This design comes from an exercise in tuning for small area, a short achievable clock period and few clock cycles on the open sky130 flow, not from production work.
RTL that was checked went through simulation tests only; none was proved equivalent to the original.
Not every run is shown, and edits may drop behaviour that the tests do not exercise.
For runs 2 to 11 and 15, only the layout was checked, not whether the RTL still works.
Power is estimated from default activity; no workload was simulated.

## flow/run.sh

```bash
#!/bin/bash
# synth_recipe.tcl (not shown) runs the flow's synth.tcl, then flattens the netlist and writes it again
# the make line also repeats each setting of config.mk as NAME=value (left out here)
make -C /OpenROAD-flow-scripts/flow DESIGN_CONFIG=/design/flow/config.mk WORK_HOME=/design/flow/orfs CLKGATE_MAP_FILE= SYNTH_SCRIPT=/design/flow/synth_recipe.tcl finish
```

## flow/config.mk

```make
export PLATFORM = sky130hd
export DESIGN_NAME = SAD
export DESIGN_NICKNAME = SAD
export VERILOG_FILES = /design/flow/design.v
export SDC_FILE = /design/flow/constraint.sdc
export NUM_CORES = 4
export LEC_CHECK = 0
export CAP_MARGIN = 20
export CORE_MARGIN = 2
export CORE_UTILIZATION = 40
export SLEW_MARGIN = 20
```

## flow/constraint.sdc

```tcl
create_clock -name core_clock -period 8.0 [get_ports {Clk}]
set_input_delay 1.6000 -clock core_clock [delete_from_list [all_inputs] [get_ports {Clk}]]
set_output_delay 1.6000 -clock core_clock [all_outputs]
set_load 0.01 [all_outputs]
```

## flow/design.v

```verilog
`timescale 1 ns/1 ns
module SAD(Go, A_Addr, A_Data, B_Addr, B_Data, C_Addr, I_RW, I_En, O_RW, O_En, Done, SAD_Out, Clk, Rst);
   input Go;
   input [7:0] A_Data, B_Data;
   output [14:0] A_Addr, B_Addr;
   output reg [6:0] C_Addr;
   output I_RW, I_En, O_RW;
   output reg O_En, Done;
   output [31:0] SAD_Out;
   input Clk, Rst;
   reg [14:0] n;           
   reg [15:0] Sum;
   reg [7:0]  x1;          
   reg        c1;
   reg        f1, f2;      
   reg        l1, l2;      
   reg        e1, e2;      
   wire       run = Go | (|n);
   wire       lastpix = &n[7:0];
   wire [8:0] s = {1'b0, A_Data} + {1'b0, ~B_Data};
   wire       c = s[8];
   assign A_Addr = n;
   assign B_Addr = n;
   assign I_En = 1'b1;
   assign I_RW = 1'b0;
   assign O_RW = 1'b1;
   assign SAD_Out = {16'b0, Sum};
   always @(posedge Clk) begin
      if (Rst) n <= 15'd0;
      else n <= n + {14'd0, run};
      if (lastpix) C_Addr <= n[14:8];
      f1 <= (n[7:0] == 8'd0);
      l1 <= ~Rst & lastpix;
      e1 <= ~Rst & lastpix & (&n[14:8]);
      x1 <= s[7:0] ^ {8{~c}};
      c1 <= c;
      f2 <= f1;
      l2 <= ~Rst & l1;
      e2 <= ~Rst & e1;
      Sum <= (f2 ? 16'd0 : Sum) + {8'd0, x1} + {15'd0, c1};
      O_En <= ~Rst & l2;
      Done <= ~Rst & e2;
   end
endmodule
```

Fig. 1: run 1, clock wires, drivers and flops
Scale bar: 20 microns.
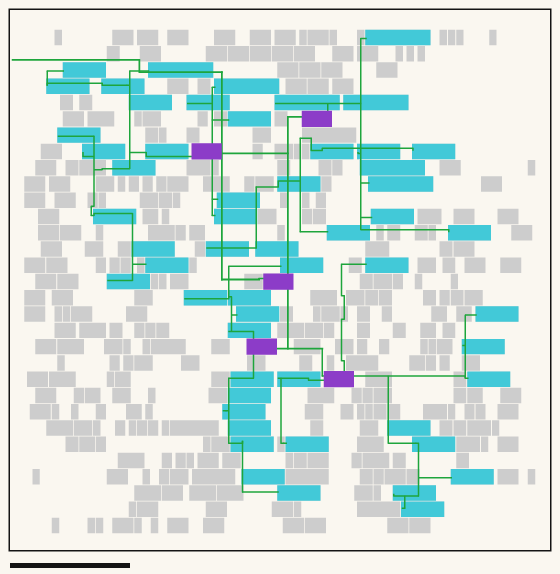
[clock wires] green | length: 626 microns
[cells driving clock nets] purple | count: 5
[flip-flops] cyan | count: 55
routed clock nets	6

Fig. 2: run 1, track usage over the die
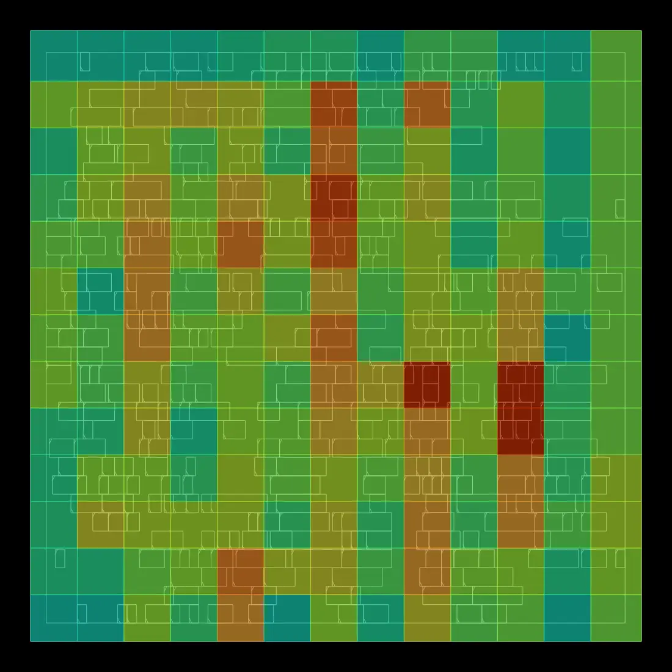
met3 Track Usage GR: 3.17%
Most Crowded Layer GR: met2

Fig. 3: run 1, pin placement
Scale bar: 20 microns. Pins as bars across the die edge, other pins in gray.
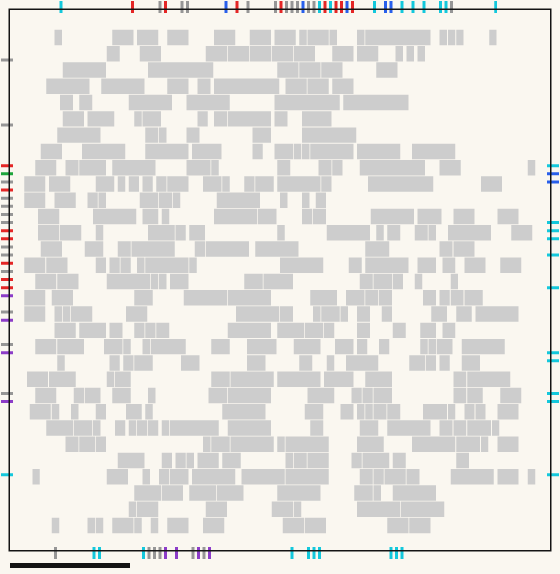
port	color	pins	direction	edge
A_Data	purple	8	input	4 bottom, 4 left
B_Addr	red	15	output	8 top, 7 left
C_Addr	blue	7	output	5 top, 2 right
Rst	green	1	input	left
SAD_Out	cyan	32	output	11 right, 10 bottom, 10 top, 1 left
all pins by edge	34 top, 26 left, 20 bottom, 13 right
IO buf count: 73
Die W: 90.3 microns

Fig. 4: run 1, top view of the die
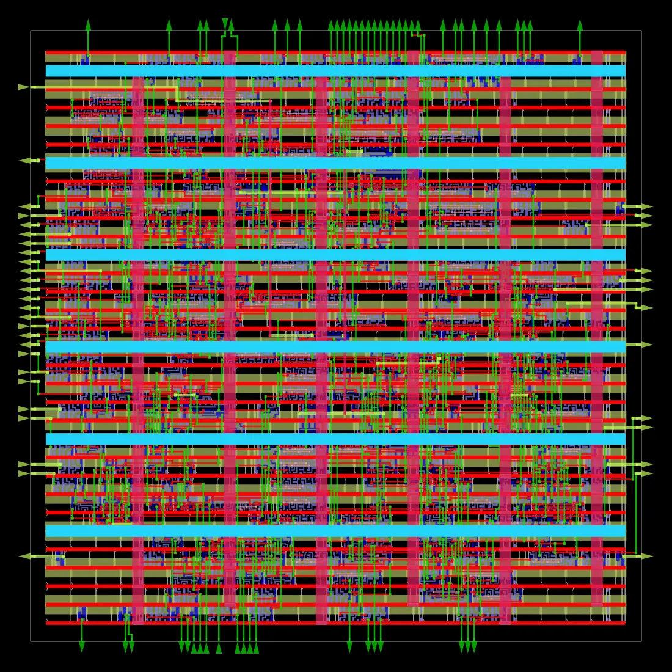
Non-Filler Instances: 475
Routed Wire Length: 5.66 mm
post-layout util: 51.8%
die area: 8150 sq um

run 1: synth_stat cells (2+ instances only):
cell type and n:
nand4_1 3, edfxtp_1 7, or4_1 3, nand2_1 9, nor3_1 6, nor4_1 3
nor2b_1 24, nand3_1 13, a21oi_1 16, buf_4 34, a31oi_1 2, dfxtp_1 48
or3_1 3, ha_1 17, and2_1 2, o21bai_1 3, o21ai_0 9, clkbuf_1 5
nand2b_1 4, fa_1 3, o211ai_1 2, mux2i_1 2, xor2_1 10, and3_1 3
nor2_1 26, inv_1 18, conb_1 2, mux2_2 5, xnor2_1 16
run 1: through the flow:
step	cell area [sq um]	std cells	worst slack [ps]
2_1_floorplan	3040	335	4670
3_3_place_gp	3620	467	4110
3_5_place_dp	3620	467	4020
4_1_cts	3730	475	4340
5_1_grt	3730	475	4230
6_report	3730	475	4360
run 1: state kept, by name, indices dropped and copies added (netlist names):
name	cells
Sum	16
n	15
x1	8
C_Addr	7
Done	1
O_En	1
c1	1
e1	1
e2	1
f1	1
f2	1
l1	1
l2	1
run 1: per-layer routing:
metal  vias to the layer above  track usage [%]
met5                         -                0
met4                         0             5.00
met3                         6             3.17
met2                        52             23.5
met1                      1016             18.8
li1                       1143                -
==> flow_summary.ini, run 1 <==
[outcome]
status = complete, no violations

[power]
ir_worst_vdd_uv = 114
p_sw_mw = 0.315
seqPwrFrac_pct = 40.7
leakagePower_nw = 1.45
p_seq_mw = 0.375
clock_net_power_mw = 0.175
finalPower_mw = 0.922

[worst_setup_path]
critPathCaptureType = register
r2r-start = f2
critPathArrivalTime_ps = 3820
path_depth = 9
required_ps = 8180
path_cells = clkdlybuf4s50_1, inv_1, ha_1, fa_1, a21oi_1, nor2_1, nor2_1, o21ai_4, xnor3_1
rrSetupSlack_ps = 5070
rr_endpoint = Sum[14]

[worst_hold_path]
whs_path_depth = 0
min_to = f2
hold_class = register to register
min_from = f1

[clock_network]
clkLatencyLatePin_ps = 310
cts-root-buf = clkbuf_8
htreeDepth = 2
cts_tree = built
clockBufferDepth = 2
numCtsBuffers = 5

[yosys]
synth_warnings = 1
yosysTopAreaCellShare_pct = 32.3
synthDistinctLibCells = 49
yosysTopAreaCell = dfxtp_1
ys_seq_area_share_pct = 39.3
synth-seq-cells = 55
synth-edff-count = 7
avgSynthCellArea_sq_um = 9.36
async_flop_share_pct = 0
synth_top_flop_cell = dfxtp_1

[timing]
hold_viol = 0
setup_viol = 0
grt_setup_unrepaired = no
fin_crit_ps = 3640
max_freq_mhz = 274

[final_layout]
drive_above_1_share_pct = 5.59
multi_input_area_share_pct = 41.0
fillers = 698
buffer_area_share_pct = 19.6
largest_cell_class = multi-input combinational cells
nMultiInputCombCells = 222
multi_input_area_sq_um = 1530
ff_latch_area_sq_um = 1170
area_growth_pct = 25.4
final_nets = 414
nClkBuffers = 6

[job]
drv_cap = 0

[floorplanning]
core_region_area_sq_um = 7210
io_pins = 93
initial_core_util_pct = 41.3
rows = 31

[place]
gp_congestion = 0.792
hpwl_mm = 4.34

[detailed_routing]
topRoutingLayerUsed = met4
wl_met3_microns = 205
viasPerCell = 4.67
num_vias = 2217
ant_nets = 0
drtIter0Drc = 50
post_drt_wl_per_cell_microns = 11.9
drc_errors = 0

[grt]
grt_pass1_wl_mm = 9.78
antenna_found_initial = 0
grt_max_degree = 24
grtUsageTotal_pct = 14.4
Testbench counts for the RTL of run 1, summed over its fixed seeds: cycles 393,246.
Fig. 5: run 1, wires at chosen ports, followed through buffers
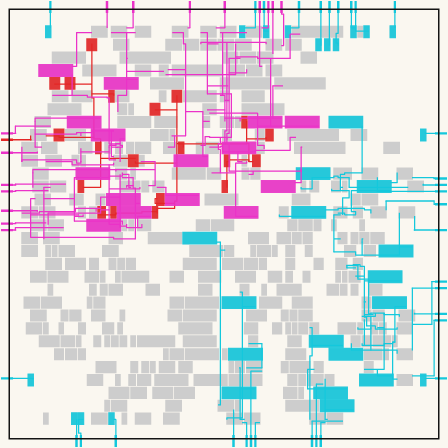

==> run 1 -> run 2 <==
==> flow/design.v (replaced) <==
`timescale 1 ns/1 ns
module SAD(Go, A_Addr, A_Data, B_Addr, B_Data, C_Addr, I_RW, I_En, O_RW, O_En, Done, SAD_Out, Clk, Rst);
   input Go;
   input [7:0] A_Data, B_Data;
   output [14:0] A_Addr, B_Addr;
   output reg [6:0] C_Addr;
   output I_RW, I_En, O_RW;
   output reg O_En, Done;
   output [31:0] SAD_Out;
   input Clk, Rst;
   reg [14:0] n;           
   reg [15:0] Sum;
   reg [7:0]  x1;
   reg        c1;
   reg        f2;          
   reg        l1, l2;      
   wire       busy = |n;
   wire       run = Go | busy;
   wire       lastpix = &n[7:0];
   wire [14:0] t;
   genvar gi;
   generate
      for (gi = 0; gi < 15; gi = gi + 1) begin : inc
         if (gi == 0) assign t[gi] = run;
         else assign t[gi] = run & (&n[gi-1:0]);
      end
   endgenerate
   wire [7:0] g0 = A_Data & ~B_Data;
   wire [7:0] p0 = ~(A_Data ^ B_Data);
   wire [7:0] g1, p1, g2, p2, g3, p3;
   generate
      for (gi = 0; gi < 8; gi = gi + 1) begin : ks
         if (gi >= 1) begin
            assign g1[gi] = g0[gi] | (p0[gi] & g0[gi-1]);
            assign p1[gi] = p0[gi] & p0[gi-1];
         end else begin
            assign g1[gi] = g0[gi];
            assign p1[gi] = p0[gi];
         end
         if (gi >= 2) begin
            assign g2[gi] = g1[gi] | (p1[gi] & g1[gi-2]);
            assign p2[gi] = p1[gi] & p1[gi-2];
         end else begin
            assign g2[gi] = g1[gi];
            assign p2[gi] = p1[gi];
         end
         if (gi >= 4) begin
            assign g3[gi] = g2[gi] | (p2[gi] & g2[gi-4]);
            assign p3[gi] = p2[gi] & p2[gi-4];
         end else begin
            assign g3[gi] = g2[gi];
            assign p3[gi] = p2[gi];
         end
      end
   endgenerate
   wire [7:0] s = p0 ^ {g3[6:0], 1'b0};
   wire       c = g3[7];
   wire [15:0] base = f2 ? 16'd0 : Sum;
   wire [15:0] acc = base + {8'd0, x1} + {15'd0, c1};
   assign A_Addr = n;
   assign B_Addr = n;
   assign I_En = 1'b1;
   assign I_RW = 1'b0;
   assign O_RW = 1'b1;
   assign SAD_Out = {16'b0, Sum};
   always @(posedge Clk) begin
      n <= Rst ? 15'd0 : (n ^ t);
      if (lastpix) C_Addr <= n[14:8];
      l1 <= ~Rst & lastpix;
      x1 <= s ^ {8{~c}};
      c1 <= c;
      l2 <= ~Rst & l1;
      f2 <= (n[7:0] == 8'd1);
      Sum <= acc;
      O_En <= ~Rst & l2;
      Done <= ~Rst & l2 & ~busy;
   end
endmodule
Fig. 6: run 2, wires at chosen ports, followed through buffers
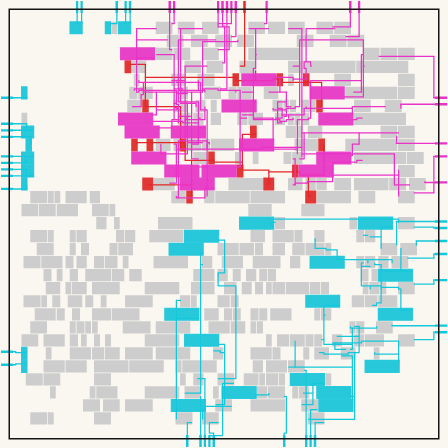
port	color	direction	edge	end cells	buffers	wire
SAD_Out	cyan	output	11 left, 9 bottom, 7 right, 5 top	32	16	574 microns
Rst	red	input	top	18	1	175 microns
B_Addr	magenta	output	10 top, 5 right	15	15	900 microns
IO Pins: 93

Fig. 7: run 2, routed metal per tile
Scale bar: 20 microns. 18 x 18 tiles, from dark blue (low) to red (high), scaled to the fullest tile. Values are wire area over tile area, all layers added.
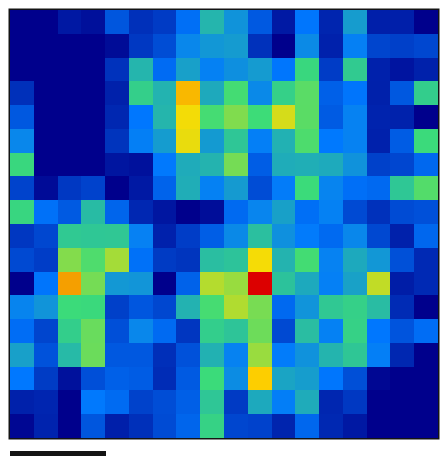
nearly empty tiles	13%
mean over tiles	0.10
emptiest ninth of the die	top left
vias: 2,143
global-route usage over all layers: 13.4%
WL/cell: 11.1 microns

==> flow_summary.ini, run 2 <==
[timing]
maxSlewViolCount = 0
fin_crit_ps = 3800
max_freq_mhz = 263
max_slew_margin_pct = 54.9
finalCritPeriodShare_pct = 47.5
clock_skew_ps = 8.79
grt_setup_unrepaired = no
hold_viol = 0
setup_viol = 0

[final_layout]
ff_latch_area_sq_um = 1110
nClkBuffers = 7
area_growth_pct = 25.1
largest_register = Sum
fin_area_sq_um = 3650
largest_register_ffs = 16
fillers = 703
num-nonclk-inverters = 17
multi_input_area_share_pct = 41.8
final_nets = 410
multi_input_area_sq_um = 1520
nMultiInputCombCells = 223
buffer_area_share_pct = 20.0
drive_above_1_share_pct = 4.83
reg_top3 = Sum: 16 flops, n: 15 flops, x1: 8 flops
largest_cell_class = multi-input combinational cells
antennaDiodeCount = 0

[power]
ir_worst_vdd_uv = 120
seqPwrFrac_pct = 38.3
finalPower_mw = 0.969
p_seq_mw = 0.371
clkPwrFrac_pct = 15.7
leakagePower_nw = 1.49
power_leader = combinational cells
power.density_nw_per_um2 = 266
p_sw_mw = 0.354
combinationalPower_mw = 0.446
pwr-share-comb_pct = 46.0
p_int_mw = 0.616
clock_net_power_mw = 0.152

[yosys]
yosysTopAreaCellShare_pct = 30.9
synthAdderAreaFrac_pct = 8.92
async_flop_share_pct = 0
synthDistinctLibCells = 46
synthesis.area_sq_um = 2920
yosys.area_share.simple_pct = 19.1
avgSynthCellArea_sq_um = 9.29
synth_top_flop_cell = dfxtp_1
ys_seq_area_share_pct = 38.1
synth_mux_area_share_pct = 1.54
synth_area_leaders = dfxtp_1, buf_4, edfxtp_1
synth_xor_area_share_pct = 10.6
synth_common_cells = dfxtp_1, nor2_1, buf_4
synth-seq-cells = 52
yosysMostFrequentCell = dfxtp_1
synth_top_family_by_area = simple AND/OR/NAND/NOR gates
synth_warnings = 1
synthCells = 314
synth-edff-count = 7
yosysTopAreaCell = dfxtp_1

[clock_network]
cts-root-buf = clkbuf_8
path_clk_slew_ps = 90
cts_tree = built
htreeDepth = 2
clockBufferDepth = 2
numCtsBuffers = 5
ctsHoldBuffers = 0
clkLatencyLatePin_ps = 300

[floorplanning]
initial_core_util_pct = 40.9
die_y_microns = 89.4
core_region_area_sq_um = 7140
dieArea_sq_um = 7990
die_x_microns = 89.4
rows = 31

[worst_setup_path]
crit_family = compound AO/OA/AOI/OAI gates
critPathMostFrequentCell = a21o_1
crit_path_max_incr_delay_ps = 450
worst-path-buf-inv = 2
rrSetupSlack_ps = 5140
required_ps = 8170
critPathArrivalTime_ps = 3980
critPathCaptureType = register
path_cells = clkdlybuf4s50_1, inv_1, ha_1, fa_1, a21o_1, a221oi_2, o21bai_1, a21o_1, xnor2_2
r2r-start = f2
critical_path_class = primary input to register
crit_start = B_Data[0]

[worst_hold_path]
min_from = l1
hold_class = register to register

[detailed_routing]
wl_met3_microns = 213
finalWirelength_mm = 5.22
ant_nets = 0
viasPerCell = 4.54
drtIter0Drc = 54
topRoutingLayerUsed = met4
drc_errors = 0
dr.pass1.iters = 4

[place]
hpwl_mm = 4.06
gp_congestion = 0.849
portBuffers = 73
dpl-instance-area_sq_um = 3550

[grt]
grt_pass1_vias = 1924
grt_pass1_wl_mm = 8.43
use_met1_pct = 17.7
use_met2_pct = 22.0
grt.busiest_layer = met2
antenna_found_initial = 0
met3_usage_pct = 2.77
grt_max_degree = 21

[outcome]
status = complete, no violations

[job]
drv_cap = 0
[run 2: cell count changes after synthesis, sizes merged, moves of 4 or more]
cell,previous run,this run
a21o,0,4
nand2,9,13
nor2,26,36
nor2b,24,15
[run 2: worst paths after layout]
check / endpoint / cells after the start
worst min register to register: l2 / 1
worst max register to register: Sum[14] / 8
worst min-delay path: l2 / 1
worst max-delay path: x1[5] / 9
[run 2: metrics by stage]
| stage | worst slack, ps | utilization [%] | cells | hold slack (ps) |
|---|---|---|---|---|
| after floorplan | 4580 | - | 331 | 414 |
| after global placement | 3900 | 49.8 | 464 | 420 |
| after detailed placement | 3870 | 49.8 | 464 | 430 |
| after CTS | 4190 | 51.1 | 472 | 452 |
| after global routing | 4080 | 51.1 | 472 | 459 |
| final | 4200 | 51.1 | 472 | 445 |
[run 2: worst reg2reg max path: stages, from the launching register on]
cell and delay [ps]:
dfxtp_1 530, nand2b_1 270, fa_1 410, fa_1 410, nand2b_1 180, a21oi_1 230, nor3_1 110, o31ai_1 280
mux2_1 340
[run 2: logic make-up after synthesis]
kind of cell	Yosys count
compound gates	41
buf+inv	56
fa+ha+maj	19
xor+xnor	30
other cells	2
mux	4
simple gates	110
flops	52
Fig. 8: run 2, top view of the die
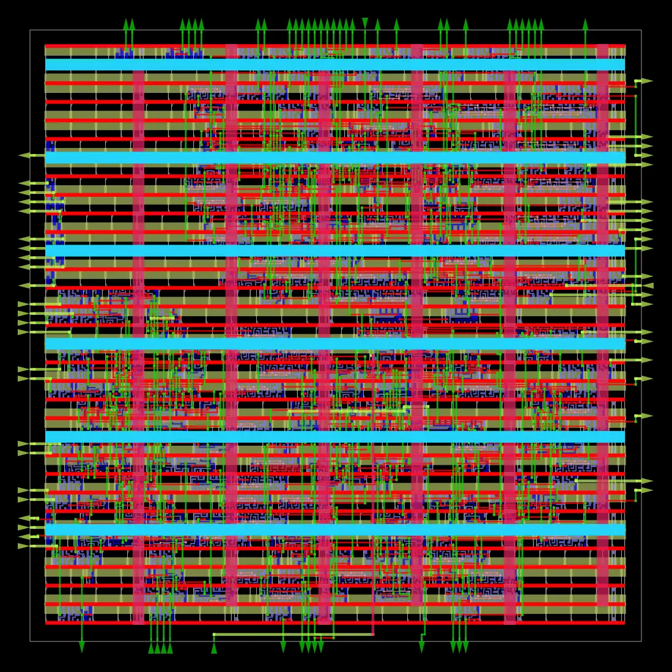

==> run 2 -> run 3 <==
==> flow/flow/run.sh (new file) <==
#!/bin/bash
# Standard layout, with the port buffers made of buf_1 cells instead of the
# delay buffers buffer_ports picks by default.
set -euo pipefail
bash standard.sh "BUFFER_PORTS_ARGS=-buffer_cell sky130_fd_sc_hd__buf_1" finish > make_finish.log 2>&1
==> flow/standard.sh (new file) <==
#!/bin/bash
# synth_recipe.tcl (not shown) runs the flow's synth.tcl, then flattens the netlist and writes it again
# the make line also repeats each setting of config.mk as NAME=value (left out here)
make -C /OpenROAD-flow-scripts/flow DESIGN_CONFIG=/design/flow/config.mk WORK_HOME=/design/flow/orfs CLKGATE_MAP_FILE= SYNTH_SCRIPT=/design/flow/synth_recipe.tcl "${@:-finish}"
removed: flow/run.sh
Fig. 9: run 3, top view of the die
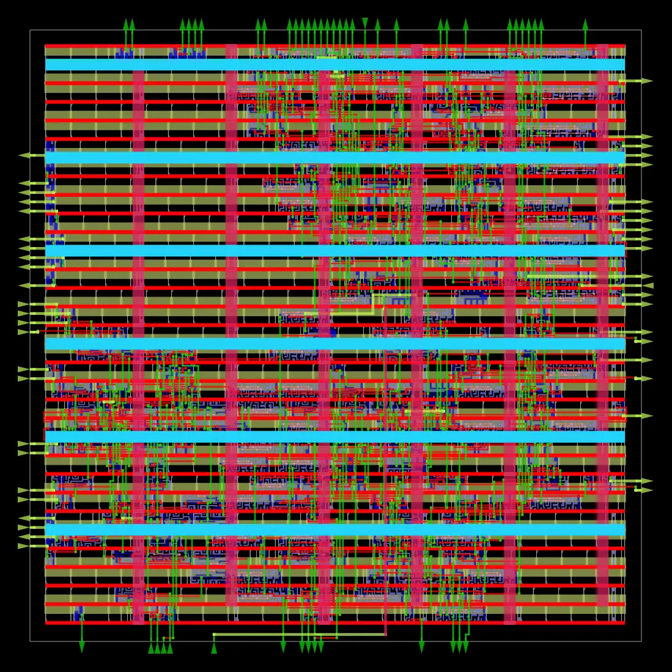
die area: 7990 sq um
final instance area: 3190 sq um

Fig. 10: run 3, pin placement
Scale bar: 20 microns. Pins as bars across the die edge, other pins in gray.
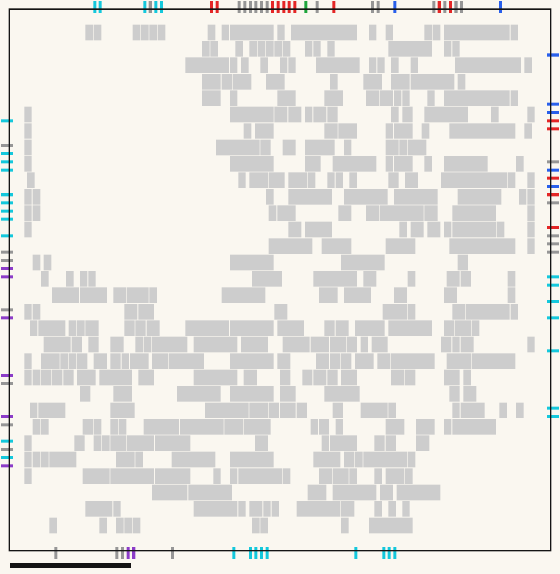
port	color	pins	direction	edge
C_Addr	blue	7	output	5 right, 2 top
B_Addr	red	15	output	10 top, 5 right
A_Data	purple	8	input	6 left, 2 bottom
SAD_Out	cyan	32	output	11 left, 9 bottom, 7 right, 5 top
Rst	green	1	input	top
all pins by edge	32 top, 24 left, 22 right, 15 bottom
die height: 89.4 microns
Die W: 89.4 microns

==> flow_summary.ini, run 3 <==
[outcome]
status = complete, no violations

[power]
p_int_mw = 0.555
ir_worst_vdd_uv = 87.8
clkPwrFrac_pct = 16.2
finalPower_mw = 0.913
p_sw_mw = 0.358
seqPwrFrac_pct = 40.5
power.density_nw_per_um2 = 287

[final_layout]
final_nets = 410
ff_latch_area_sq_um = 1110
multi_input_area_share_pct = 47.8
fillers = 712
antennaDiodeCount = 0
largest_cell_class = multi-input combinational cells
buffer_area_share_pct = 8.60
nClkBuffers = 6
largest_register = Sum
multi_input_area_sq_um = 1520
reg_top3 = Sum: 16 flops, n: 15 flops, x1: 8 flops
nMultiInputCombCells = 223
drive_above_1_share_pct = 4.83
largest_register_ffs = 16

[yosys]
synth_top_flop_cell = dfxtp_1
avgSynthCellArea_sq_um = 9.29
yosysTopAreaCellShare_pct = 30.9
synth_common_cells = dfxtp_1, nor2_1, buf_4
synth_warnings = 1
synth-seq-cells = 52
synth_area_leaders = dfxtp_1, buf_4, edfxtp_1
synthDistinctLibCells = 46
synthesis.area_sq_um = 2920
synth_xor_area_share_pct = 10.6
yosys.area_share.simple_pct = 19.1
yosysMostFrequentCell = dfxtp_1
async_flop_share_pct = 0
synth_top_family_by_area = simple AND/OR/NAND/NOR gates
synthAdderAreaFrac_pct = 8.92
synthCells = 314
synth-edff-count = 7

[place]
portBuffers = 73
hpwl_mm = 3.88
placed_cells = 464
pre_cts_ws_ps = 4270
dpl-instance-area_sq_um = 3100
gp_congestion = 0.858

[clock_network]
clkLatencyLatePin_ps = 300
path_clk_slew_ps = 90
ctsHoldBuffers = 0
numCtsBuffers = 5
cts_tree = built
clockBufferDepth = 2

[worst_hold_path]
min_to = l2
min_from = l1

[grt]
grtUsageTotal_pct = 12.5
grt_max_degree = 21
antenna_found_initial = 0
grt_pass1_vias = 1796

[timing]
clock_skew_ps = 5.77
max_freq_mhz = 292
grt_setup_unrepaired = no
setup_viol = 0
fin_crit_ps = 3420
max_slew_margin_pct = 48.1
finalWorstSetupSlack_ps = 4580
hold_viol = 0
fin_hold_ws_ps = 443

[floorplanning]
rows = 31
initial_core_util_pct = 40.9

[detailed_routing]
drtIter0Drc = 59
dr.pass1.iters = 4
ant_nets = 0
post_drt_wl_per_cell_microns = 10.7
drc_errors = 0
finalWirelength_mm = 5.04

[worst_setup_path]
critPathArrivalTime_ps = 3590
r2r-start = f2
required_ps = 8170
critical_path_class = primary input to register

[job]
drv_cap = 0
## run 3: worst max-delay path by stage
stage | from | to | slack [ps] | depth (start not counted)
finish | B_Data[0] | x1[2] | 4580 | 9
global route | B_Data[0] | x1[2] | 4510 | 9
CTS | B_Data[0] | x1[2] | 4580 | 9
detailed placement | B_Data[0] | x1[2] | 4270 | 9
global placement | B_Data[0] | x1[3] | 4290 | 9
floorplan | B_Data[0] | x1[4] | 4580 | 9
## run 3: critical path, cell delays in order
cell      delay (ps)
buf_1             70
inv_1             40
ha_1             200
fa_1             400
a21o_1           210
a221oi_2         390
o21bai_1         110
a21o_1           370
xnor2_2          210
## run 3: metal layers
layer  GRT usage, %  vias up  share of wire, %
met4           4.61        0              0.93
met1           17.3      953                50
met2           19.1       61                45
met5              0        -                 0
li1               -     1129                 -
met3           2.68        2               4.3
## run 3: power by group through the flow
stage               registers [mW]  clock network [mW]  logic [mW]
finish                       0.370               0.147       0.396
floorplan                    0.368                   0       0.322
global placement             0.375                   0       0.389
global route                 0.378               0.165       0.450
CTS                          0.370               0.153       0.399
detailed placement           0.376                   0       0.396
Fig. 11: run 3, routed metal per tile
Scale bar: 20 microns. 18 x 18 tiles, from dark blue (low) to red (high), scaled to the fullest tile. Values are wire area over tile area, all layers added.
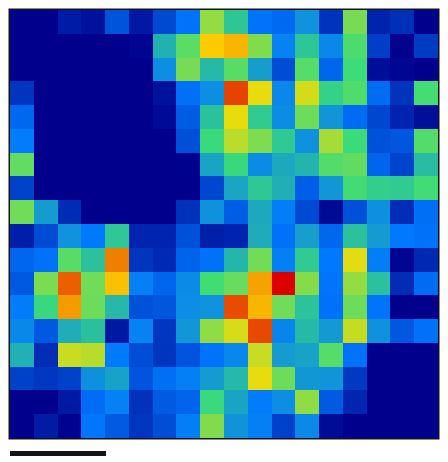

==> run 3 -> run 4 <==
==> flow/design.v (replaced) <==
`timescale 1 ns/1 ns
module SAD(Go, A_Addr, A_Data, B_Addr, B_Data, C_Addr, I_RW, I_En, O_RW, O_En, Done, SAD_Out, Clk, Rst);
   input Go;
   input [7:0] A_Data, B_Data;
   output [14:0] A_Addr, B_Addr;
   output [6:0] C_Addr;
   output I_RW, I_En, O_RW;
   output reg O_En, Done;
   output [31:0] SAD_Out;
   input Clk, Rst;
   reg [7:0]  L;           
   reg [6:0]  H;           
   reg        H7;
   reg [7:0]  Ar, Br;
   reg [15:0] Sum;
   reg        f2;          
   reg        l1, l2;      
   wire       busy = (|L) | (|H);
   wire       run = Go | busy;
   wire       lastpix = &L;
   wire       adv = run & lastpix;
   wire       fb = H[6] ^ H[5] ^ (H[5:0] == 6'd0);
   wire [7:0] d = Ar - Br;
   wire [7:0] ad = (Ar > Br) ? d : -d;
   wire [15:0] base = f2 ? 16'd0 : Sum;
   assign A_Addr = {H, L};
   assign B_Addr = {H, L};
   assign C_Addr = {H7, H[6:1]};
   assign I_En = 1'b1;
   assign I_RW = 1'b0;
   assign O_RW = 1'b1;
   assign SAD_Out = {16'b0, Sum};
   always @(posedge Clk) begin
      if (Rst) begin
         L <= 8'd0;
         H <= 7'd0;
      end else begin
         L <= L + {7'd0, run};
         if (adv) H <= {H[5:0], fb};
      end
      if (adv) H7 <= H[6];
      l1 <= ~Rst & lastpix;
      Ar <= A_Data;
      Br <= B_Data;
      l2 <= ~Rst & l1;
      f2 <= (L == 8'd1);
      Sum <= base + {8'd0, ad};
      O_En <= ~Rst & l2;
      Done <= ~Rst & l2 & ~busy;
   end
endmodule
Fig. 12: run 4, routed metal per tile
Scale bar: 20 microns. 18 x 18 tiles, from dark blue (low) to red (high), scaled to the fullest tile. Values are wire area over tile area, all layers added.
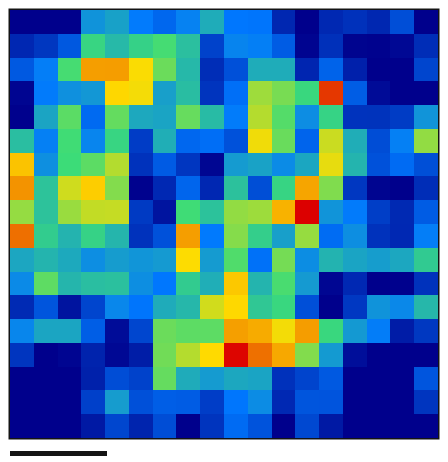
mean over tiles	0.10
emptiest ninth of the die	bottom left
tiles over half the peak	21%
fullest tile	0.34

==> flow_summary.ini, run 4 <==
[yosys]
synth_area_leaders = dfxtp_1, buf_4, ha_1
synth_common_cells = dfxtp_1, buf_4, nor2_1
avgSynthCellArea_sq_um = 9.32
synth-edff-count = 1
synth_mux_area_share_pct = 2.83
yosysTopAreaCellShare_pct = 36.7
synthesis.area_sq_um = 2830
synthDistinctLibCells = 46
async_flop_share_pct = 0
synthAdderAreaFrac_pct = 9.80
synth_warnings = 1
yosysMostFrequentCell = dfxtp_1
synthCells = 304
synth_top_flop_cell = dfxtp_1
synth-seq-cells = 53
synth_top_family_by_area = simple AND/OR/NAND/NOR gates
yosysTopAreaCell = dfxtp_1
yosys.area_share.simple_pct = 17.3
synth_xor_area_share_pct = 7.42
ys_seq_area_share_pct = 37.8

[place]
pre_cts_ws_ps = 4360
placed_cells = 446
gp_congestion = 0.799
hpwl_mm = 3.88
portBuffers = 73
dpl-instance-area_sq_um = 2970

[worst_hold_path]
min_from = l1
whs_path_depth = 1
min_to = l2
hold_class = register to register

[worst_setup_path]
required_ps = 8180
crit_start = Ar[0]
rr_endpoint = Sum[10]
rrSetupSlack_ps = 4360
reg2reg_depth = 15
critical_path_class = register to register
r2r-start = Ar[0]
critPathCaptureType = register
critPathArrivalTime_ps = 3820

[final_layout]
ff_latch_area_sq_um = 1070
final_nets = 397
area_growth_pct = 9.14
stdcell_count = 454
largest_register = Sum
antennaDiodeCount = 0
multi_input_area_sq_um = 1450
drive_above_1_share_pct = 5.87
fin_area_sq_um = 3090
fillers = 712
final_common_cell = buf_1
largest_register_ffs = 16

[power]
p_sw_mw = 0.351
pwr-share-comb_pct = 43.2
clkPwrFrac_pct = 19.8
power.density_nw_per_um2 = 304
leakagePower_nw = 1.25
finalPower_mw = 0.940
ir_worst_vdd_uv = 117
seqPwrFrac_pct = 36.9
p_int_mw = 0.589

[timing]
worstMarginPinSlew_ps = 769
grt_setup_unrepaired = no
maxSlewViolCount = 0
hold_viol = 0
setup_viol = 0
fin_crit_ps = 3640
finalCritPeriodShare_pct = 45.5
finalWorstSetupSlack_ps = 4360
max_slew_margin_pct = 48.7
clock_skew_ps = 5.39
max_freq_mhz = 275
fin_hold_ws_ps = 444

[clock_network]
post_cts_buffers = 0
cts_tree = built
numCtsBuffers = 5
clockBufferDepth = 2
clkLatencyLatePin_ps = 300
path_clk_slew_ps = 90
cts-root-buf = clkbuf_8
ctsHoldBuffers = 0
htreeDepth = 2

[floorplanning]
core_region_area_sq_um = 6830
die_x_microns = 88.2
die_y_microns = 88.2
initial_core_util_pct = 41.5
io_pins = 93
rows = 30
dieArea_sq_um = 7770

[grt]
grt_pass1_vias = 1866
met3_usage_pct = 3.39
grtUsageTotal_pct = 13.2
grt.busiest_layer = met2
antenna_found_initial = 0
grt_max_degree = 19
grt_pass1_wl_mm = 8.25
use_met2_pct = 20.7

[detailed_routing]
finalWirelength_mm = 4.95
dr.pass1.iters = 4
wl_met1_mm = 2.32
drc_errors = 0
wl_met3_microns = 310
ant_nets = 0
num_vias = 2080
topRoutingLayerUsed = met4
viasPerCell = 4.58
drtIter0Drc = 43

[job]
drv_cap = 0

[outcome]
status = complete, no violations
Fig. 13: run 4, track usage over the die
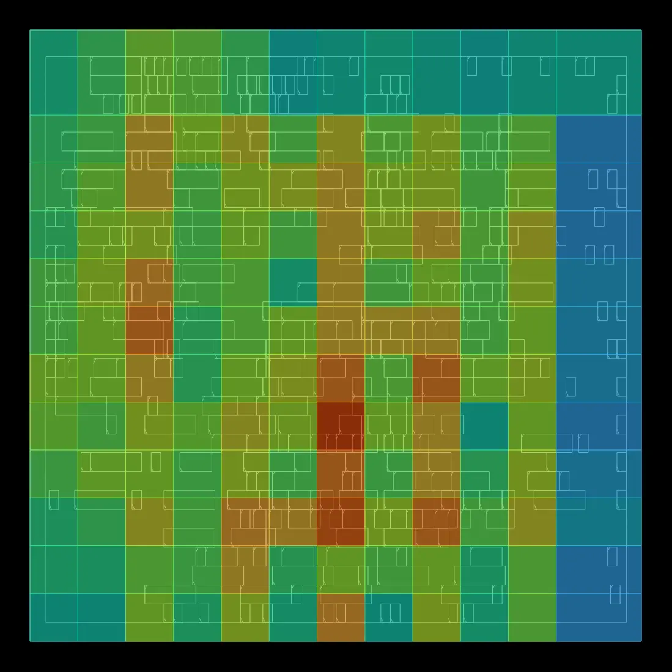
met1 GRT Util: 17.7%
post-layout util: 45.3%
WL/cell: 10.9 microns

==> run 4: final cells by class <==
class / instances / share of cell area, %
Multi-Input combinational cell: 208 / 46.8
Sequential cell: 53 / 34.6
Timing Repair Buffer: 73 / 8.86
Tap cell: 96 / 3.88
Clock buffer: 6 / 2.67
Inverter: 16 / 1.94
Clock inverter: 2 / 1.21
==> run 4: critical path, cell delays in order (launching register included) <==
cell,delay (ps)
dfxtp_1,320
inv_1,40
ha_1,210
fa_1,400
nand2b_1,190
a21oi_2,190
a221oi_2,80
nor2_2,240
mux2i_1,170
fa_1,480
a21oi_1,240
o21ai_1,140
a2111oi_4,450
nor3_1,120
xnor2_1,170
nor2_1,50
==> run 4: power groups by stage <==
stage	logic (mW)	registers, mW	clock network [mW]
floorplan	0.327	0.356	0
global placement	0.405	0.353	0
detailed placement	0.407	0.355	0
CTS	0.412	0.349	0.196
global route	0.458	0.355	0.207
finish	0.406	0.347	0.186
==> run 4: worst max-delay path by stage <==
stage,slack (ps),cells after the start,to
CTS,4330,15,Sum[10]
floorplan,4740,15,Sum[10]
detailed placement,4360,15,Sum[10]
global route,4010,15,Sum[12]
finish,4360,15,Sum[10]
global placement,4540,15,Sum[12]
Fig. 14: run 4, pin placement
Scale bar: 20 microns. Pins as bars across the die edge, other pins in gray.
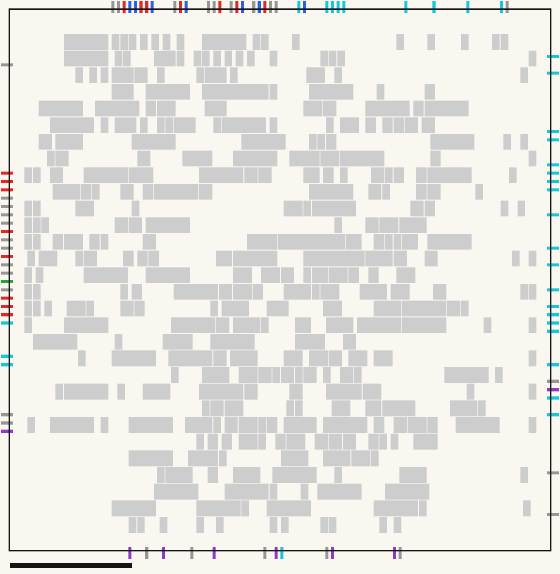

==> run 4 -> run 5 <==
==> flow/flow/run.sh (replaced) <==
#!/bin/bash
# Standard layout, with the port buffers made of buf_1 cells instead of the
# delay buffers buffer_ports picks by default, and adders left to ABC.
set -euo pipefail
bash standard.sh "BUFFER_PORTS_ARGS=-buffer_cell sky130_fd_sc_hd__buf_1" ADDER_MAP_FILE= ABC_CLOCK_PERIOD_IN_PS=2500 finish > make_finish.log 2>&1
Fig. 15: run 5, pin placement
Scale bar: 20 microns. Pins as bars across the die edge, other pins in gray.
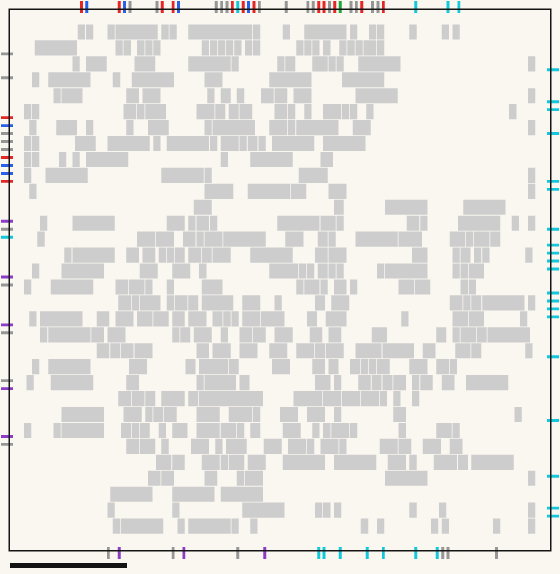
port	color	pins	direction	edge
A_Data	purple	8	input	5 left, 3 bottom
C_Addr	blue	7	output	4 top, 3 left
Rst	green	1	input	top
SAD_Out	cyan	32	output	20 right, 7 bottom, 4 top, 1 left
B_Addr	red	15	output	12 top, 3 left
all pins by edge	35 top, 22 left, 20 right, 16 bottom
Die W: 92.1 microns
die height: 92.1 microns

==> flow_summary.ini, run 5 <==
[grt]
use_met2_pct = 22.3
met3_usage_pct = 3.29
grt_max_degree = 23
grt.busiest_layer = met2
grtUsageTotal_pct = 14.3
antenna_found_initial = 0
grt_pass1_vias = 2183

[yosys]
ys_seq_area_share_pct = 34.5
synth_top_flop_cell = dfxtp_1
synthesis.area_sq_um = 3110
synth_warnings = 1
synth-edff-count = 1
synth-seq-cells = 53
synth_xor_area_share_pct = 10.4
yosysMostFrequentCell = dfxtp_1
yosysTopAreaCell = dfxtp_1
synth_area_leaders = dfxtp_1, buf_4, xnor2_1
synth_mux_area_share_pct = 3.78
synthDistinctLibCells = 53
synthCells = 372
synth_top_family_by_area = simple AND/OR/NAND/NOR gates
synth_common_cells = dfxtp_1, nor2_1, buf_4
yosys.area_share.simple_pct = 22.6
yosysTopAreaCellShare_pct = 33.5
async_flop_share_pct = 0

[detailed_routing]
ant_nets = 0
dr.pass1.iters = 4
met2WireLength_mm = 2.69
drc_errors = 0
wl_met3_microns = 300
topRoutingLayerUsed = met4
viasPerCell = 4.82
num_vias = 2533
drtIter0Drc = 103
wl_met1_mm = 2.79
post_drt_wl_per_cell_microns = 11.1
finalWirelength_mm = 5.85

[place]
portBuffers = 73
dpl-instance-area_sq_um = 3250
pre_cts_ws_ps = 3780
gp_congestion = 0.836
placed_cells = 518
hpwl_mm = 4.48

[power]
p_int_mw = 0.564
combinationalPower_mw = 0.392
clkPwrFrac_pct = 19.7
leakagePower_nw = 1.26
seqPwrFrac_pct = 38.2
power_leader = combinational cells
finalPower_mw = 0.930
p_seq_mw = 0.355
ir_worst_vdd_uv = 86.6
pwr-share-comb_pct = 42.2

[final_layout]
largest_register_ffs = 16
stdcell_count = 526
area_growth_pct = 8.33
largest_register = Sum
drive_above_1_share_pct = 5.42
utilization_pct = 44.3
final_nets = 442
antennaDiodeCount = 0
fillers = 817
final_common_cell = buf_1

[worst_setup_path]
rr_endpoint = Sum[13]
rrSetupSlack_ps = 3940
critical_path.endpoint = Sum[13]
crit_start = Br[4]
critical_path_class = register to register
critPathCaptureType = register
critPathArrivalTime_ps = 4300
reg2reg_depth = 12
required_ps = 8240
r2r-start = Br[4]
crit_fanout = 11

[timing]
max_slew_margin_pct = 44.8
setup_viol = 0
finalWorstSetupSlack_ps = 3940
grt_setup_unrepaired = no
worstMarginPinSlew_ps = 825
fin_hold_ws_ps = 450
fin_crit_ps = 4060
clock_skew_ps = 9.99
max_freq_mhz = 246
finalCritPeriodShare_pct = 50.7
hold_viol = 0

[clock_network]
post_cts_buffers = 0
ctsHoldBuffers = 0
cts-root-buf = clkbuf_8
clockBufferDepth = 2
htreeDepth = 2
path_clk_slew_ps = 100
clkLatencyLatePin_ps = 300
cts_tree = built

[floorplanning]
initial_core_util_pct = 40.9
io_pins = 93
dieArea_sq_um = 8490
core_region_area_sq_um = 7610

[worst_hold_path]
whs_path_depth = 1

[job]
drv_cap = 0

[outcome]
status = complete, no violations
Fig. 16: run 5, wires at chosen ports, followed through buffers
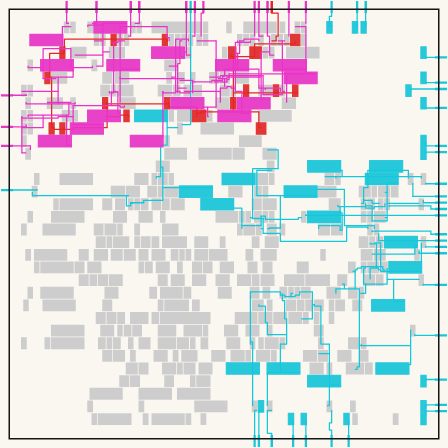
port	color	direction	edge	end cells	buffers	wire
B_Addr	magenta	output	12 top, 3 left	15	15	584 microns
Rst	red	input	top	19	1	163 microns
SAD_Out	cyan	output	20 right, 7 bottom, 4 top, 1 left	32	16	754 microns

## run 5: cell count changes in the layout (fill, tap and decap cells not counted), moves of 5 or more
cell      change
o211ai_1      +5
xor2_1        +8
nand2_1      +19
ha_1         -19
nand3_1       +5
xnor2_1       +5
nor2_1       +14
o31ai_1       +6
## run 5: area by class of cell
type	count	area, sq um	share of cell area, %
clock buffer	6	72.6	2.16
multi-input combinational	275	1720	51.2
clock inverter	2	38.8	1.15
sequential	53	1070	31.8
inverter	14	52.6	1.56
timing repair buffer	74	282	8.36
tap	102	128	3.79
## run 5: worst max-delay path: stages (launching register included)
cell and delay, ps:
dfxtp_1 360, nand2b_2 210, maj3_2 310, maj3_2 310
maj3_2 360, a21o_4 260, mux2_4 320, maj3_2 380
a221o_1 380, o211ai_2 190, a311oi_2 230, or4_1 550
a21oi_1 150
## run 5: worst min path at each step
stage | endpoint | startpoint | slack, ps
after CTS | l2 | l1 | 450
after global placement | l2 | l1 | 420
after global routing | l2 | l1 | 480
after detailed placement | l2 | l1 | 430
after floorplan | l2 | l1 | 410
final | l2 | l1 | 450
Fig. 17: run 5, routed metal per tile
Scale bar: 20 microns. 18 x 18 tiles, from dark blue (low) to red (high), scaled to the fullest tile. Values are wire area over tile area, all layers added.
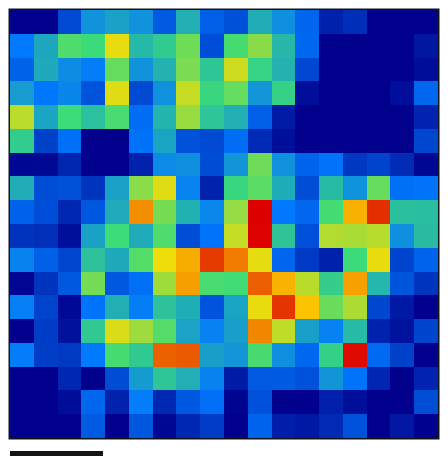

==> run 5 -> run 6 <==
--- a/flow/design.v
+++ b/flow/design.v
@@ -12,17 +12,47 @@
    reg [6:0]  H;           
    reg        H7;
    reg [7:0]  Ar, Br;
+   reg [7:0]  x1;
+   reg        c1;
    reg [15:0] Sum;
-   reg        f2;          
-   reg        l1, l2;      
+   reg        f3;          
+   reg        l1, l2, l3;  
    wire       busy = (|L) | (|H);
    wire       run = Go | busy;
    wire       lastpix = &L;
    wire       adv = run & lastpix;
    wire       fb = H[6] ^ H[5] ^ (H[5:0] == 6'd0);
-   wire [7:0] d = Ar - Br;
-   wire [7:0] ad = (Ar > Br) ? d : -d;
-   wire [15:0] base = f2 ? 16'd0 : Sum;
+   function [7:0] ks8;
+      input [7:0] a, b;
+      input cin;
+      reg [7:0] g, p, g1, p1, g2, p2, g3;
+      integer i;
+      begin
+         g = a & b;
+         p = a | b;
+         g[0] = g[0] | (p[0] & cin);
+         for (i = 0; i < 8; i = i + 1) begin
+            g1[i] = (i >= 1) ? g[i] | (p[i] & g[i-1]) : g[i];
+            p1[i] = (i >= 1) ? p[i] & p[i-1] : p[i];
+         end
+         for (i = 0; i < 8; i = i + 1) begin
+            g2[i] = (i >= 2) ? g1[i] | (p1[i] & g1[i-2]) : g1[i];
+            p2[i] = (i >= 2) ? p1[i] & p1[i-2] : p1[i];
+         end
+         for (i = 0; i < 8; i = i + 1)
+            g3[i] = (i >= 4) ? g2[i] | (p2[i] & g2[i-4]) : g2[i];
+         ks8 = g3;
+      end
+   endfunction
+   wire [7:0] nb = ~Br;
+   wire [7:0] dc = ks8(Ar, nb, 1'b0);
+   wire [7:0] s = Ar ^ nb ^ {dc[6:0], 1'b0};
+   wire       c = dc[7];
+   wire [15:0] base = f3 ? 16'd0 : Sum;
+   wire [7:0]  lc = ks8(base[7:0], x1, c1);
+   wire [7:0]  lo = base[7:0] ^ x1 ^ {lc[6:0], c1};
+   wire [7:0]  hi1 = base[15:8] + 8'd1;
+   wire [7:0]  hi = lc[7] ? hi1 : base[15:8];
    assign A_Addr = {H, L};
    assign B_Addr = {H, L};
    assign C_Addr = {H7, H[6:1]};
@@ -43,9 +73,12 @@
       Ar <= A_Data;
       Br <= B_Data;
       l2 <= ~Rst & l1;
-      f2 <= (L == 8'd1);
-      Sum <= base + {8'd0, ad};
-      O_En <= ~Rst & l2;
-      Done <= ~Rst & l2 & ~busy;
+      x1 <= s ^ {8{~c}};
+      c1 <= c;
+      l3 <= ~Rst & l2;
+      f3 <= (L == 8'd2);
+      Sum <= {hi, lo};
+      O_En <= ~Rst & l3;
+      Done <= ~Rst & l3 & ~busy;
    end
 endmodule
==> flow/flow/run.sh (replaced) <==
#!/bin/bash
# Standard layout, with the port buffers made of buf_1 cells instead of the
# delay buffers buffer_ports picks by default, and adders left to ABC.
set -euo pipefail
bash standard.sh "BUFFER_PORTS_ARGS=-buffer_cell sky130_fd_sc_hd__buf_1" ADDER_MAP_FILE= finish > make_finish.log 2>&1
Fig. 18: run 6, routed metal per tile
Scale bar: 20 microns. 19 x 19 tiles, from dark blue (low) to red (high), scaled to the fullest tile. Values are wire area over tile area, all layers added.
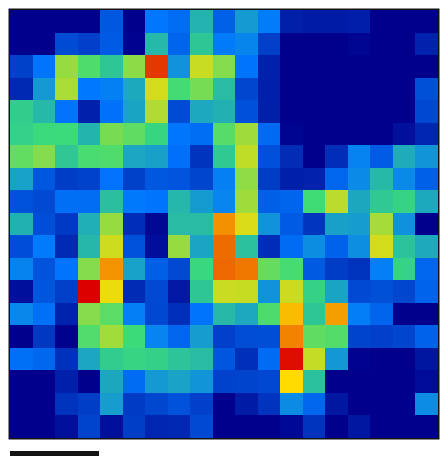
tiles over half the peak	16%
emptiest ninth of the die	top right
fullest tile	0.41
mean over tiles	0.11
densest ninth of the die	middle
vias: 2,664
Routed Wire Length: 6.07 mm
WL/cell: 11.0 microns

Fig. 19: run 6, wires at chosen ports, followed through buffers
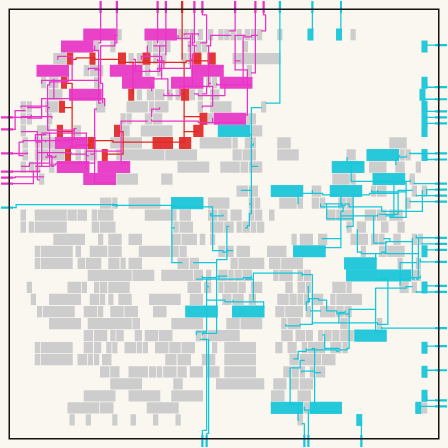
port	color	direction	edge	end cells	buffers	wire
B_Addr	magenta	output	9 top, 6 left	15	15	616 microns
SAD_Out	cyan	output	23 right, 5 bottom, 3 top, 1 left	32	16	841 microns
Rst	red	input	top	20	1	135 microns

==> flow_summary.ini, run 6 <==
[yosys]
synthDistinctLibCells = 59
synthCells = 401
ys_seq_area_share_pct = 37.0
yosysTopAreaCellShare_pct = 36.1
synth_top_family_by_area = simple AND/OR/NAND/NOR gates
synth_top_flop_cell = dfxtp_1
synth_mux_area_share_pct = 3.17
synth_warnings = 1
synth_area_leaders = dfxtp_1, buf_4, xnor2_1
yosys.area_share.simple_pct = 20.5
synthAdderAreaFrac_pct = 1.02
avgSynthCellArea_sq_um = 8.56
synth-seq-cells = 63
yosysMostFrequentCell = dfxtp_1
async_flop_share_pct = 0
synthesis.area_sq_um = 3430
yosysTopAreaCell = dfxtp_1
synth_common_cells = dfxtp_1, buf_4, nor2_1
synth-edff-count = 1

[floorplanning]
io_pins = 93
dieArea_sq_um = 9340
core_region_area_sq_um = 8260
die_y_microns = 96.7
nWellTaps = 105
initial_core_util_pct = 41.6
rows = 33
die_x_microns = 96.7

[final_layout]
num-nonclk-buffers = 74
largest_register = Sum
largest_cell_class = multi-input combinational cells
multi_input_area_sq_um = 1780
fillers = 830
largest_register_ffs = 16
ff_latch_area_sq_um = 1270
final_common_cell = buf_1
num-nonclk-inverters = 14
design.seq.count = 63
buffer_area_share_pct = 7.55
stdcell_count = 554
drive_above_1_share_pct = 8.24
antennaDiodeCount = 0
nClkBuffers = 10
area_growth_pct = 8.63
nMultiInputCombCells = 282
multi_input_area_share_pct = 47.6
seq_area_share_pct = 34.1

[clock_network]
htreeDepth = 3
cts-root-buf = clkbuf_8
clockBufferDepth = 2
post_cts_buffers = 0
clkLatencyLatePin_ps = 340
numCtsBuffers = 9
path_clk_slew_ps = 80
ctsHoldBuffers = 0
cts_tree = built

[power]
p_sw_mw = 0.442
seqPwrFrac_pct = 38.8
ir_worst_vdd_uv = 113
clkPwrFrac_pct = 25.8
p_int_mw = 0.747
power.density_nw_per_um2 = 319
clock_net_power_mw = 0.306
power_leader = sequential cells
combinationalPower_mw = 0.422
leakagePower_nw = 1.42
pwr-share-comb_pct = 35.5
p_seq_mw = 0.461

[detailed_routing]
viasPerCell = 4.81
dr.pass1.iters = 4
ant_nets = 0
drc_errors = 0

[timing]
grt_setup_unrepaired = no
clock_skew_ps = 10.5
finalCritPeriodShare_pct = 33.2
worstMarginPinSlew_ps = 788
hold_viol = 0
finalWorstSetupSlack_ps = 5340
max_slew_margin_pct = 47.5
fin_crit_ps = 2660
maxSlewViolCount = 0
setup_viol = 0
fin_hold_ws_ps = 448
max_freq_mhz = 376

[worst_setup_path]
crit_family = flip-flops
path_cells = buf_1
crit_fanout = 11
crit_path_max_incr_delay_ps = 530
required_ps = 6400
worst-path-buf-inv = 1
critPathCaptureType = output pin
critical_path_class = register to output pin
slowest_stage = dfxtp_1

[place]
pre_cts_ws_ps = 5530
placed_cells = 538
portBuffers = 73
gp_congestion = 0.761

[outcome]
status = complete, no violations

[worst_hold_path]
hold_class = register to register

[grt]
grt_pass1_vias = 2304
grt_pass1_wl_mm = 10.3
antenna_found_initial = 0
grtUsageTotal_pct = 13.0
grt_max_degree = 45

[job]
drv_cap = 0
-- run 6: changes by cell type after synthesis, sizes merged, moves of 5 or more --
cell and delta:
buf +9, dfxtp +10, a21oi +12, o31ai -5
nand2 +7, nor2 -5, xor2 -5, o21ai +11
mux2i -5
-- run 6: stage by stage --
step | power (mW) | utilization (%) | area [sq um]
finish | 1.19 | 45.2 | 3730
floorplan | 0.818 | - | 3500
global placement | 0.884 | 42.5 | 3510
detailed placement | 0.891 | 42.5 | 3510
global route | 1.28 | 45.2 | 3730
CTS | 1.20 | 45.2 | 3730
-- run 6: routing by layer --
metal	share of wire, %	routed length, microns	GRT usage, %
met5	0	0	0
met4	1.8	108	5.85
met3	5.8	351	3.11
met2	46	2790	20.9
met1	47	2820	16.5
-- run 6: cell families (layout without fill, tap and decap cells) --
family,count (synthesis),in the layout
other cells,2,19
fa+ha+maj,3,3
compound gates,77,77
buf+inv,73,104
mux,10,10
flops,63,63
xor+xnor,35,35
simple gates,138,138
-- run 6: worst paths after layout --
check               endpoint  startpoint  slack (ps)  depth (start not counted)
setup reg to reg      Sum[7]          f3        5830                          7
hold reg to reg           l3          l2         450                          1
setup / recovery  SAD_Out[3]      Sum[3]        5340                          1
hold / removal            l3          l2         450                          1
Fig. 20: run 6, pin placement
Scale bar: 20 microns. Pins as bars across the die edge, other pins in gray.
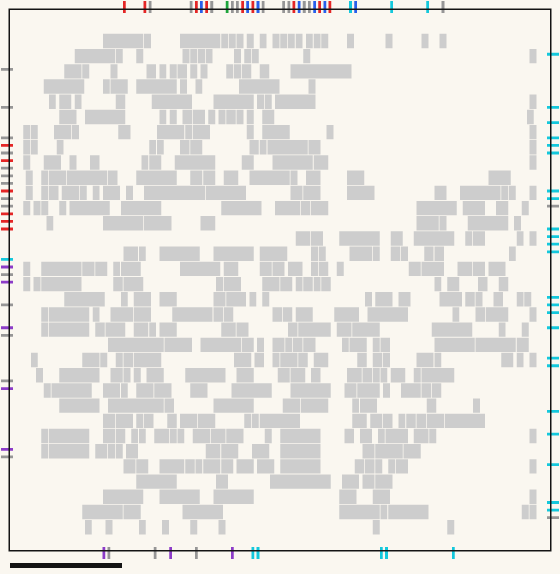

==> run 6 -> run 7 <==
--- a/flow/config.mk
+++ b/flow/config.mk
@@ -7,5 +7,7 @@
 export LEC_CHECK = 0
 export CAP_MARGIN = 20
 export CORE_MARGIN = 2
-export CORE_UTILIZATION = 40
+export CORE_UTILIZATION = 70
+export CTS_CLUSTER_DIAMETER = 100
+export CTS_CLUSTER_SIZE = 40
 export SLEW_MARGIN = 20
Fig. 21: run 7, pin placement
Scale bar: 20 microns. Pins as bars across the die edge, other pins in gray.
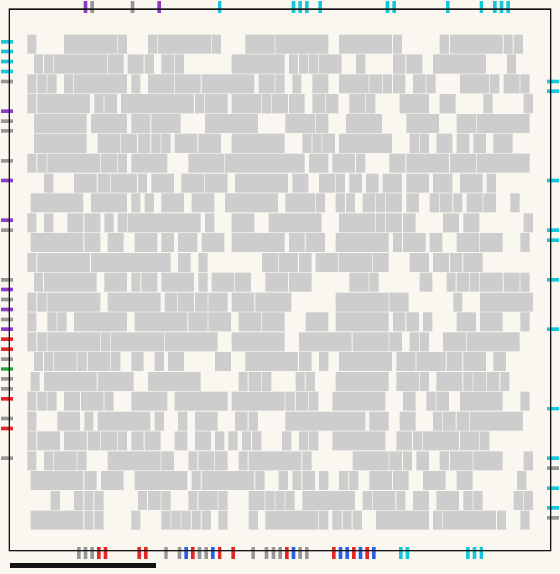
port	color	pins	direction	edge
SAD_Out	cyan	32	output	12 top, 11 right, 5 bottom, 4 left
Rst	green	1	input	left
C_Addr	blue	7	output	bottom
A_Data	purple	8	input	6 left, 2 top
B_Addr	red	15	output	11 bottom, 4 left
all pins by edge	36 bottom, 28 left, 16 top, 13 right
Die W: 74.0 microns
die height: 74.0 microns

==> flow_summary.ini, run 7 <==
[yosys]
yosysMostFrequentCell = dfxtp_1
synth-edff-count = 1
ys_seq_area_share_pct = 37.0
synth-seq-cells = 63
synth_common_cells = dfxtp_1, buf_4, nor2_1
synth_area_leaders = dfxtp_1, buf_4, xnor2_1
yosysTopAreaCell = dfxtp_1
avgSynthCellArea_sq_um = 8.56
synth_top_flop_cell = dfxtp_1

[power]
p_sw_mw = 0.425
combinationalPower_mw = 0.421
power.density_nw_per_um2 = 322
pwr-share-comb_pct = 35.5

[clock_network]
post_cts_buffers = 0
cts_tree = built
path_clk_slew_ps = 70

[worst_setup_path]
required_ps = 6400
critPathArrivalTime_ps = 1020
slowest_stage = dfxtp_1
path_depth = 1
crit_fanout = 11
r2r-start = Sum[3]
path_cells = buf_1
worst-path-buf-inv = 1
rrSetupSlack_ps = 5820

[detailed_routing]
drtIter0Drc = 119
ant_nets = 0
post_drt_wl_per_cell_microns = 11.2
finalWirelength_mm = 5.77
wl_met1_mm = 2.68

[timing]
worstMarginPinSlew_ps = 836
setup_viol = 0
max_freq_mhz = 382
max_slew_margin_pct = 44.3
hold_viol = 0

[final_layout]
antennaDiodeCount = 0
largest_register = Sum
area_growth_pct = 7.40
fillers = 344
largest_register_ffs = 16

[worst_hold_path]
min_from = l2

[job]
drv_cap = 0

[grt]
grtUsageTotal_pct = 21.9
grt_pass1_wl_mm = 9.42
use_met2_pct = 34.1
grt_max_degree = 45

[place]
portBuffers = 73
placed_cells = 500

[floorplanning]
dieArea_sq_um = 5480
io_pins = 93

[outcome]
status = complete, no violations
Fig. 22: run 7, wires at chosen ports, followed through buffers
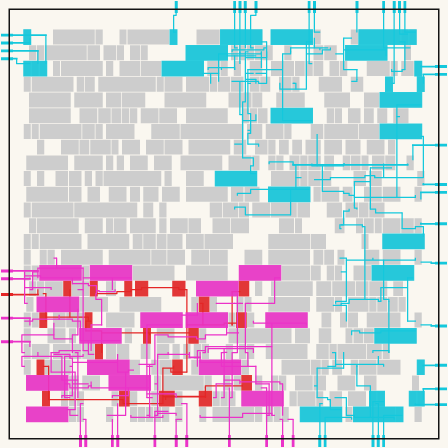
port	color	direction	edge	end cells	buffers	wire
SAD_Out	cyan	output	12 top, 11 right, 5 bottom, 4 left	32	16	732 microns
Rst	red	input	left	20	1	156 microns
B_Addr	magenta	output	11 bottom, 4 left	15	15	600 microns

run 7: final cells by class:
type | instances | share of cell area, %
tap | 67 | 2.27
inverter | 14 | 1.42
timing repair buffer | 74 | 7.63
sequential | 63 | 34.5
multi-input combinational | 282 | 48.1
clock inverter | 3 | 1.76
clock buffer | 13 | 4.31
run 7: cells by family (layout without fill, tap and decap cells):
logic type                 Yosys count  count (layout)  share of synthesized area [%]
AOI/OAI and AO/OA                   77              77                           16.0
other                                2              19                          0.219
adders and majority gates            3               3                           1.02
and+or+nand+nor                    138             138                           20.5
xor gates and xnor gates            35              35                           8.93
DFF                                 63              63                           37.0
muxes                               10              10                           3.17
buffers and inverters               73             104                           13.2
run 7: stage by stage:
step | cell area, sq um | setup WS [ps] | power (mW) | utilization [%] | hold slack, ps
floorplan | 3500 | 5770 | 0.818 | - | 414
global placement | 3460 | 5550 | 0.875 | 73.4 | 418
detailed placement | 3460 | 5520 | 0.888 | 73.4 | 432
CTS | 3690 | 5350 | 1.19 | 78.1 | 446
global route | 3690 | 5290 | 1.27 | 78.1 | 459
finish | 3690 | 5380 | 1.19 | 78.1 | 438
Fig. 23: run 7, track usage over the die
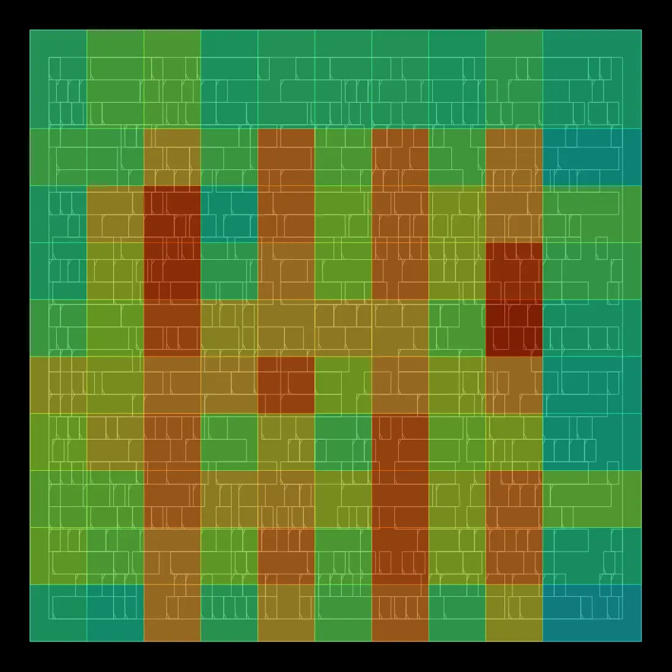

==> run 7 -> run 8 <==
--- a/flow/design.v
+++ b/flow/design.v
@@ -11,12 +11,11 @@
    reg [7:0]  L;           
    reg [6:0]  H;           
    reg        H7;
-   reg [7:0]  Ar, Br;
    reg [7:0]  x1;
    reg        c1;
    reg [15:0] Sum;
-   reg        f3;          
-   reg        l1, l2, l3;  
+   reg        f2;          
+   reg        l1, l2;      
    wire       busy = (|L) | (|H);
    wire       run = Go | busy;
    wire       lastpix = &L;
@@ -44,11 +43,11 @@
          ks8 = g3;
       end
    endfunction
-   wire [7:0] nb = ~Br;
-   wire [7:0] dc = ks8(Ar, nb, 1'b0);
-   wire [7:0] s = Ar ^ nb ^ {dc[6:0], 1'b0};
+   wire [7:0] nb = ~B_Data;
+   wire [7:0] dc = ks8(A_Data, nb, 1'b0);
+   wire [7:0] s = A_Data ^ nb ^ {dc[6:0], 1'b0};
    wire       c = dc[7];
-   wire [15:0] base = f3 ? 16'd0 : Sum;
+   wire [15:0] base = f2 ? 16'd0 : Sum;
    wire [7:0]  lc = ks8(base[7:0], x1, c1);
    wire [7:0]  lo = base[7:0] ^ x1 ^ {lc[6:0], c1};
    wire [7:0]  hi1 = base[15:8] + 8'd1;
@@ -70,15 +69,12 @@
       end
       if (adv) H7 <= H[6];
       l1 <= ~Rst & lastpix;
-      Ar <= A_Data;
-      Br <= B_Data;
-      l2 <= ~Rst & l1;
       x1 <= s ^ {8{~c}};
       c1 <= c;
-      l3 <= ~Rst & l2;
-      f3 <= (L == 8'd2);
+      l2 <= ~Rst & l1;
+      f2 <= (L == 8'd1);
       Sum <= {hi, lo};
-      O_En <= ~Rst & l3;
-      Done <= ~Rst & l3 & ~busy;
+      O_En <= ~Rst & l2;
+      Done <= ~Rst & l2 & ~busy;
    end
 endmodule
--- a/flow/config.mk
+++ b/flow/config.mk
@@ -7,7 +7,5 @@
 export LEC_CHECK = 0
 export CAP_MARGIN = 20
 export CORE_MARGIN = 2
-export CORE_UTILIZATION = 70
-export CTS_CLUSTER_DIAMETER = 100
-export CTS_CLUSTER_SIZE = 40
+export CORE_UTILIZATION = 40
 export SLEW_MARGIN = 20
Fig. 24: run 8, track usage over the die
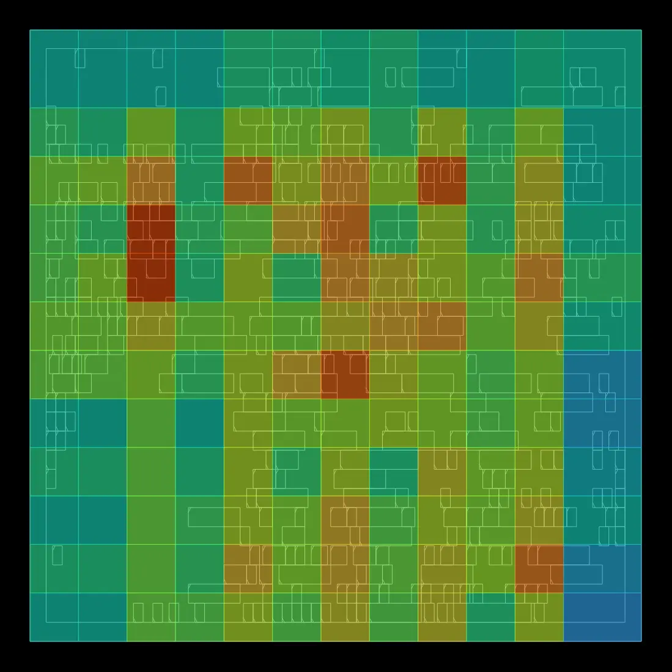
met2 Usage GRT: 22.8%
global-route usage over all layers: 13.0%
WL/cell: 10.8 microns
post-layout util: 44.3%
met3 Track Usage GR: 2.46%

Fig. 25: run 8, top view of the die
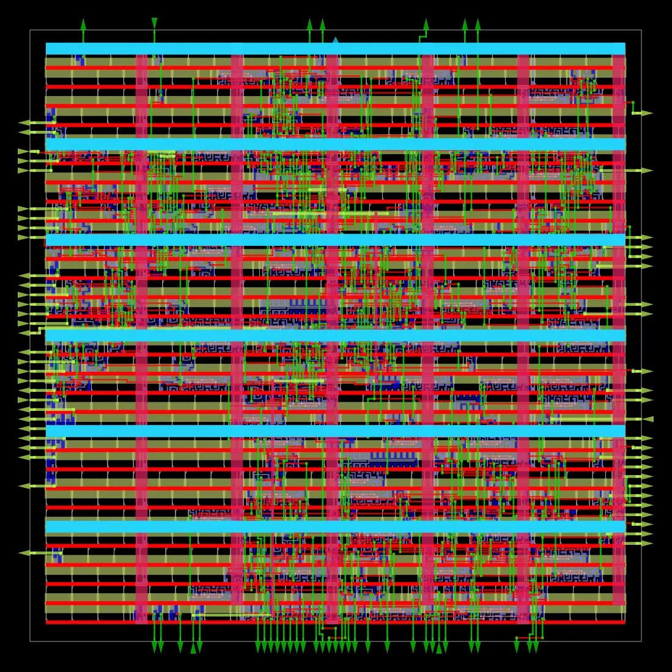
final instance area: 2980 sq um
die area: 7560 sq um
Die W: 87.0 microns

==> flow_summary.ini, run 8 <==
[final_layout]
fillers = 683
drive_above_1_share_pct = 3.92
antennaDiodeCount = 0
final_nets = 401
area_growth_pct = 8.09
final_common_cell = buf_1
largest_register = Sum

[power]
p_int_mw = 0.576
leakagePower_nw = 1.13
pwr-share-comb_pct = 40.7
combinationalPower_mw = 0.377
ir_worst_vdd_uv = 101
power_leader = combinational cells
clock_net_power_mw = 0.204
power.density_nw_per_um2 = 311
seqPwrFrac_pct = 37.3
clkPwrFrac_pct = 22.0
p_sw_mw = 0.350
p_seq_mw = 0.345

[clock_network]
path_clk_slew_ps = 90
numCtsBuffers = 5
clkLatencyLatePin_ps = 300
htreeDepth = 2
cts_tree = built
cts-root-buf = clkbuf_8
clockBufferDepth = 2

[timing]
finalCritPeriodShare_pct = 41.9
fin_crit_ps = 3350
maxSlewViolCount = 0
max_freq_mhz = 299
setup_viol = 0
grt_setup_unrepaired = no
fin_hold_ws_ps = 448
max_slew_margin_pct = 45.3
worstMarginPinSlew_ps = 820
finalWorstSetupSlack_ps = 4650
clock_skew_ps = 4.90

[yosys]
synth_common_cells = dfxtp_1, buf_4, nor2_1
yosysTopAreaCell = dfxtp_1
avgSynthCellArea_sq_um = 8.22
synth_xor_area_share_pct = 11.8
yosysTopAreaCellShare_pct = 32.7
synth-seq-cells = 46
synth_area_leaders = dfxtp_1, buf_4, xnor2_1
synthDistinctLibCells = 50
ys_seq_area_share_pct = 33.8
synth_top_flop_cell = dfxtp_1
synthCells = 335
synth_warnings = 1
synth_mux_area_share_pct = 1.95
yosys.area_share.simple_pct = 20.0
async_flop_share_pct = 0
synthesis.area_sq_um = 2750
synthAdderAreaFrac_pct = 1.14
synth-edff-count = 1
synth_top_family_by_area = simple AND/OR/NAND/NOR gates
synth-compound-area-share_pct = 16.2

[grt]
antenna_found_initial = 0
grt_pass1_wl_mm = 8.22
grt_pass1_vias = 1913
grt_max_degree = 29

[floorplanning]
initial_core_util_pct = 41.0
io_pins = 93
rows = 30
core_region_area_sq_um = 6720

[detailed_routing]
viasPerCell = 4.79
finalWirelength_mm = 5.00
num_vias = 2219
ant_nets = 0
drtIter0Drc = 87
drc_errors = 0

[place]
dpl-instance-area_sq_um = 2840
gp_congestion = 0.800
hpwl_mm = 3.75
pre_cts_ws_ps = 4330

[worst_setup_path]
critPathCaptureType = register
crit_fanout = 8
critPathArrivalTime_ps = 3520
required_ps = 8170
critical_path_class = primary input to register
worstSetupStartpointType = primary input

[outcome]
status = complete, no violations

[worst_hold_path]
hold_class = register to register

[job]
drv_cap = 0
-- run 8: critical path: stages --
cell      delay [ps]
buf_1             90
nand2b_1         180
maj3_2           360
a311oi_1         340
nor2_1           120
a22oi_1          250
maj3_1           460
xnor2_1          130
-- run 8: layout make-up --
type | count | area [sq um] | share of cell area, %
Multi-Input combinational cell | 242 | 1480 | 49.6
Sequential cell | 46 | 931 | 31.3
Timing Repair Buffer | 74 | 282 | 9.46
Tap cell | 80 | 100 | 3.36
Clock buffer | 5 | 68.8 | 2.31
Clock inverter | 3 | 68.8 | 2.31
Inverter | 13 | 48.8 | 1.64
-- run 8: path summary, 6_finish.rpt --
check | start | end | slack, ps | depth (start not counted)
worst max-delay path | B_Data[0] | x1[2] | 4650 | 8
worst min-delay path | l1 | l2 | 450 | 1
worst max register to register | f2 | Sum[15] | 5400 | 8
worst min register to register | l1 | l2 | 450 | 1
-- run 8: per-stage QoR --
step                      cells  util (%)
after floorplan             352         -
after global placement      455      42.3
after detailed placement    455      42.3
after CTS                   463      44.3
after global routing        463      44.3
final                       463      44.3
-- run 8: metal layers --
layer	GRT usage (%)	part of all wire, %
met1	16.2	49
met2	22.8	45
met5	0	0
met4	3.84	1.1
met3	2.46	5.3
Fig. 26: run 8, wires at chosen ports, followed through buffers
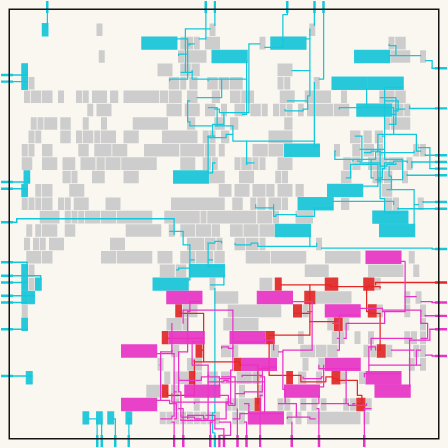

==> run 8 -> run 9 <==
==> flow/flow/run.sh (replaced) <==
#!/bin/bash
# Standard layout with three changes: port buffers made of buf_1 cells
# instead of the delay buffers buffer_ports picks by default, adders left to
# ABC, and no dummy loads added to the clock tree.
set -euo pipefail
bash standard.sh \
  "BUFFER_PORTS_ARGS=-buffer_cell sky130_fd_sc_hd__buf_1" \
  ADDER_MAP_FILE= \
  "CTS_ARGS=-sink_clustering_enable -repair_clock_nets -dont_use_dummy_load" \
  finish > make_finish.log 2>&1
Fig. 27: run 9, wires at chosen ports, followed through buffers
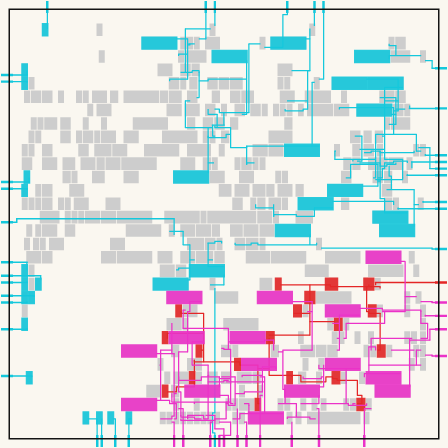
port	color	direction	edge	end cells	buffers	wire
SAD_Out	cyan	output	12 left, 9 right, 6 top, 5 bottom	32	16	750 microns
B_Addr	magenta	output	11 bottom, 4 right	15	15	548 microns
Rst	red	input	right	19	1	173 microns

Fig. 28: run 9, routed metal per tile
Scale bar: 20 microns. 17 x 17 tiles, from dark blue (low) to red (high), scaled to the fullest tile. Values are wire area over tile area, all layers added.
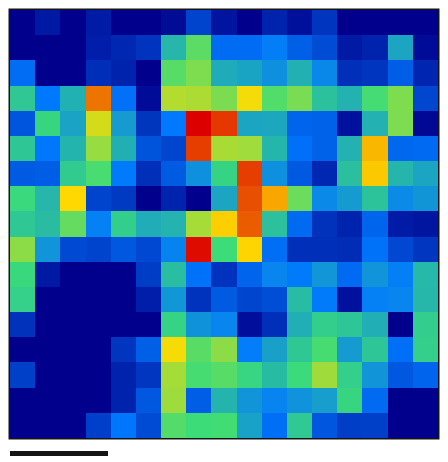
tiles over half the peak	16%
emptiest ninth of the die	bottom left
nearly empty tiles	17%
densest ninth of the die	middle
fullest tile	0.38
global-route usage over all layers: 13.0%
WL/cell: 10.9 microns

==> flow_summary.ini, run 9 <==
[outcome]
status = complete, no violations

[final_layout]
design.seq.count = 46
multi_input_area_share_pct = 50.8
final_nets = 401
fillers = 693
multi_input_area_sq_um = 1480
ff_latch_area_sq_um = 931
largest_register = Sum
reg_top3 = Sum: 16 flops, L: 8 flops, x1: 8 flops
largest_cell_class = multi-input combinational cells
stdcell_count = 460
drive_above_1_share_pct = 3.16

[worst_setup_path]
reg2reg_depth = 8
crit_fanout = 8
critPathArrivalTime_ps = 3520
required_ps = 8160
critical_path_class = primary input to register
path_depth = 8
critical_path.endpoint = x1[2]
r2r-start = f2
worstSetupStartpointType = primary input
worst-path-buf-inv = 1
path_cells = buf_1, nand2b_1, maj3_2, a311oi_1, nor2_1, a22oi_1, maj3_1, xnor2_1

[clock_network]
clkLatencyLatePin_ps = 300
ctsHoldBuffers = 0
cts-root-buf = clkbuf_8
post_cts_buffers = 0

[detailed_routing]
wl_met3_microns = 275
wl_met1_mm = 2.46
num_vias = 2221
viasPerCell = 4.83
topRoutingLayerUsed = met4
finalWirelength_mm = 5.01
met2WireLength_mm = 2.21
dr.pass1.iters = 4

[timing]
maxSlewViolCount = 0
clock_skew_ps = 18.9
max_slew_margin_pct = 45.3
finalCritPeriodShare_pct = 42.0

[job]
drv_cap = 0

[grt]
met3_usage_pct = 2.46
grt_pass1_vias = 1911
grt_pass1_wl_mm = 8.21

[yosys]
yosysTopAreaCell = dfxtp_1
synth_area_leaders = dfxtp_1, buf_4, xnor2_1
synth-seq-cells = 46
async_flop_share_pct = 0
yosysTopAreaCellShare_pct = 32.7
synth_top_flop_cell = dfxtp_1
avgSynthCellArea_sq_um = 8.22

[power]
clkPwrFrac_pct = 14.7
combinationalPower_mw = 0.377
leakagePower_nw = 1.10
p_seq_mw = 0.346
seqPwrFrac_pct = 40.8
pwr-share-comb_pct = 44.4
ir_worst_vdd_uv = 91.8
p_sw_mw = 0.339
clock_net_power_mw = 0.125

[worst_hold_path]
whs_path_depth = 1
hold_class = register to register

[floorplanning]
io_pins = 93
dieArea_sq_um = 7560
nWellTaps = 80
core_region_area_sq_um = 6720
die_x_microns = 87.0

[place]
hpwl_mm = 3.75
placed_cells = 455
[run 9: cell count changes in the layout (fill, tap and decap cells not counted), sizes merged]
cell	before	now
bufinv	2	0
clkinv	1	0
[run 9: logic make-up after synthesis]
group | Yosys count | synth area share [%]
simple gates | 115 | 20.0
compound gates | 63 | 16.2
buf+inv | 64 | 14.9
flops | 46 | 33.8
fa+ha+maj | 3 | 1.14
xor+xnor | 37 | 11.8
mux | 5 | 1.95
other cells | 2 | 0.273
[run 9: through the flow]
| step | setup WS, ps | instance area [sq um] | utilization (%) | hold slack (ps) | power [mW] |
|---|---|---|---|---|---|
| finish | 4640 | 2910 | 43.3 | 448 | 0.847 |
| global route | 4420 | 2910 | 43.3 | 479 | 0.919 |
| CTS | 4640 | 2910 | 43.3 | 455 | 0.858 |
| detailed placement | 4330 | 2840 | 42.3 | 433 | 0.729 |
| global placement | 4410 | 2840 | 42.3 | 421 | 0.720 |
| floorplan | 4720 | 2820 | - | 414 | 0.663 |
[run 9: worst min-delay path by stage]
stage                     startpoint    to
after global placement            l1    l2
after floorplan                   l1    l2
after detailed placement          l1    l2
after global routing              l2  O_En
final                             l1    l2
after CTS                         l1    l2
Fig. 29: run 9, top view of the die
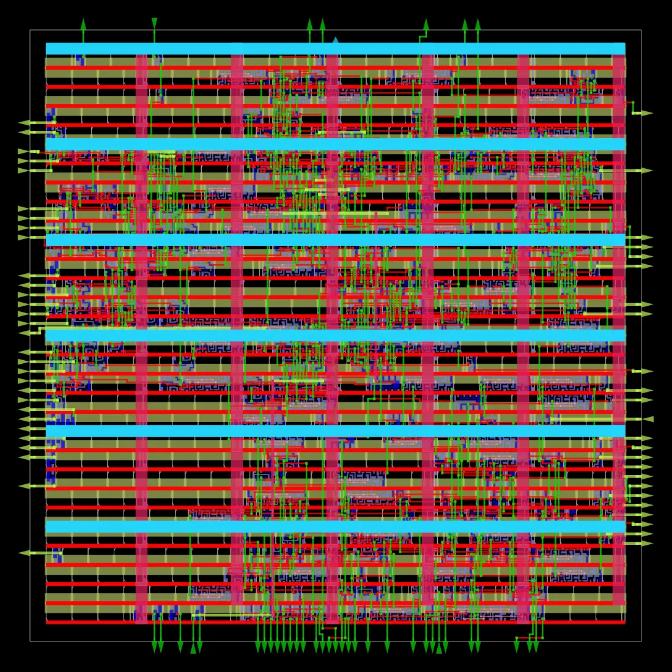

==> run 9 -> run 10 <==
--- a/flow/design.v
+++ b/flow/design.v
@@ -48,8 +48,9 @@
    wire [7:0] s = A_Data ^ nb ^ {dc[6:0], 1'b0};
    wire       c = dc[7];
    wire [15:0] base = f2 ? 16'd0 : Sum;
-   wire [7:0]  lc = ks8(base[7:0], x1, c1);
-   wire [7:0]  lo = base[7:0] ^ x1 ^ {lc[6:0], c1};
+   wire [7:0]  x = x1 ^ {8{~c1}};
+   wire [7:0]  lc = ks8(base[7:0], x, c1);
+   wire [7:0]  lo = base[7:0] ^ x ^ {lc[6:0], c1};
    wire [7:0]  hi1 = base[15:8] + 8'd1;
    wire [7:0]  hi = lc[7] ? hi1 : base[15:8];
    assign A_Addr = {H, L};
@@ -69,7 +70,7 @@
       end
       if (adv) H7 <= H[6];
       l1 <= ~Rst & lastpix;
-      x1 <= s ^ {8{~c}};
+      x1 <= s;
       c1 <= c;
       l2 <= ~Rst & l1;
       f2 <= (L == 8'd1);
Fig. 30: run 10, top view of the die
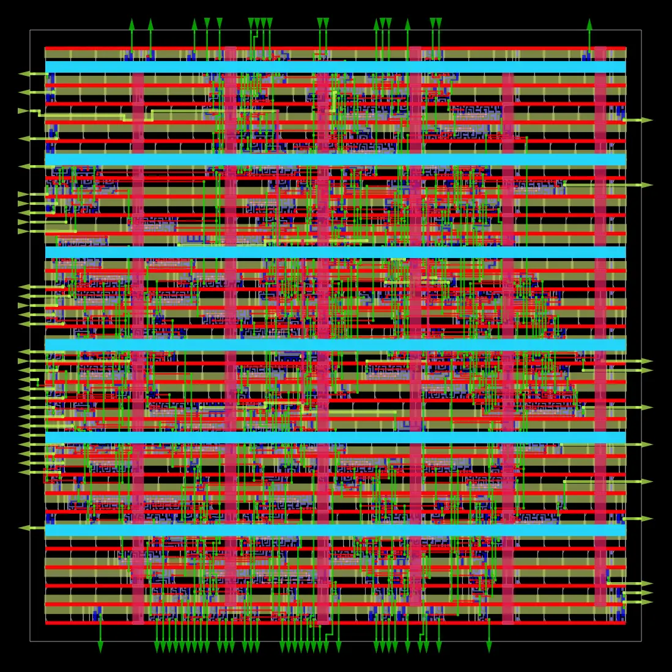
post-layout util: 43.3%
num rows: 31
Die W: 89.7 microns

==> flow_summary.ini, run 10 <==
[grt]
met3_usage_pct = 3.94
grt_max_degree = 34
grt_pass1_wl_mm = 9.42
grt.busiest_layer = met2
use_met2_pct = 23.4

[power]
clkPwrFrac_pct = 14.7
p_sw_mw = 0.357
ir_worst_vdd_uv = 113
seqPwrFrac_pct = 40.3

[worst_setup_path]
crit_start = A_Data[0]
r2r-start = c1
crit_fanout = 5
worstSetupStartpointType = primary input
rrSetupSlack_ps = 5210
reg2reg_depth = 8
required_ps = 8170
critical_path_class = primary input to register

[timing]
maxSlewViolCount = 0
fin_crit_ps = 3330
finalCritPeriodShare_pct = 41.6
grt_setup_unrepaired = no

[yosys]
yosysMostFrequentCell = dfxtp_1
synth_common_cells = dfxtp_1, buf_4, nor2_1
yosysTopAreaCellShare_pct = 30.6
synthesis.area_sq_um = 2940
synth_top_family_by_area = simple AND/OR/NAND/NOR gates

[clock_network]
htreeDepth = 2

[final_layout]
fin_area_sq_um = 3100
drive_above_1_share_pct = 3.77
largest_register = Sum

[worst_hold_path]
hold_class = register to register
min_to = l2
whs_path_depth = 1

[outcome]
status = complete, no violations

[place]
gp_congestion = 0.763
portBuffers = 73

[floorplanning]
dieArea_sq_um = 8050
initial_core_util_pct = 41.0

[detailed_routing]
drtIter0Drc = 88
num_vias = 2420
wl_met1_mm = 2.65
Fig. 31: run 10, clock wires, drivers and flops
Scale bar: 20 microns.
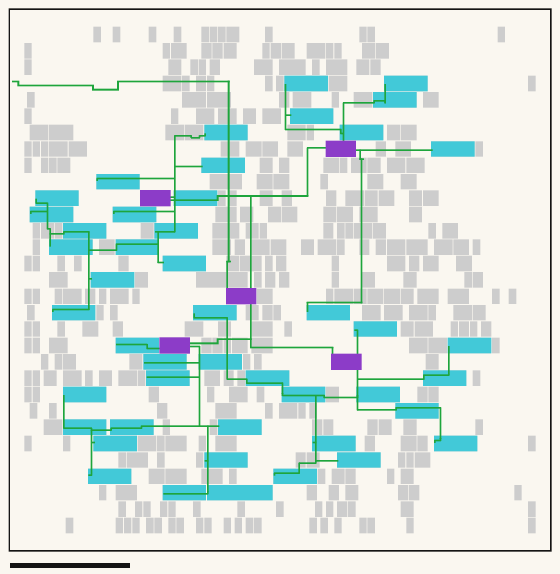
[flip-flops] cyan | count: 46
[cells driving clock nets] purple | count: 5
[clock wires] green | length: 598 microns
flops lie	widely spread

## run 10: cell types whose count changed after synthesis, moves of 4 or more
cell / delta
clkbuf_1: +4
or3_1: +6
nand2_1: -18
o21ai_0: +9
a22oi_1: +5
buf_2: +4
a211oi_1: +5
nor2_1: -5
mux2i_1: +7
## run 10: per-stage QoR
step / utilization, % / setup slack, ps / total power [mW]
final: 43.3 / 4670 / 0.868
after global routing: 43.3 / 4580 / 0.943
after CTS: 43.3 / 4650 / 0.876
after detailed placement: 42.3 / 4350 / 0.746
after global placement: 42.3 / 4380 / 0.740
after floorplan: - / 4560 / 0.668
## run 10: power by group through the flow
stage               Clock, mW  Combinational [mW]  Sequential (mW)
global placement            0               0.384            0.355
floorplan                   0               0.334            0.334
global route            0.141               0.441            0.361
detailed placement          0               0.391            0.355
CTS                     0.133               0.394            0.349
finish                  0.128               0.391            0.350
## run 10: cell type report
cell class,count,area [sq um]
multi-input combinational,256,1630
clock buffer,5,68.8
sequential,46,931
tap,99,124
timing repair buffer,75,289
fill,768,4070
inverter,16,60.1
## run 10: critical path, stage by stage
cell	delay [ps]
buf_1	90
nor2b_1	150
maj3_2	360
maj3_2	340
maj3_2	340
a211oi_2	290
maj3_1	250
o21ai_0	70
Fig. 32: run 10, track usage over the die
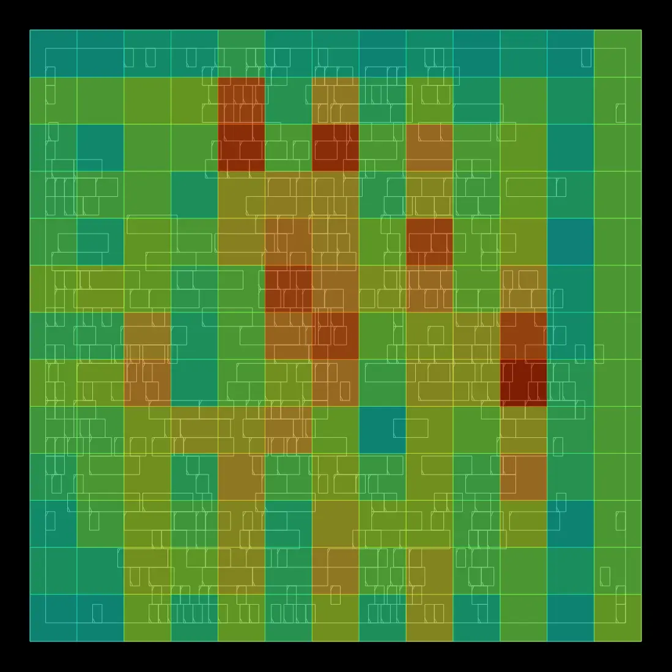

==> run 10 -> run 11 <==
==> flow/flow/run.sh (replaced) <==
#!/bin/bash
# Standard layout with three changes: port buffers made of buf_1 cells
# instead of the delay buffers buffer_ports picks by default, adders left to
# ABC, no dummy loads added to the clock tree, and timing repair aimed 5.4 ns below the period.
set -euo pipefail
bash standard.sh \
  "BUFFER_PORTS_ARGS=-buffer_cell sky130_fd_sc_hd__buf_1" \
  ADDER_MAP_FILE= \
  "CTS_ARGS=-sink_clustering_enable -repair_clock_nets -dont_use_dummy_load" \
  SETUP_SLACK_MARGIN=5.4 \
  finish > make_finish.log 2>&1
Fig. 33: run 11, track usage over the die
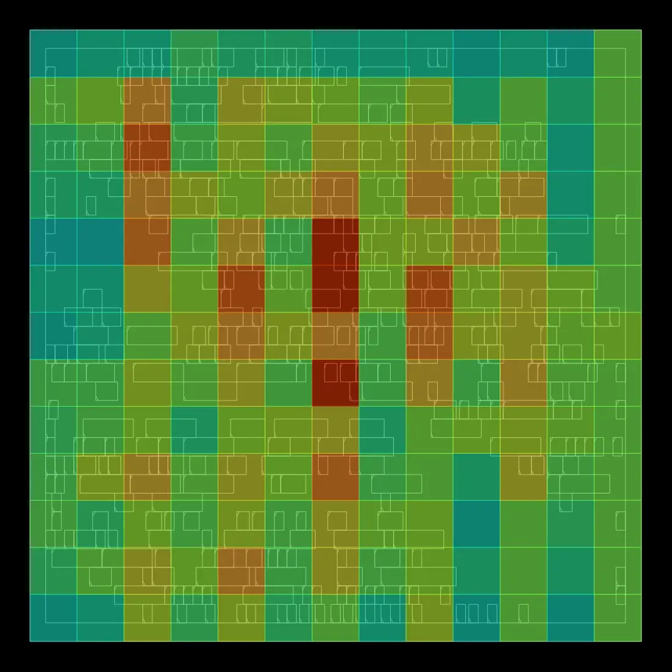
global-route usage over all layers: 13.5%
met1 GRT Util: 18.7%

Fig. 34: run 11, wires at chosen ports, followed through buffers
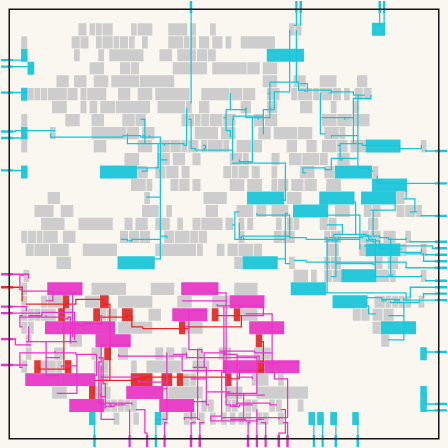
port	color	direction	edge	end cells	buffers	wire
SAD_Out	cyan	output	15 right, 6 left, 6 bottom, 5 top	32	16	839 microns
Rst	red	input	left	19	1	151 microns
B_Addr	magenta	output	10 bottom, 5 left	15	15	645 microns

==> flow_summary.ini, run 11 <==
[detailed_routing]
finalWirelength_mm = 5.60
dr.pass1.iters = 4
num_vias = 2452
post_drt_wl_per_cell_microns = 11.0
viasPerCell = 4.83
ant_nets = 0
topRoutingLayerUsed = met4

[grt]
grt.busiest_layer = met2

[power]
seqPwrFrac_pct = 39.5
combinationalPower_mw = 0.416
clkPwrFrac_pct = 14.2
p_seq_mw = 0.354
leakagePower_nw = 1.22
pwr-share-comb_pct = 46.4

[clock_network]
clockBufferDepth = 2
cts-root-buf = clkbuf_8
path_clk_slew_ps = 100
ctsHoldBuffers = 0
post_cts_buffers = 8
cts_tree = built
numCtsBuffers = 5

[final_layout]
fillers = 745
drive_above_1_share_pct = 10.3
reg_top3 = Sum: 16 flops, L: 8 flops, x1: 8 flops
utilization_pct = 45.3
nMultiInputCombCells = 256
largest_register = Sum
buffer_area_share_pct = 11.8
ff_latch_area_sq_um = 940
num-nonclk-buffers = 86
seq_area_share_pct = 28.9
final_common_cell = buf_1
largest_cell_class = multi-input combinational cells
multi_input_area_sq_um = 1680
fin_area_sq_um = 3250
stdcell_count = 508

[yosys]
synth-seq-cells = 46
yosysTopAreaCell = dfxtp_1
synthesis.area_sq_um = 2940
async_flop_share_pct = 0
yosysMostFrequentCell = dfxtp_1
synth_top_flop_cell = dfxtp_1
synth_common_cells = dfxtp_1, buf_4, nor2_1
ys_seq_area_share_pct = 31.7
synth_area_leaders = dfxtp_1, buf_4, xnor2_1
synth_warnings = 1
synthDistinctLibCells = 50

[timing]
setup_viol = 0
fin_crit_ps = 3140
finalWorstSetupSlack_ps = 4860
clock_skew_ps = 29.0
max_freq_mhz = 318
finalCritPeriodShare_pct = 39.2
hold_viol = 0

[worst_setup_path]
crit_fanout = 2
rrSetupSlack_ps = 5630
crit_start = A_Data[0]
rr_endpoint = Sum[14]
critPathCaptureType = register
critPathArrivalTime_ps = 3310
r2r-start = x1[0]

[place]
pre_cts_ws_ps = 4420
dpl-instance-area_sq_um = 3040
gp_congestion = 0.756

[floorplanning]
initial_core_util_pct = 41.0
rows = 31
die_y_microns = 89.7
die_x_microns = 89.7
dieArea_sq_um = 8050
core_region_area_sq_um = 7180
nWellTaps = 99

[outcome]
status = complete, no violations

[job]
drv_cap = 0

[worst_hold_path]
min_from = l1
## run 11: cell types whose count changed in the layout (fill, tap and decap cells not counted), sizes merged
cell	previous run	this run
clkbuf	5	6
buf	75	85
## run 11: worst max path at each step
stage | depth (start not counted) | slack [ps] | to
floorplan | 7 | 4670 | x1[7]
global placement | 8 | 4480 | x1[7]
detailed placement | 8 | 4420 | x1[7]
CTS | 8 | 4780 | x1[7]
global route | 8 | 4810 | x1[7]
finish | 8 | 4860 | c1
## run 11: critical path, cell delays in order
cell and delay, ps:
buf_6 90, nor2b_4 110, maj3_2 310, maj3_2 320, maj3_2 340, a211oi_4 220, maj3_2 250, o21ai_1 70
## run 11: kinds of logic (layout without fill, tap and decap cells)
family | count (synthesis) | count (layout) | synth area share, %
other | 2 | 19 | 0.255
AND/OR/NAND/NOR | 106 | 106 | 18.5
flip-flops | 46 | 46 | 31.7
adder cells (fa/ha/maj) | 6 | 6 | 2.17
buffers and inverters | 75 | 107 | 15.0
XOR/XNOR | 39 | 39 | 12.1
multiplexers | 9 | 9 | 3.06
AO/OA/AOI/OAI | 77 | 77 | 17.2
Fig. 35: run 11, clock wires, drivers and flops
Scale bar: 20 microns.
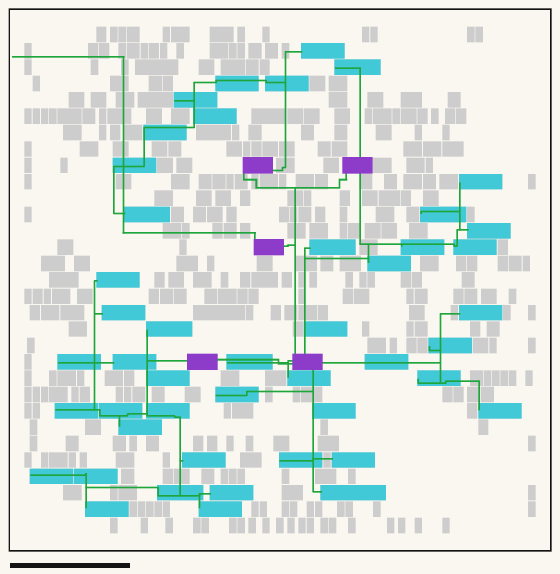

==> run 11 -> run 12 <==
==> flow/design.v (replaced) <==
`timescale 1 ns/1 ns
module SAD(Go, A_Addr, A_Data, B_Addr, B_Data, C_Addr, I_RW, I_En, O_RW, O_En, Done, SAD_Out, Clk, Rst);
   input Go;
   input [7:0] A_Data, B_Data;
   output [14:0] A_Addr, B_Addr;
   output [6:0] C_Addr;
   output I_RW, I_En, O_RW;
   output reg O_En, Done;
   output [31:0] SAD_Out;
   input Clk, Rst;
   reg [7:0]  L;           
   reg [6:0]  H;           
   reg        H7;
   reg [7:0]  x1;
   reg        c1;
   reg [15:0] Sum;
   reg        f2;          
   reg        l1, l2;      
   wire       busy = (|L) | (|H);
   wire       run = Go | busy;
   wire       lastpix = &L;
   wire       adv = run & lastpix;
   wire       fb = H[6] ^ H[5] ^ (H[5:0] == 6'd0);
   wire [7:0] ag = A_Data & ~B_Data;
   wire [7:0] ap = A_Data | ~B_Data;
   wire [7:0] ah = ~(A_Data ^ B_Data);
   wire [7:0] ac;          
   sad_pfx8 u_pa(.g(ag), .p(ap), .c(ac));
   wire [7:0] s = ah ^ {ac[6:0], 1'b0};
   wire [7:0]  x = ~(x1 ^ {8{c1}});
   wire [15:0] base = f2 ? 16'd0 : Sum;
   wire [7:0]  bg = base[7:0] & x;
   wire [7:0]  bp = base[7:0] | x;
   wire [7:0]  bh = base[7:0] ^ x;
   wire        bg0;
   sad_g u_b0(.gh(bg[0]), .ph(bp[0]), .gl(c1), .g(bg0));
   wire [7:0]  bc;         
   sad_pfx8 u_pb(.g({bg[7:1], bg0}), .p(bp), .c(bc));
   wire [7:0]  lo = bh ^ {bc[6:0], c1};
   wire [7:0]  hi1 = base[15:8] + 8'd1;
   wire [7:0]  hi = bc[7] ? hi1 : base[15:8];
   assign A_Addr = {H, L};
   assign B_Addr = {H, L};
   assign C_Addr = {H7, H[6:1]};
   assign I_En = 1'b1;
   assign I_RW = 1'b0;
   assign O_RW = 1'b1;
   assign SAD_Out = {16'b0, Sum};
   always @(posedge Clk) begin
      if (Rst) begin
         L <= 8'd0;
         H <= 7'd0;
      end else begin
         L <= L + {7'd0, run};
         if (adv) H <= {H[5:0], fb};
      end
      if (adv) H7 <= H[6];
      l1 <= ~Rst & lastpix;
      x1 <= s;
      c1 <= ac[7];
      l2 <= ~Rst & l1;
      f2 <= (L == 8'd1);
      Sum <= {hi, lo};
      O_En <= ~Rst & l2;
      Done <= ~Rst & l2 & ~busy;
   end
endmodule
module sad_g(gh, ph, gl, g);
   input gh, ph, gl;
   output g;
   assign g = gh | (ph & gl);
endmodule
module sad_gp(gh, ph, gl, pl, g, p);
   input gh, ph, gl, pl;
   output g, p;
   assign g = gh | (ph & gl);
   assign p = ph & pl;
endmodule
module sad_pfx8(g, p, c);
   input [7:0] g, p;
   output [7:0] c;
   wire g10, g32, p32, g54, p54, g76, p76;
   wire g20, g30, g64, p64, g74, p74;
   sad_g  l1a(.gh(g[1]), .ph(p[1]), .gl(g[0]), .g(g10));
   sad_gp l1b(.gh(g[3]), .ph(p[3]), .gl(g[2]), .pl(p[2]), .g(g32), .p(p32));
   sad_gp l1c(.gh(g[5]), .ph(p[5]), .gl(g[4]), .pl(p[4]), .g(g54), .p(p54));
   sad_gp l1d(.gh(g[7]), .ph(p[7]), .gl(g[6]), .pl(p[6]), .g(g76), .p(p76));
   sad_g  l2a(.gh(g[2]), .ph(p[2]), .gl(g10), .g(g20));
   sad_g  l2b(.gh(g32), .ph(p32), .gl(g10), .g(g30));
   sad_gp l2c(.gh(g[6]), .ph(p[6]), .gl(g54), .pl(p54), .g(g64), .p(p64));
   sad_gp l2d(.gh(g76), .ph(p76), .gl(g54), .pl(p54), .g(g74), .p(p74));
   sad_g  l3a(.gh(g[4]), .ph(p[4]), .gl(g30), .g(c[4]));
   sad_g  l3b(.gh(g54), .ph(p54), .gl(g30), .g(c[5]));
   sad_g  l3c(.gh(g64), .ph(p64), .gl(g30), .g(c[6]));
   sad_g  l3d(.gh(g74), .ph(p74), .gl(g30), .g(c[7]));
   assign c[0] = g[0];
   assign c[1] = g10;
   assign c[2] = g20;
   assign c[3] = g30;
endmodule
--- a/flow/config.mk
+++ b/flow/config.mk
@@ -7,5 +7,7 @@
 export LEC_CHECK = 0
 export CAP_MARGIN = 20
 export CORE_MARGIN = 2
-export CORE_UTILIZATION = 40
+export CORE_UTILIZATION = 45
 export SLEW_MARGIN = 20
+export SYNTH_HIERARCHICAL = 1
+export SYNTH_MINIMUM_KEEP_SIZE = 0
Fig. 36: run 12, clock wires, drivers and flops
Scale bar: 20 microns.
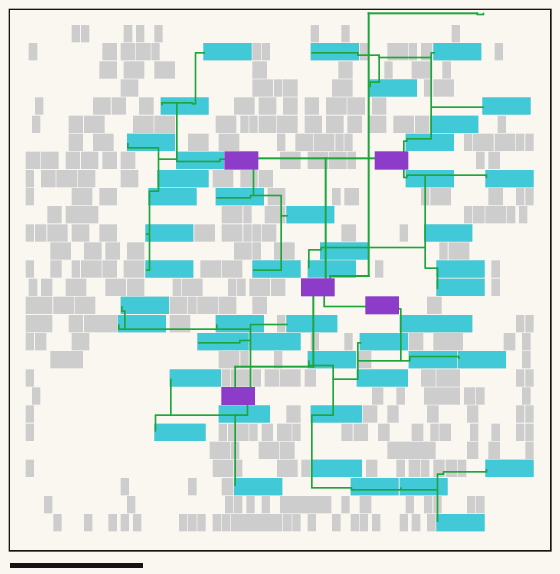
[clock wires] green | length: 537 microns
[flip-flops] cyan | count: 46
[cells driving clock nets] purple | count: 5
routed clock nets	6

==> flow_summary.ini, run 12 <==
[yosys]
synthCells = 302
synth_warnings = 7
avgSynthCellArea_sq_um = 8.85
synthesis.area_sq_um = 2670

[worst_setup_path]
required_ps = 8180
critPathArrivalTime_ps = 2740
crit_fanout = 5
critical_path_class = primary input to register
critPathCaptureType = register
worstSetupStartpointType = primary input

[clock_network]
htreeDepth = 2
post_cts_resized = 2
clockBufferDepth = 2
path_clk_slew_ps = 70
cts-root-buf = clkbuf_8
cts_tree = built
clkLatencyLatePin_ps = 290
post_cts_buffers = 0
ctsHoldBuffers = 0
numCtsBuffers = 5
cts_num_sinks = 46

[final_layout]
final_common_cell = buf_1
stdcell_count = 419
largest_register_ffs = 16
area_growth_pct = 6.51
reg_top3 = Sum: 16 flops, L: 8 flops, x1: 8 flops
antennaDiodeCount = 0
fin_area_sq_um = 2850
drive_above_1_share_pct = 9.59
utilization_pct = 48.9
final_nets = 365
most-common-layout-cells = buf_1, dfxtp_1, xnor2_1
largest_register = Sum
fillers = 590

[floorplanning]
die_x_microns = 81.1
io_pins = 93
core_region_area_sq_um = 5820
dieArea_sq_um = 6570
die_y_microns = 81.1
rows = 28
initial_core_util_pct = 46.0

[grt]
grt_pass1_wl_mm = 6.86
grt_max_degree = 21
use_met1_pct = 16.4
grtUsageTotal_pct = 13.3
met3_usage_pct = 3.33
globalRoute.totalOverflow = 0
use_met2_pct = 22.2
grt_pass1_vias = 1574
antenna_found_initial = 0
grt.busiest_layer = met2

[detailed_routing]
finalWirelength_mm = 4.23
num_vias = 1866
dr.pass1.iters = 4
drtIter0Drc = 64
ant_nets = 0
drc_errors = 0
wl_met1_mm = 2.05
viasPerCell = 4.45
topRoutingLayerUsed = met4
met2WireLength_mm = 1.91
post_drt_wl_per_cell_microns = 10.1
wl_met3_microns = 192

[place]
portBuffers = 73
placed_cells = 412
hpwl_mm = 3.23
pre_cts_ws_ps = 5110
dpl-instance-area_sq_um = 2710
gp_congestion = 0.730

[timing]
maxSlewViolCount = 0
hold_viol = 0
fin_crit_ps = 2560
finalCritPeriodShare_pct = 32.0
grt_setup_unrepaired = no
clock_skew_ps = 9.29
setup_viol = 0
finalWorstSetupSlack_ps = 5440
max_freq_mhz = 391
fin_hold_ws_ps = 437
setup-tns-final_ps = 0

[power]
seqPwrFrac_pct = 41.0
p_int_mw = 0.494
pwr-share-comb_pct = 42.8
finalPower_mw = 0.766
sw_frac_of_total_pct = 35.5
power.density_nw_per_um2 = 269
p_sw_mw = 0.272
ir_worst_vdd_uv = 113
leakagePower_nw = 1.27
clkPwrFrac_pct = 16.2

[job]
drv_cap = 0

[worst_hold_path]
hold_class = register to register

[outcome]
status = complete, no violations
Testbench counts for the RTL of run 12, summed over its fixed seeds: cycles 393,246.
Fig. 37: run 12, routed metal per tile
Scale bar: 20 microns. 16 x 16 tiles, from dark blue (low) to red (high), scaled to the fullest tile. Values are wire area over tile area, all layers added.
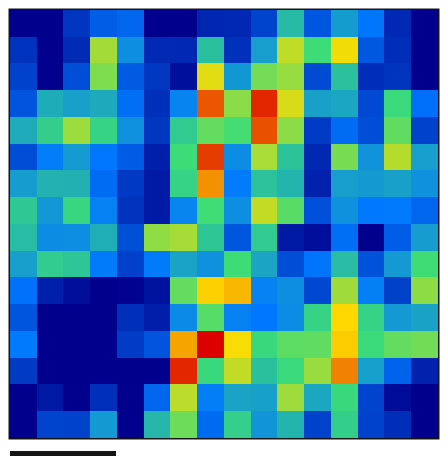
fullest tile	0.33
nearly empty tiles	12%
mean over tiles	0.10

==> run 12: power by group through the flow <==
stage / Clock (mW) / Sequential [mW] / Combinational (mW)
after floorplan: 0 / 0.324 / 0.283
after global placement: 0 / 0.318 / 0.320
after detailed placement: 0 / 0.320 / 0.326
after CTS: 0.132 / 0.315 / 0.329
after global routing: 0.139 / 0.321 / 0.371
final: 0.124 / 0.314 / 0.328
==> run 12: area by class of cell <==
cell class	count	area (sq um)	area share, %
Timing Repair Buffer	75	310	10.9
Sequential cell	46	943	33.1
Inverter	1	3.75	0.132
Clock buffer	5	68.8	2.42
Multi-Input combinational cell	217	1430	50.1
Tap cell	75	93.8	3.30
==> run 12: critical path, stage by stage <==
cell and delay (ps):
buf_6 90, nor2b_4 120, a21o_1 200, a21o_1 240, a21o_1 200, xor2_1 150
xnor2_1 130
==> run 12: final timing paths <==
kind / start / endpoint / slack [ps] / cells past startpoint
worst max-delay path: A_Data[0] / x1[7] / 5440 / 7
worst min-delay path: l1 / l2 / 440 / 1
worst max register to register: f2 / Sum[15] / 5690 / 10
worst min register to register: l1 / l2 / 440 / 1
Fig. 38: run 12, track usage over the die
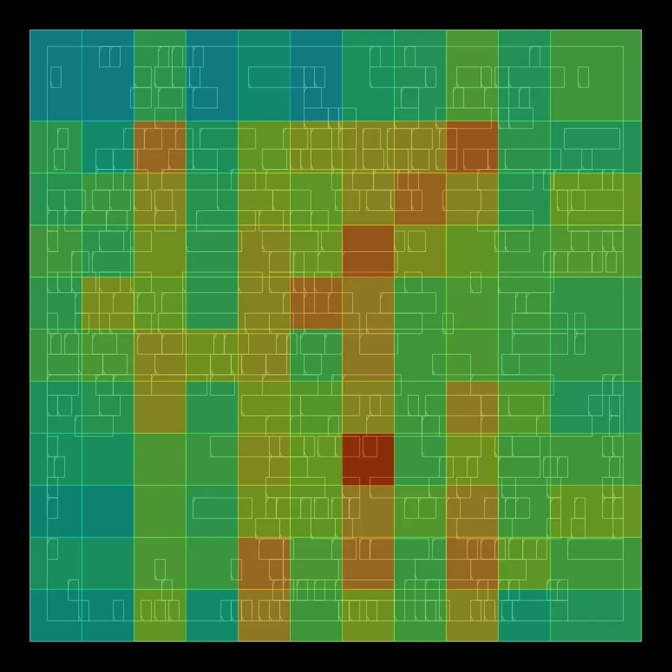

==> run 12 -> run 13 <==
==> flow/flow/run.sh (replaced) <==
#!/bin/bash
# Standard layout with three changes: port buffers made of buf_1 cells
# instead of the delay buffers buffer_ports picks by default, adders left to
# ABC, and no dummy loads added to the clock tree.
set -euo pipefail
bash standard.sh \
  "BUFFER_PORTS_ARGS=-buffer_cell sky130_fd_sc_hd__buf_1" \
  ADDER_MAP_FILE= \
  "CTS_ARGS=-sink_clustering_enable -repair_clock_nets -dont_use_dummy_load" \
  finish > make_finish.log 2>&1
Fig. 39: run 13, track usage over the die
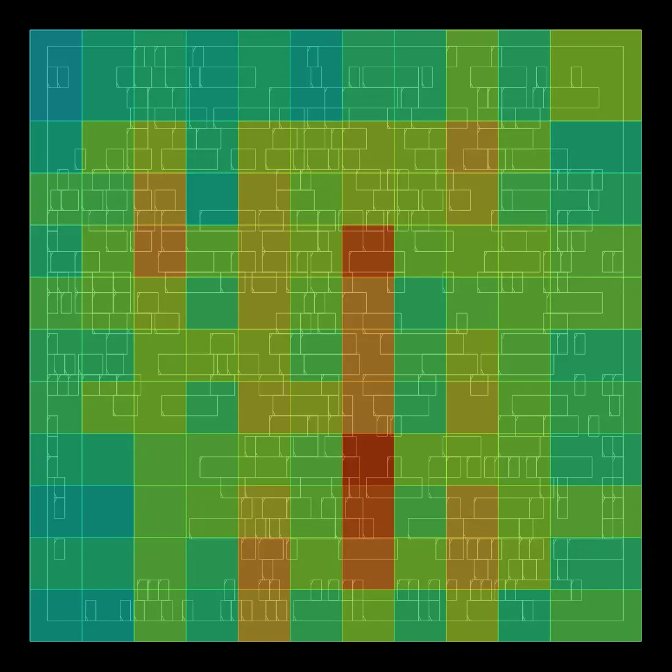
met1 GRT Util: 17.1%
global-route usage over all layers: 13.3%
met2 Usage GRT: 21.8%

==> flow_summary.ini, run 13 <==
[detailed_routing]
ant_nets = 0
post_drt_wl_per_cell_microns = 10.4
dr.pass1.iters = 4
finalWirelength_mm = 4.33
viasPerCell = 4.55
drc_errors = 0

[place]
pre_cts_ws_ps = 5130
gp_congestion = 0.724
placed_cells = 412

[floorplanning]
initial_core_util_pct = 46.0
core_region_area_sq_um = 5820
io_pins = 93

[worst_hold_path]
hold_class = register to register

[timing]
fin_crit_ps = 2660
worstMarginPinSlew_ps = 890
finalWorstSetupSlack_ps = 5340
clock_skew_ps = 15.6
max_freq_mhz = 375
fin_hold_ws_ps = 443
setup_viol = 0
hold_viol = 0
max_slew_margin_pct = 40.6
maxSlewViolCount = 0

[final_layout]
final_nets = 363
reg_top3 = Sum: 16 flops, L: 8 flops, x1: 8 flops
utilization_pct = 47.7
largest_register = Sum
drive_above_1_share_pct = 2.92

[clock_network]
clockBufferDepth = 2
cts-root-buf = clkbuf_8
path_clk_slew_ps = 90
cts_num_sinks = 46
post_cts_buffers = 0
htreeDepth = 2
cts_tree = built
post_cts_resized = 0
numCtsBuffers = 5

[power]
ir_worst_vdd_uv = 116
power.density_nw_per_um2 = 275
finalPower_mw = 0.761

[worst_setup_path]
worst-path-buf-inv = 1
crit_path_max_incr_delay_ps = 570
critPathCaptureType = output pin
required_ps = 6400
critical_path_class = register to output pin
slowest_stage = dfxtp_1
crit_fanout = 10
crit_family = flip-flops

[grt]
globalRoute.totalOverflow = 0
grt_max_degree = 21
grt_pass1_wl_mm = 6.92
antenna_found_initial = 0

[job]
drv_cap = 0

[yosys]
synthCells = 302
synthesis.area_sq_um = 2670
synth_warnings = 7

[outcome]
status = complete, no violations
Fig. 40: run 13, top view of the die
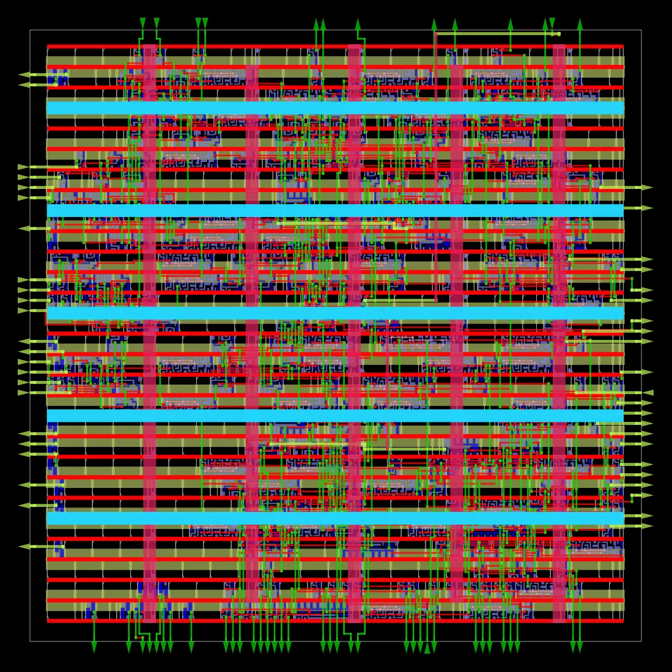
num rows: 28
final instance area: 2770 sq um
die area: 6570 sq um

==> run 13: power by group <==
group / total (mW) / leakage (nW) / switching (mW) / internal [mW]
Clock: 0.126 / 0.0359 / 0.0694 / 0.0564
Combinational: 0.322 / 0.801 / 0.167 / 0.156
Sequential: 0.313 / 0.380 / 0.0352 / 0.278
Total: 0.761 / 1.22 / 0.271 / 0.490
==> run 13: layer usage <==
layer | part of all wire, % | global-route usage, % | wire (microns)
met5 | 0 | 0 | 0
met4 | 1.2 | 4.58 | 52
met3 | 5.2 | 3.33 | 226
met2 | 46 | 21.8 | 1980
met1 | 48 | 17.1 | 2070
==> run 13: final timing paths <==
kind | from | endpoint | slack (ps) | cells past startpoint
worst max register to register | f2 | Sum[15] | 5470 | 10
worst min-delay path | l1 | l2 | 440 | 1
worst max-delay path | L[0] | B_Addr[0] | 5340 | 1
worst min register to register | l1 | l2 | 440 | 1
==> run 13: layout make-up <==
class / count / area, sq um / area share [%]
multi-input cells: 217 / 1400 / 50.5
flip-flops and latches: 46 / 931 / 33.6
well taps: 75 / 93.8 / 3.38
inverters: 1 / 3.75 / 0.135
repair buffers: 73 / 274 / 9.88
clock buffers: 5 / 68.8 / 2.48
Fig. 41: run 13, pin placement
Scale bar: 20 microns. Pins as bars across the die edge, other pins in gray.
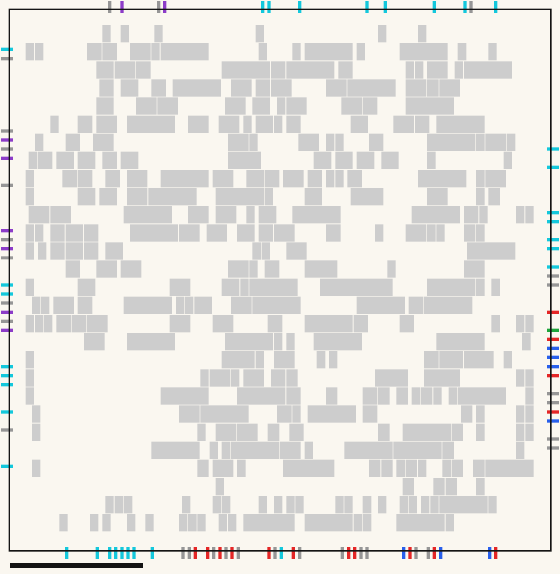

==> run 13 -> run 14 <==
==> flow/flow/run.sh (replaced) <==
#!/bin/bash
# Standard layout with three changes: port buffers made of buf_1 cells
# instead of the delay buffers buffer_ports picks by default, adders left to
# ABC, no dummy loads added to the clock tree, and timing repair aimed 5.4 ns below the period.
set -euo pipefail
bash standard.sh \
  "BUFFER_PORTS_ARGS=-buffer_cell sky130_fd_sc_hd__buf_1" \
  ADDER_MAP_FILE= \
  "CTS_ARGS=-sink_clustering_enable -sink_clustering_size 50 -sink_clustering_max_diameter 500 -repair_clock_nets -dont_use_dummy_load" \
  SETUP_SLACK_MARGIN=5.4 \
  finish > make_finish.log 2>&1
Fig. 42: run 14, pin placement
Scale bar: 20 microns. Pins as bars across the die edge, other pins in gray.
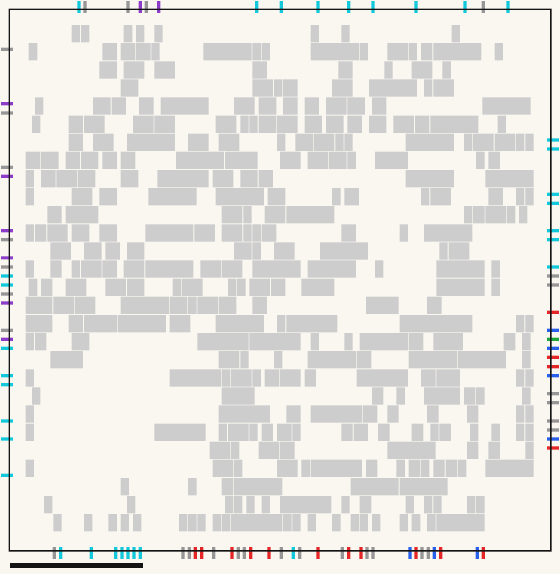
port	color	pins	direction	edge
Rst	green	1	input	right
SAD_Out	cyan	32	output	9 top, 8 bottom, 8 left, 7 right
B_Addr	red	15	output	11 bottom, 4 right
C_Addr	blue	7	output	4 right, 3 bottom
A_Data	purple	8	input	6 left, 2 top
all pins by edge	35 bottom, 22 right, 21 left, 15 top
die height: 81.1 microns
Die W: 81.1 microns

==> flow_summary.ini, run 14 <==
[yosys]
synthCells = 302
synthesis.area_sq_um = 2670
synth_warnings = 7
avgSynthCellArea_sq_um = 8.85

[final_layout]
drive_above_1_share_pct = 9.59
largest_register_ffs = 16
reg_top3 = Sum: 16 flops, L: 8 flops, x1: 8 flops
largest_register = Sum
antennaDiodeCount = 0
final_common_cell = buf_1
final_nets = 365
area_growth_pct = 6.51
most-common-layout-cells = buf_1, dfxtp_1, xnor2_1

[floorplanning]
rows = 28
core_region_area_sq_um = 5820
initial_core_util_pct = 46.0
dieArea_sq_um = 6570
io_pins = 93

[clock_network]
cts-root-buf = clkbuf_8
numCtsBuffers = 5
clockBufferDepth = 2
cts_num_sinks = 46
path_clk_slew_ps = 70
ctsHoldBuffers = 0
cts_tree = built
htreeDepth = 2
clkLatencyLatePin_ps = 290

[worst_setup_path]
worst-path-buf-inv = 1
critPathArrivalTime_ps = 2740
path_cells = buf_6, nor2b_4, a21o_1, a21o_1, a21o_1, xor2_1, xnor2_1
critical_path_class = primary input to register
slowest_stage = a21o_1
crit_fanout = 5
critPathMostFrequentCell = a21o_1
rrSetupSlack_ps = 5690
required_ps = 8180
crit_path_max_incr_delay_ps = 240
worstSetupStartpointType = primary input
crit_family = compound AO/OA/AOI/OAI gates
critPathCaptureType = register

[detailed_routing]
drtIter0Drc = 64
drc_errors = 0
ant_nets = 0
post_drt_wl_per_cell_microns = 10.1
num_vias = 1866
dr.pass1.iters = 4
viasPerCell = 4.45

[timing]
max_freq_mhz = 391
setup_viol = 0
fin_crit_ps = 2560
maxSlewViolCount = 0
hold_viol = 0
fin_hold_ws_ps = 437
setup-tns-final_ps = 0
finalWorstSetupSlack_ps = 5440
grt_setup_unrepaired = no
clock_skew_ps = 9.29
finalCritPeriodShare_pct = 32.0

[worst_hold_path]
hold_class = register to register

[power]
finalPower_mw = 0.766
ir_worst_vdd_uv = 113
leakagePower_nw = 1.27
power.density_nw_per_um2 = 269

[outcome]
status = complete, no violations

[place]
hpwl_mm = 3.23
pre_cts_ws_ps = 5110
dpl-instance-area_sq_um = 2710
portBuffers = 73
placed_cells = 412
gp_congestion = 0.730

[job]
drv_cap = 0

[grt]
antenna_found_initial = 0
globalRoute.totalOverflow = 0
grt_pass1_wl_mm = 6.86
grtUsageTotal_pct = 13.3
grt_max_degree = 21
grt_pass1_vias = 1574
Fig. 43: run 14, top view of the die
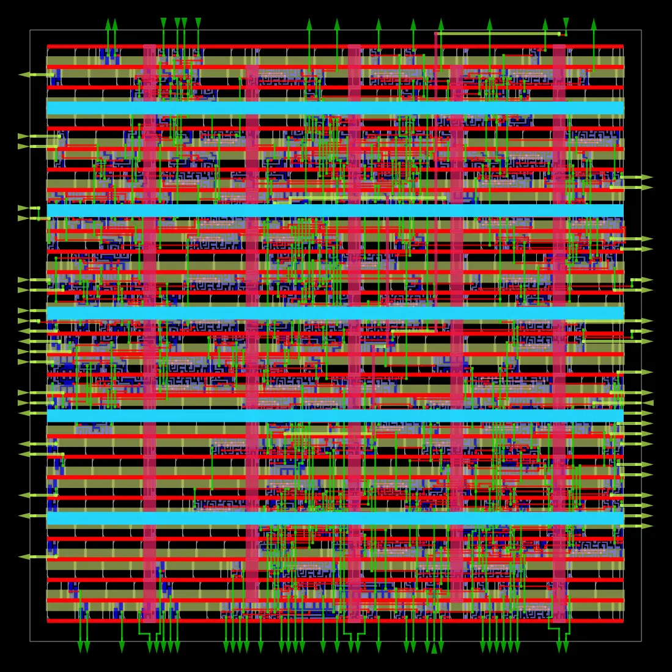
Routed Wire Length: 4.23 mm
Non-Filler Instances: 419
post-layout util: 48.9%
final instance area: 2850 sq um

[run 14: cell count changes in the layout (fill, tap and decap cells not counted), sizes merged]
| cell | change |
|---|---|
| clkbuf | +5 |
| buf | -3 |
[run 14: cell type report]
type	count	area, sq um
Fill cell	590	2970
Multi-Input combinational cell	217	1430
Clock buffer	5	68.8
Inverter	1	3.75
Timing Repair Buffer	75	310
Sequential cell	46	943
Tap cell	75	93.8
[run 14: path summary, 6_finish.rpt]
check | startpoint | end | cells past startpoint
max | A_Data[0] | x1[7] | 7
min | l1 | l2 | 1
max reg2reg | f2 | Sum[15] | 10
min reg2reg | l1 | l2 | 1
[run 14: repair_timing]
item,CTS,global route
gates resized for setup,2,23
pin swaps,0,5
buffers inserted,0,2
endpoints found under the setup margin,4,21
[run 14: layer usage]
metal  global-route usage (%)  wire length (microns)
met1                     16.4                   2050
met4                     5.08                     70
met5                        0                      0
met3                     3.33                    192
met2                     22.2                   1910
[run 14: power by group]
group / switching [mW] / internal, mW
Clock: 0.0677 / 0.0563
Combinational: 0.169 / 0.159
Sequential: 0.0358 / 0.279
Fig. 44: run 14, wires at chosen ports, followed through buffers
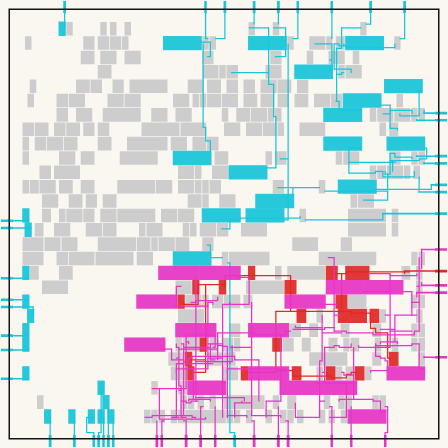

==> run 14 -> run 15 <==
--- a/flow/design.v
+++ b/flow/design.v
@@ -12,7 +12,7 @@
    reg [6:0]  H;           
    reg        H7;
    reg [7:0]  x1;
-   reg        c1;
+   reg        c1n;
    reg [15:0] Sum;
    reg        f2;          
    reg        l1, l2;      
@@ -24,10 +24,32 @@
    wire [7:0] ag = A_Data & ~B_Data;
    wire [7:0] ap = A_Data | ~B_Data;
    wire [7:0] ah = ~(A_Data ^ B_Data);
-   wire [7:0] ac;          
-   sad_pfx8 u_pa(.g(ag), .p(ap), .c(ac));
-   wire [7:0] s = ah ^ {ac[6:0], 1'b0};
-   wire [7:0]  x = ~(x1 ^ {8{c1}});
+   wire n10, n32, q32, n54, q54, n76, q76;      
+   wire g20, g30, g64, p64, g74, p74;           
+   wire n40, n50, n60, n70;                     
+   sad_g  #(4'b0001)   l1a(.gh(ag[1]), .ph(ap[1]), .gl(ag[0]), .g(n10));
+   sad_gp #(6'b000011) l1b(.gh(ag[3]), .ph(ap[3]), .gl(ag[2]), .pl(ap[2]), .g(n32), .p(q32));
+   sad_gp #(6'b000011) l1c(.gh(ag[5]), .ph(ap[5]), .gl(ag[4]), .pl(ap[4]), .g(n54), .p(q54));
+   sad_gp #(6'b000011) l1d(.gh(ag[7]), .ph(ap[7]), .gl(ag[6]), .pl(ap[6]), .g(n76), .p(q76));
+   sad_g  #(4'b0010)   l2a(.gh(ag[2]), .ph(ap[2]), .gl(n10), .g(g20));
+   sad_g  #(4'b1110)   l2b(.gh(n32), .ph(q32), .gl(n10), .g(g30));
+   sad_gp #(6'b001100) l2c(.gh(ag[6]), .ph(ap[6]), .gl(n54), .pl(q54), .g(g64), .p(p64));
+   sad_gp #(6'b111100) l2d(.gh(n76), .ph(q76), .gl(n54), .pl(q54), .g(g74), .p(p74));
+   sad_g  #(4'b0001)   l3a(.gh(ag[4]), .ph(ap[4]), .gl(g30), .g(n40));
+   sad_g  #(4'b1101)   l3b(.gh(n54), .ph(q54), .gl(g30), .g(n50));
+   sad_g  #(4'b0001)   l3c(.gh(g64), .ph(p64), .gl(g30), .g(n60));
+   sad_g  #(4'b0001)   l3d(.gh(g74), .ph(p74), .gl(g30), .g(n70));
+   wire [7:0] s;
+   assign s[0] = ah[0];
+   sad_x  u_s1(.a(ah[1]), .b(ag[0]), .y(s[1]));
+   sad_xn u_s2(.a(ah[2]), .b(n10), .y(s[2]));
+   sad_x  u_s3(.a(ah[3]), .b(g20), .y(s[3]));
+   sad_x  u_s4(.a(ah[4]), .b(g30), .y(s[4]));
+   sad_xn u_s5(.a(ah[5]), .b(n40), .y(s[5]));
+   sad_xn u_s6(.a(ah[6]), .b(n50), .y(s[6]));
+   sad_xn u_s7(.a(ah[7]), .b(n60), .y(s[7]));
+   wire        c1 = ~c1n;
+   wire [7:0]  x = x1 ^ {8{c1n}};
    wire [15:0] base = f2 ? 16'd0 : Sum;
    wire [7:0]  bg = base[7:0] & x;
    wire [7:0]  bp = base[7:0] | x;
@@ -57,7 +79,7 @@
       if (adv) H7 <= H[6];
       l1 <= ~Rst & lastpix;
       x1 <= s;
-      c1 <= ac[7];
+      c1n <= n70;
       l2 <= ~Rst & l1;
       f2 <= (L == 8'd1);
       Sum <= {hi, lo};
@@ -66,15 +88,34 @@
    end
 endmodule
 module sad_g(gh, ph, gl, g);
+   parameter INV = 4'b0000;
    input gh, ph, gl;
    output g;
-   assign g = gh | (ph & gl);
+   wire igh = gh ^ INV[3];
+   wire iph = ph ^ INV[2];
+   wire igl = gl ^ INV[1];
+   assign g = (igh | (iph & igl)) ^ INV[0];
 endmodule
 module sad_gp(gh, ph, gl, pl, g, p);
+   parameter INV = 6'b000000;
    input gh, ph, gl, pl;
    output g, p;
-   assign g = gh | (ph & gl);
-   assign p = ph & pl;
+   wire igh = gh ^ INV[5];
+   wire iph = ph ^ INV[4];
+   wire igl = gl ^ INV[3];
+   wire ipl = pl ^ INV[2];
+   assign g = (igh | (iph & igl)) ^ INV[1];
+   assign p = (iph & ipl) ^ INV[0];
+endmodule
+module sad_x(a, b, y);
+   input a, b;
+   output y;
+   assign y = a ^ b;
+endmodule
+module sad_xn(a, b, y);
+   input a, b;
+   output y;
+   assign y = ~(a ^ b);
 endmodule
 module sad_pfx8(g, p, c);
    input [7:0] g, p;
--- a/flow/flow/run.sh
+++ b/flow/flow/run.sh
@@ -6,6 +6,6 @@
 bash standard.sh \
   "BUFFER_PORTS_ARGS=-buffer_cell sky130_fd_sc_hd__buf_1" \
   ADDER_MAP_FILE= \
-  "CTS_ARGS=-sink_clustering_enable -sink_clustering_size 50 -sink_clustering_max_diameter 500 -repair_clock_nets -dont_use_dummy_load" \
+  "CTS_ARGS=-sink_clustering_enable -repair_clock_nets -dont_use_dummy_load" \
   SETUP_SLACK_MARGIN=5.4 \
   finish > make_finish.log 2>&1
Fig. 45: run 15, wires at chosen ports, followed through buffers
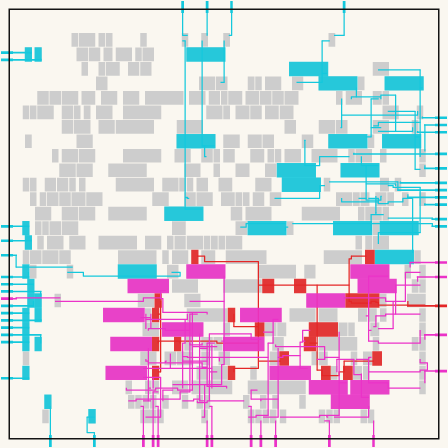
port	color	direction	edge	end cells	buffers	wire
B_Addr	magenta	output	10 bottom, 4 right, 1 left	15	15	660 microns
SAD_Out	cyan	output	15 left, 11 right, 4 top, 2 bottom	32	16	548 microns
Rst	red	input	right	20	1	165 microns

Fig. 46: run 15, routed metal per tile
Scale bar: 20 microns. 16 x 16 tiles, from dark blue (low) to red (high), scaled to the fullest tile. Values are wire area over tile area, all layers added.
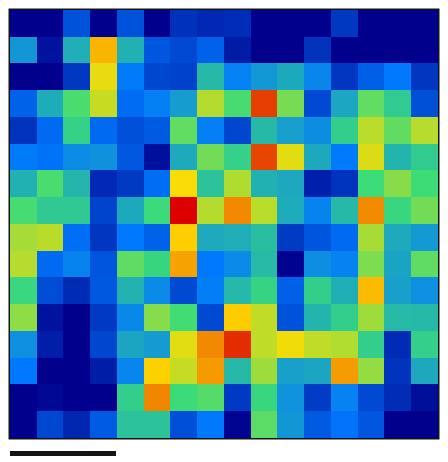
mean over tiles	0.11
nearly empty tiles	12%
fullest tile	0.31
vias: 1,869
Routed Wire Length: 4.23 mm
global-route usage over all layers: 13.5%
WL/cell: 10.1 microns

==> flow_summary.ini, run 15 <==
[yosys]
synthDistinctLibCells = 32
yosysMostFrequentCell = buf_4
ys_seq_area_share_pct = 35.4
synthesis.area_sq_um = 2630
synth-edff-count = 1
synth_area_leaders = dfxtp_1, buf_4, xnor2_1
synth-seq-cells = 46
synth_warnings = 7

[final_layout]
buffer_area_share_pct = 10.1
multi_input_area_share_pct = 49.6
num-nonclk-buffers = 73
nMultiInputCombCells = 217
fin_area_sq_um = 2780
nClkBuffers = 5
seq_area_share_pct = 33.9
antennaDiodeCount = 0

[clock_network]
numCtsBuffers = 5
clockBufferDepth = 2
post_cts_buffers = 0
cts-root-buf = clkbuf_8

[place]
gp_congestion = 0.778
dpl-instance-area_sq_um = 2690

[detailed_routing]
wl_met1_mm = 2.09
topRoutingLayerUsed = met4
ant_nets = 0
met2WireLength_mm = 1.82
wl_met3_microns = 247

[timing]
clock_skew_ps = 11.0
max_slew_margin_pct = 52.0
hold_viol = 0
max_freq_mhz = 394
fin_hold_ws_ps = 425
finalCritPeriodShare_pct = 31.8
worstMarginPinSlew_ps = 720
maxSlewViolCount = 0

[worst_setup_path]
critical_path_class = register to output pin
crit_family = flip-flops
rrSetupSlack_ps = 5560
critPathCaptureType = output pin
slowest_stage = dfxtp_1
path_cells = buf_1

[grt]
globalRoute.totalOverflow = 0
grt_pass1_vias = 1534
grt_max_degree = 21

[worst_hold_path]
whs_path_depth = 1
hold_class = register to register

[outcome]
status = complete, no violations

[job]
drv_cap = 0

[floorplanning]
io_pins = 93
rows = 27
run 15: how the worst max path moves through the flow:
stage	to	slack, ps	cells past startpoint
final	A_Addr[3]	5460	1
after global routing	H[0]	5400	3
after CTS	B_Addr[4]	5410	1
after detailed placement	H[0]	5150	3
after global placement	H[0]	5180	3
after floorplan	x1[6]	5470	5
run 15: power breakdown:
part,internal (mW),switching [mW]
Combinational,0.144,0.156
Sequential,0.278,0.0372
Clock,0.0563,0.0659
run 15: worst reg2reg max path: stages (launching register included):
cell     delay [ps]
dfxtp_1         600
xnor2_1         190
nand2_1          70
a21o_1          200
a21o_1          200
a21o_1          230
a21o_1          220
and4_1          280
nand3_1         130
xor2_1          160
nor2_1           50
run 15: per-layer routing:
metal  up-vias  track usage [%]
met5         -                0
met4         0             5.59
met3         5             3.82
met2        63             20.1
met1       798             18.2
li1       1003                -
run 15: kinds of logic after synthesis:
logic type | count (synthesis) | share of synthesized area, %
AO/OA/AOI/OAI | 39 | 10.1
XOR/XNOR | 45 | 15.0
buffers and inverters | 56 | 14.7
flip-flops | 46 | 35.4
other | 2 | 0.286
AND/OR/NAND/NOR | 114 | 24.5

-- static timing again, ports no longer ideal --
Ports are ideal in the flow. The routed layouts listed here were re-timed in OpenROAD.
Step 1: set_driving_cell puts a clkbuf_16 on Clk and a buf_2 on each other input, an assumption about the parent block.
Step 2 times the ports against the registers' clock, not the clock port: input delays grow and output delays shrink by t, the midpoint of the rising clock arrivals with the driver on.
Slacks: ideal / step 1 / step 2; pairs: ideal / step 1.
| run | t, ns | setup WS [ns] | latest minus earliest clock arrival (ns) |
|---|---|---|---|
| run 1 | 0.332 | 4.356 / 4.362 / 4.030 | 0.014 / 0.013 |
| run 2 | 0.322 | 4.196 / 4.198 / 3.876 | 0.009 / 0.009 |
| run 3 | 0.321 | 4.579 / 4.585 / 4.264 | 0.006 / 0.006 |
| run 4 | 0.329 | 4.360 / 4.360 / 4.360 | 0.006 / 0.006 |
| run 5 | 0.329 | 3.942 / 3.942 / 3.942 | 0.011 / 0.011 |
| run 6 | 0.366 | 5.343 / 5.312 / 5.537 | 0.011 / 0.011 |
| run 7 | 0.349 | 5.379 / 5.352 / 5.503 | 0.010 / 0.010 |
| run 8 | 0.321 | 4.650 / 4.654 / 4.333 | 0.006 / 0.006 |
| run 9 | 0.313 | 4.638 / 4.642 / 4.329 | 0.020 / 0.020 |
| run 10 | 0.317 | 4.675 / 4.680 / 4.363 | 0.019 / 0.020 |
| run 11 | 0.319 | 4.860 / 4.855 / 4.536 | 0.031 / 0.030 |
| run 12 | 0.314 | 5.440 / 5.436 / 5.123 | 0.010 / 0.010 |
| run 13 | 0.312 | 5.336 / 5.310 / 5.149 | 0.015 / 0.015 |
| run 14 | 0.314 | 5.440 / 5.436 / 5.123 | 0.010 / 0.010 |
| run 15 | 0.313 | 5.460 / 5.432 / 5.165 | 0.011 / 0.012 |
After both steps setup and hold are still met in every run listed. For run 1, which loses most, drivers alone change the setup slack by +0.006 ns; drivers and shift together by -0.326 ns.
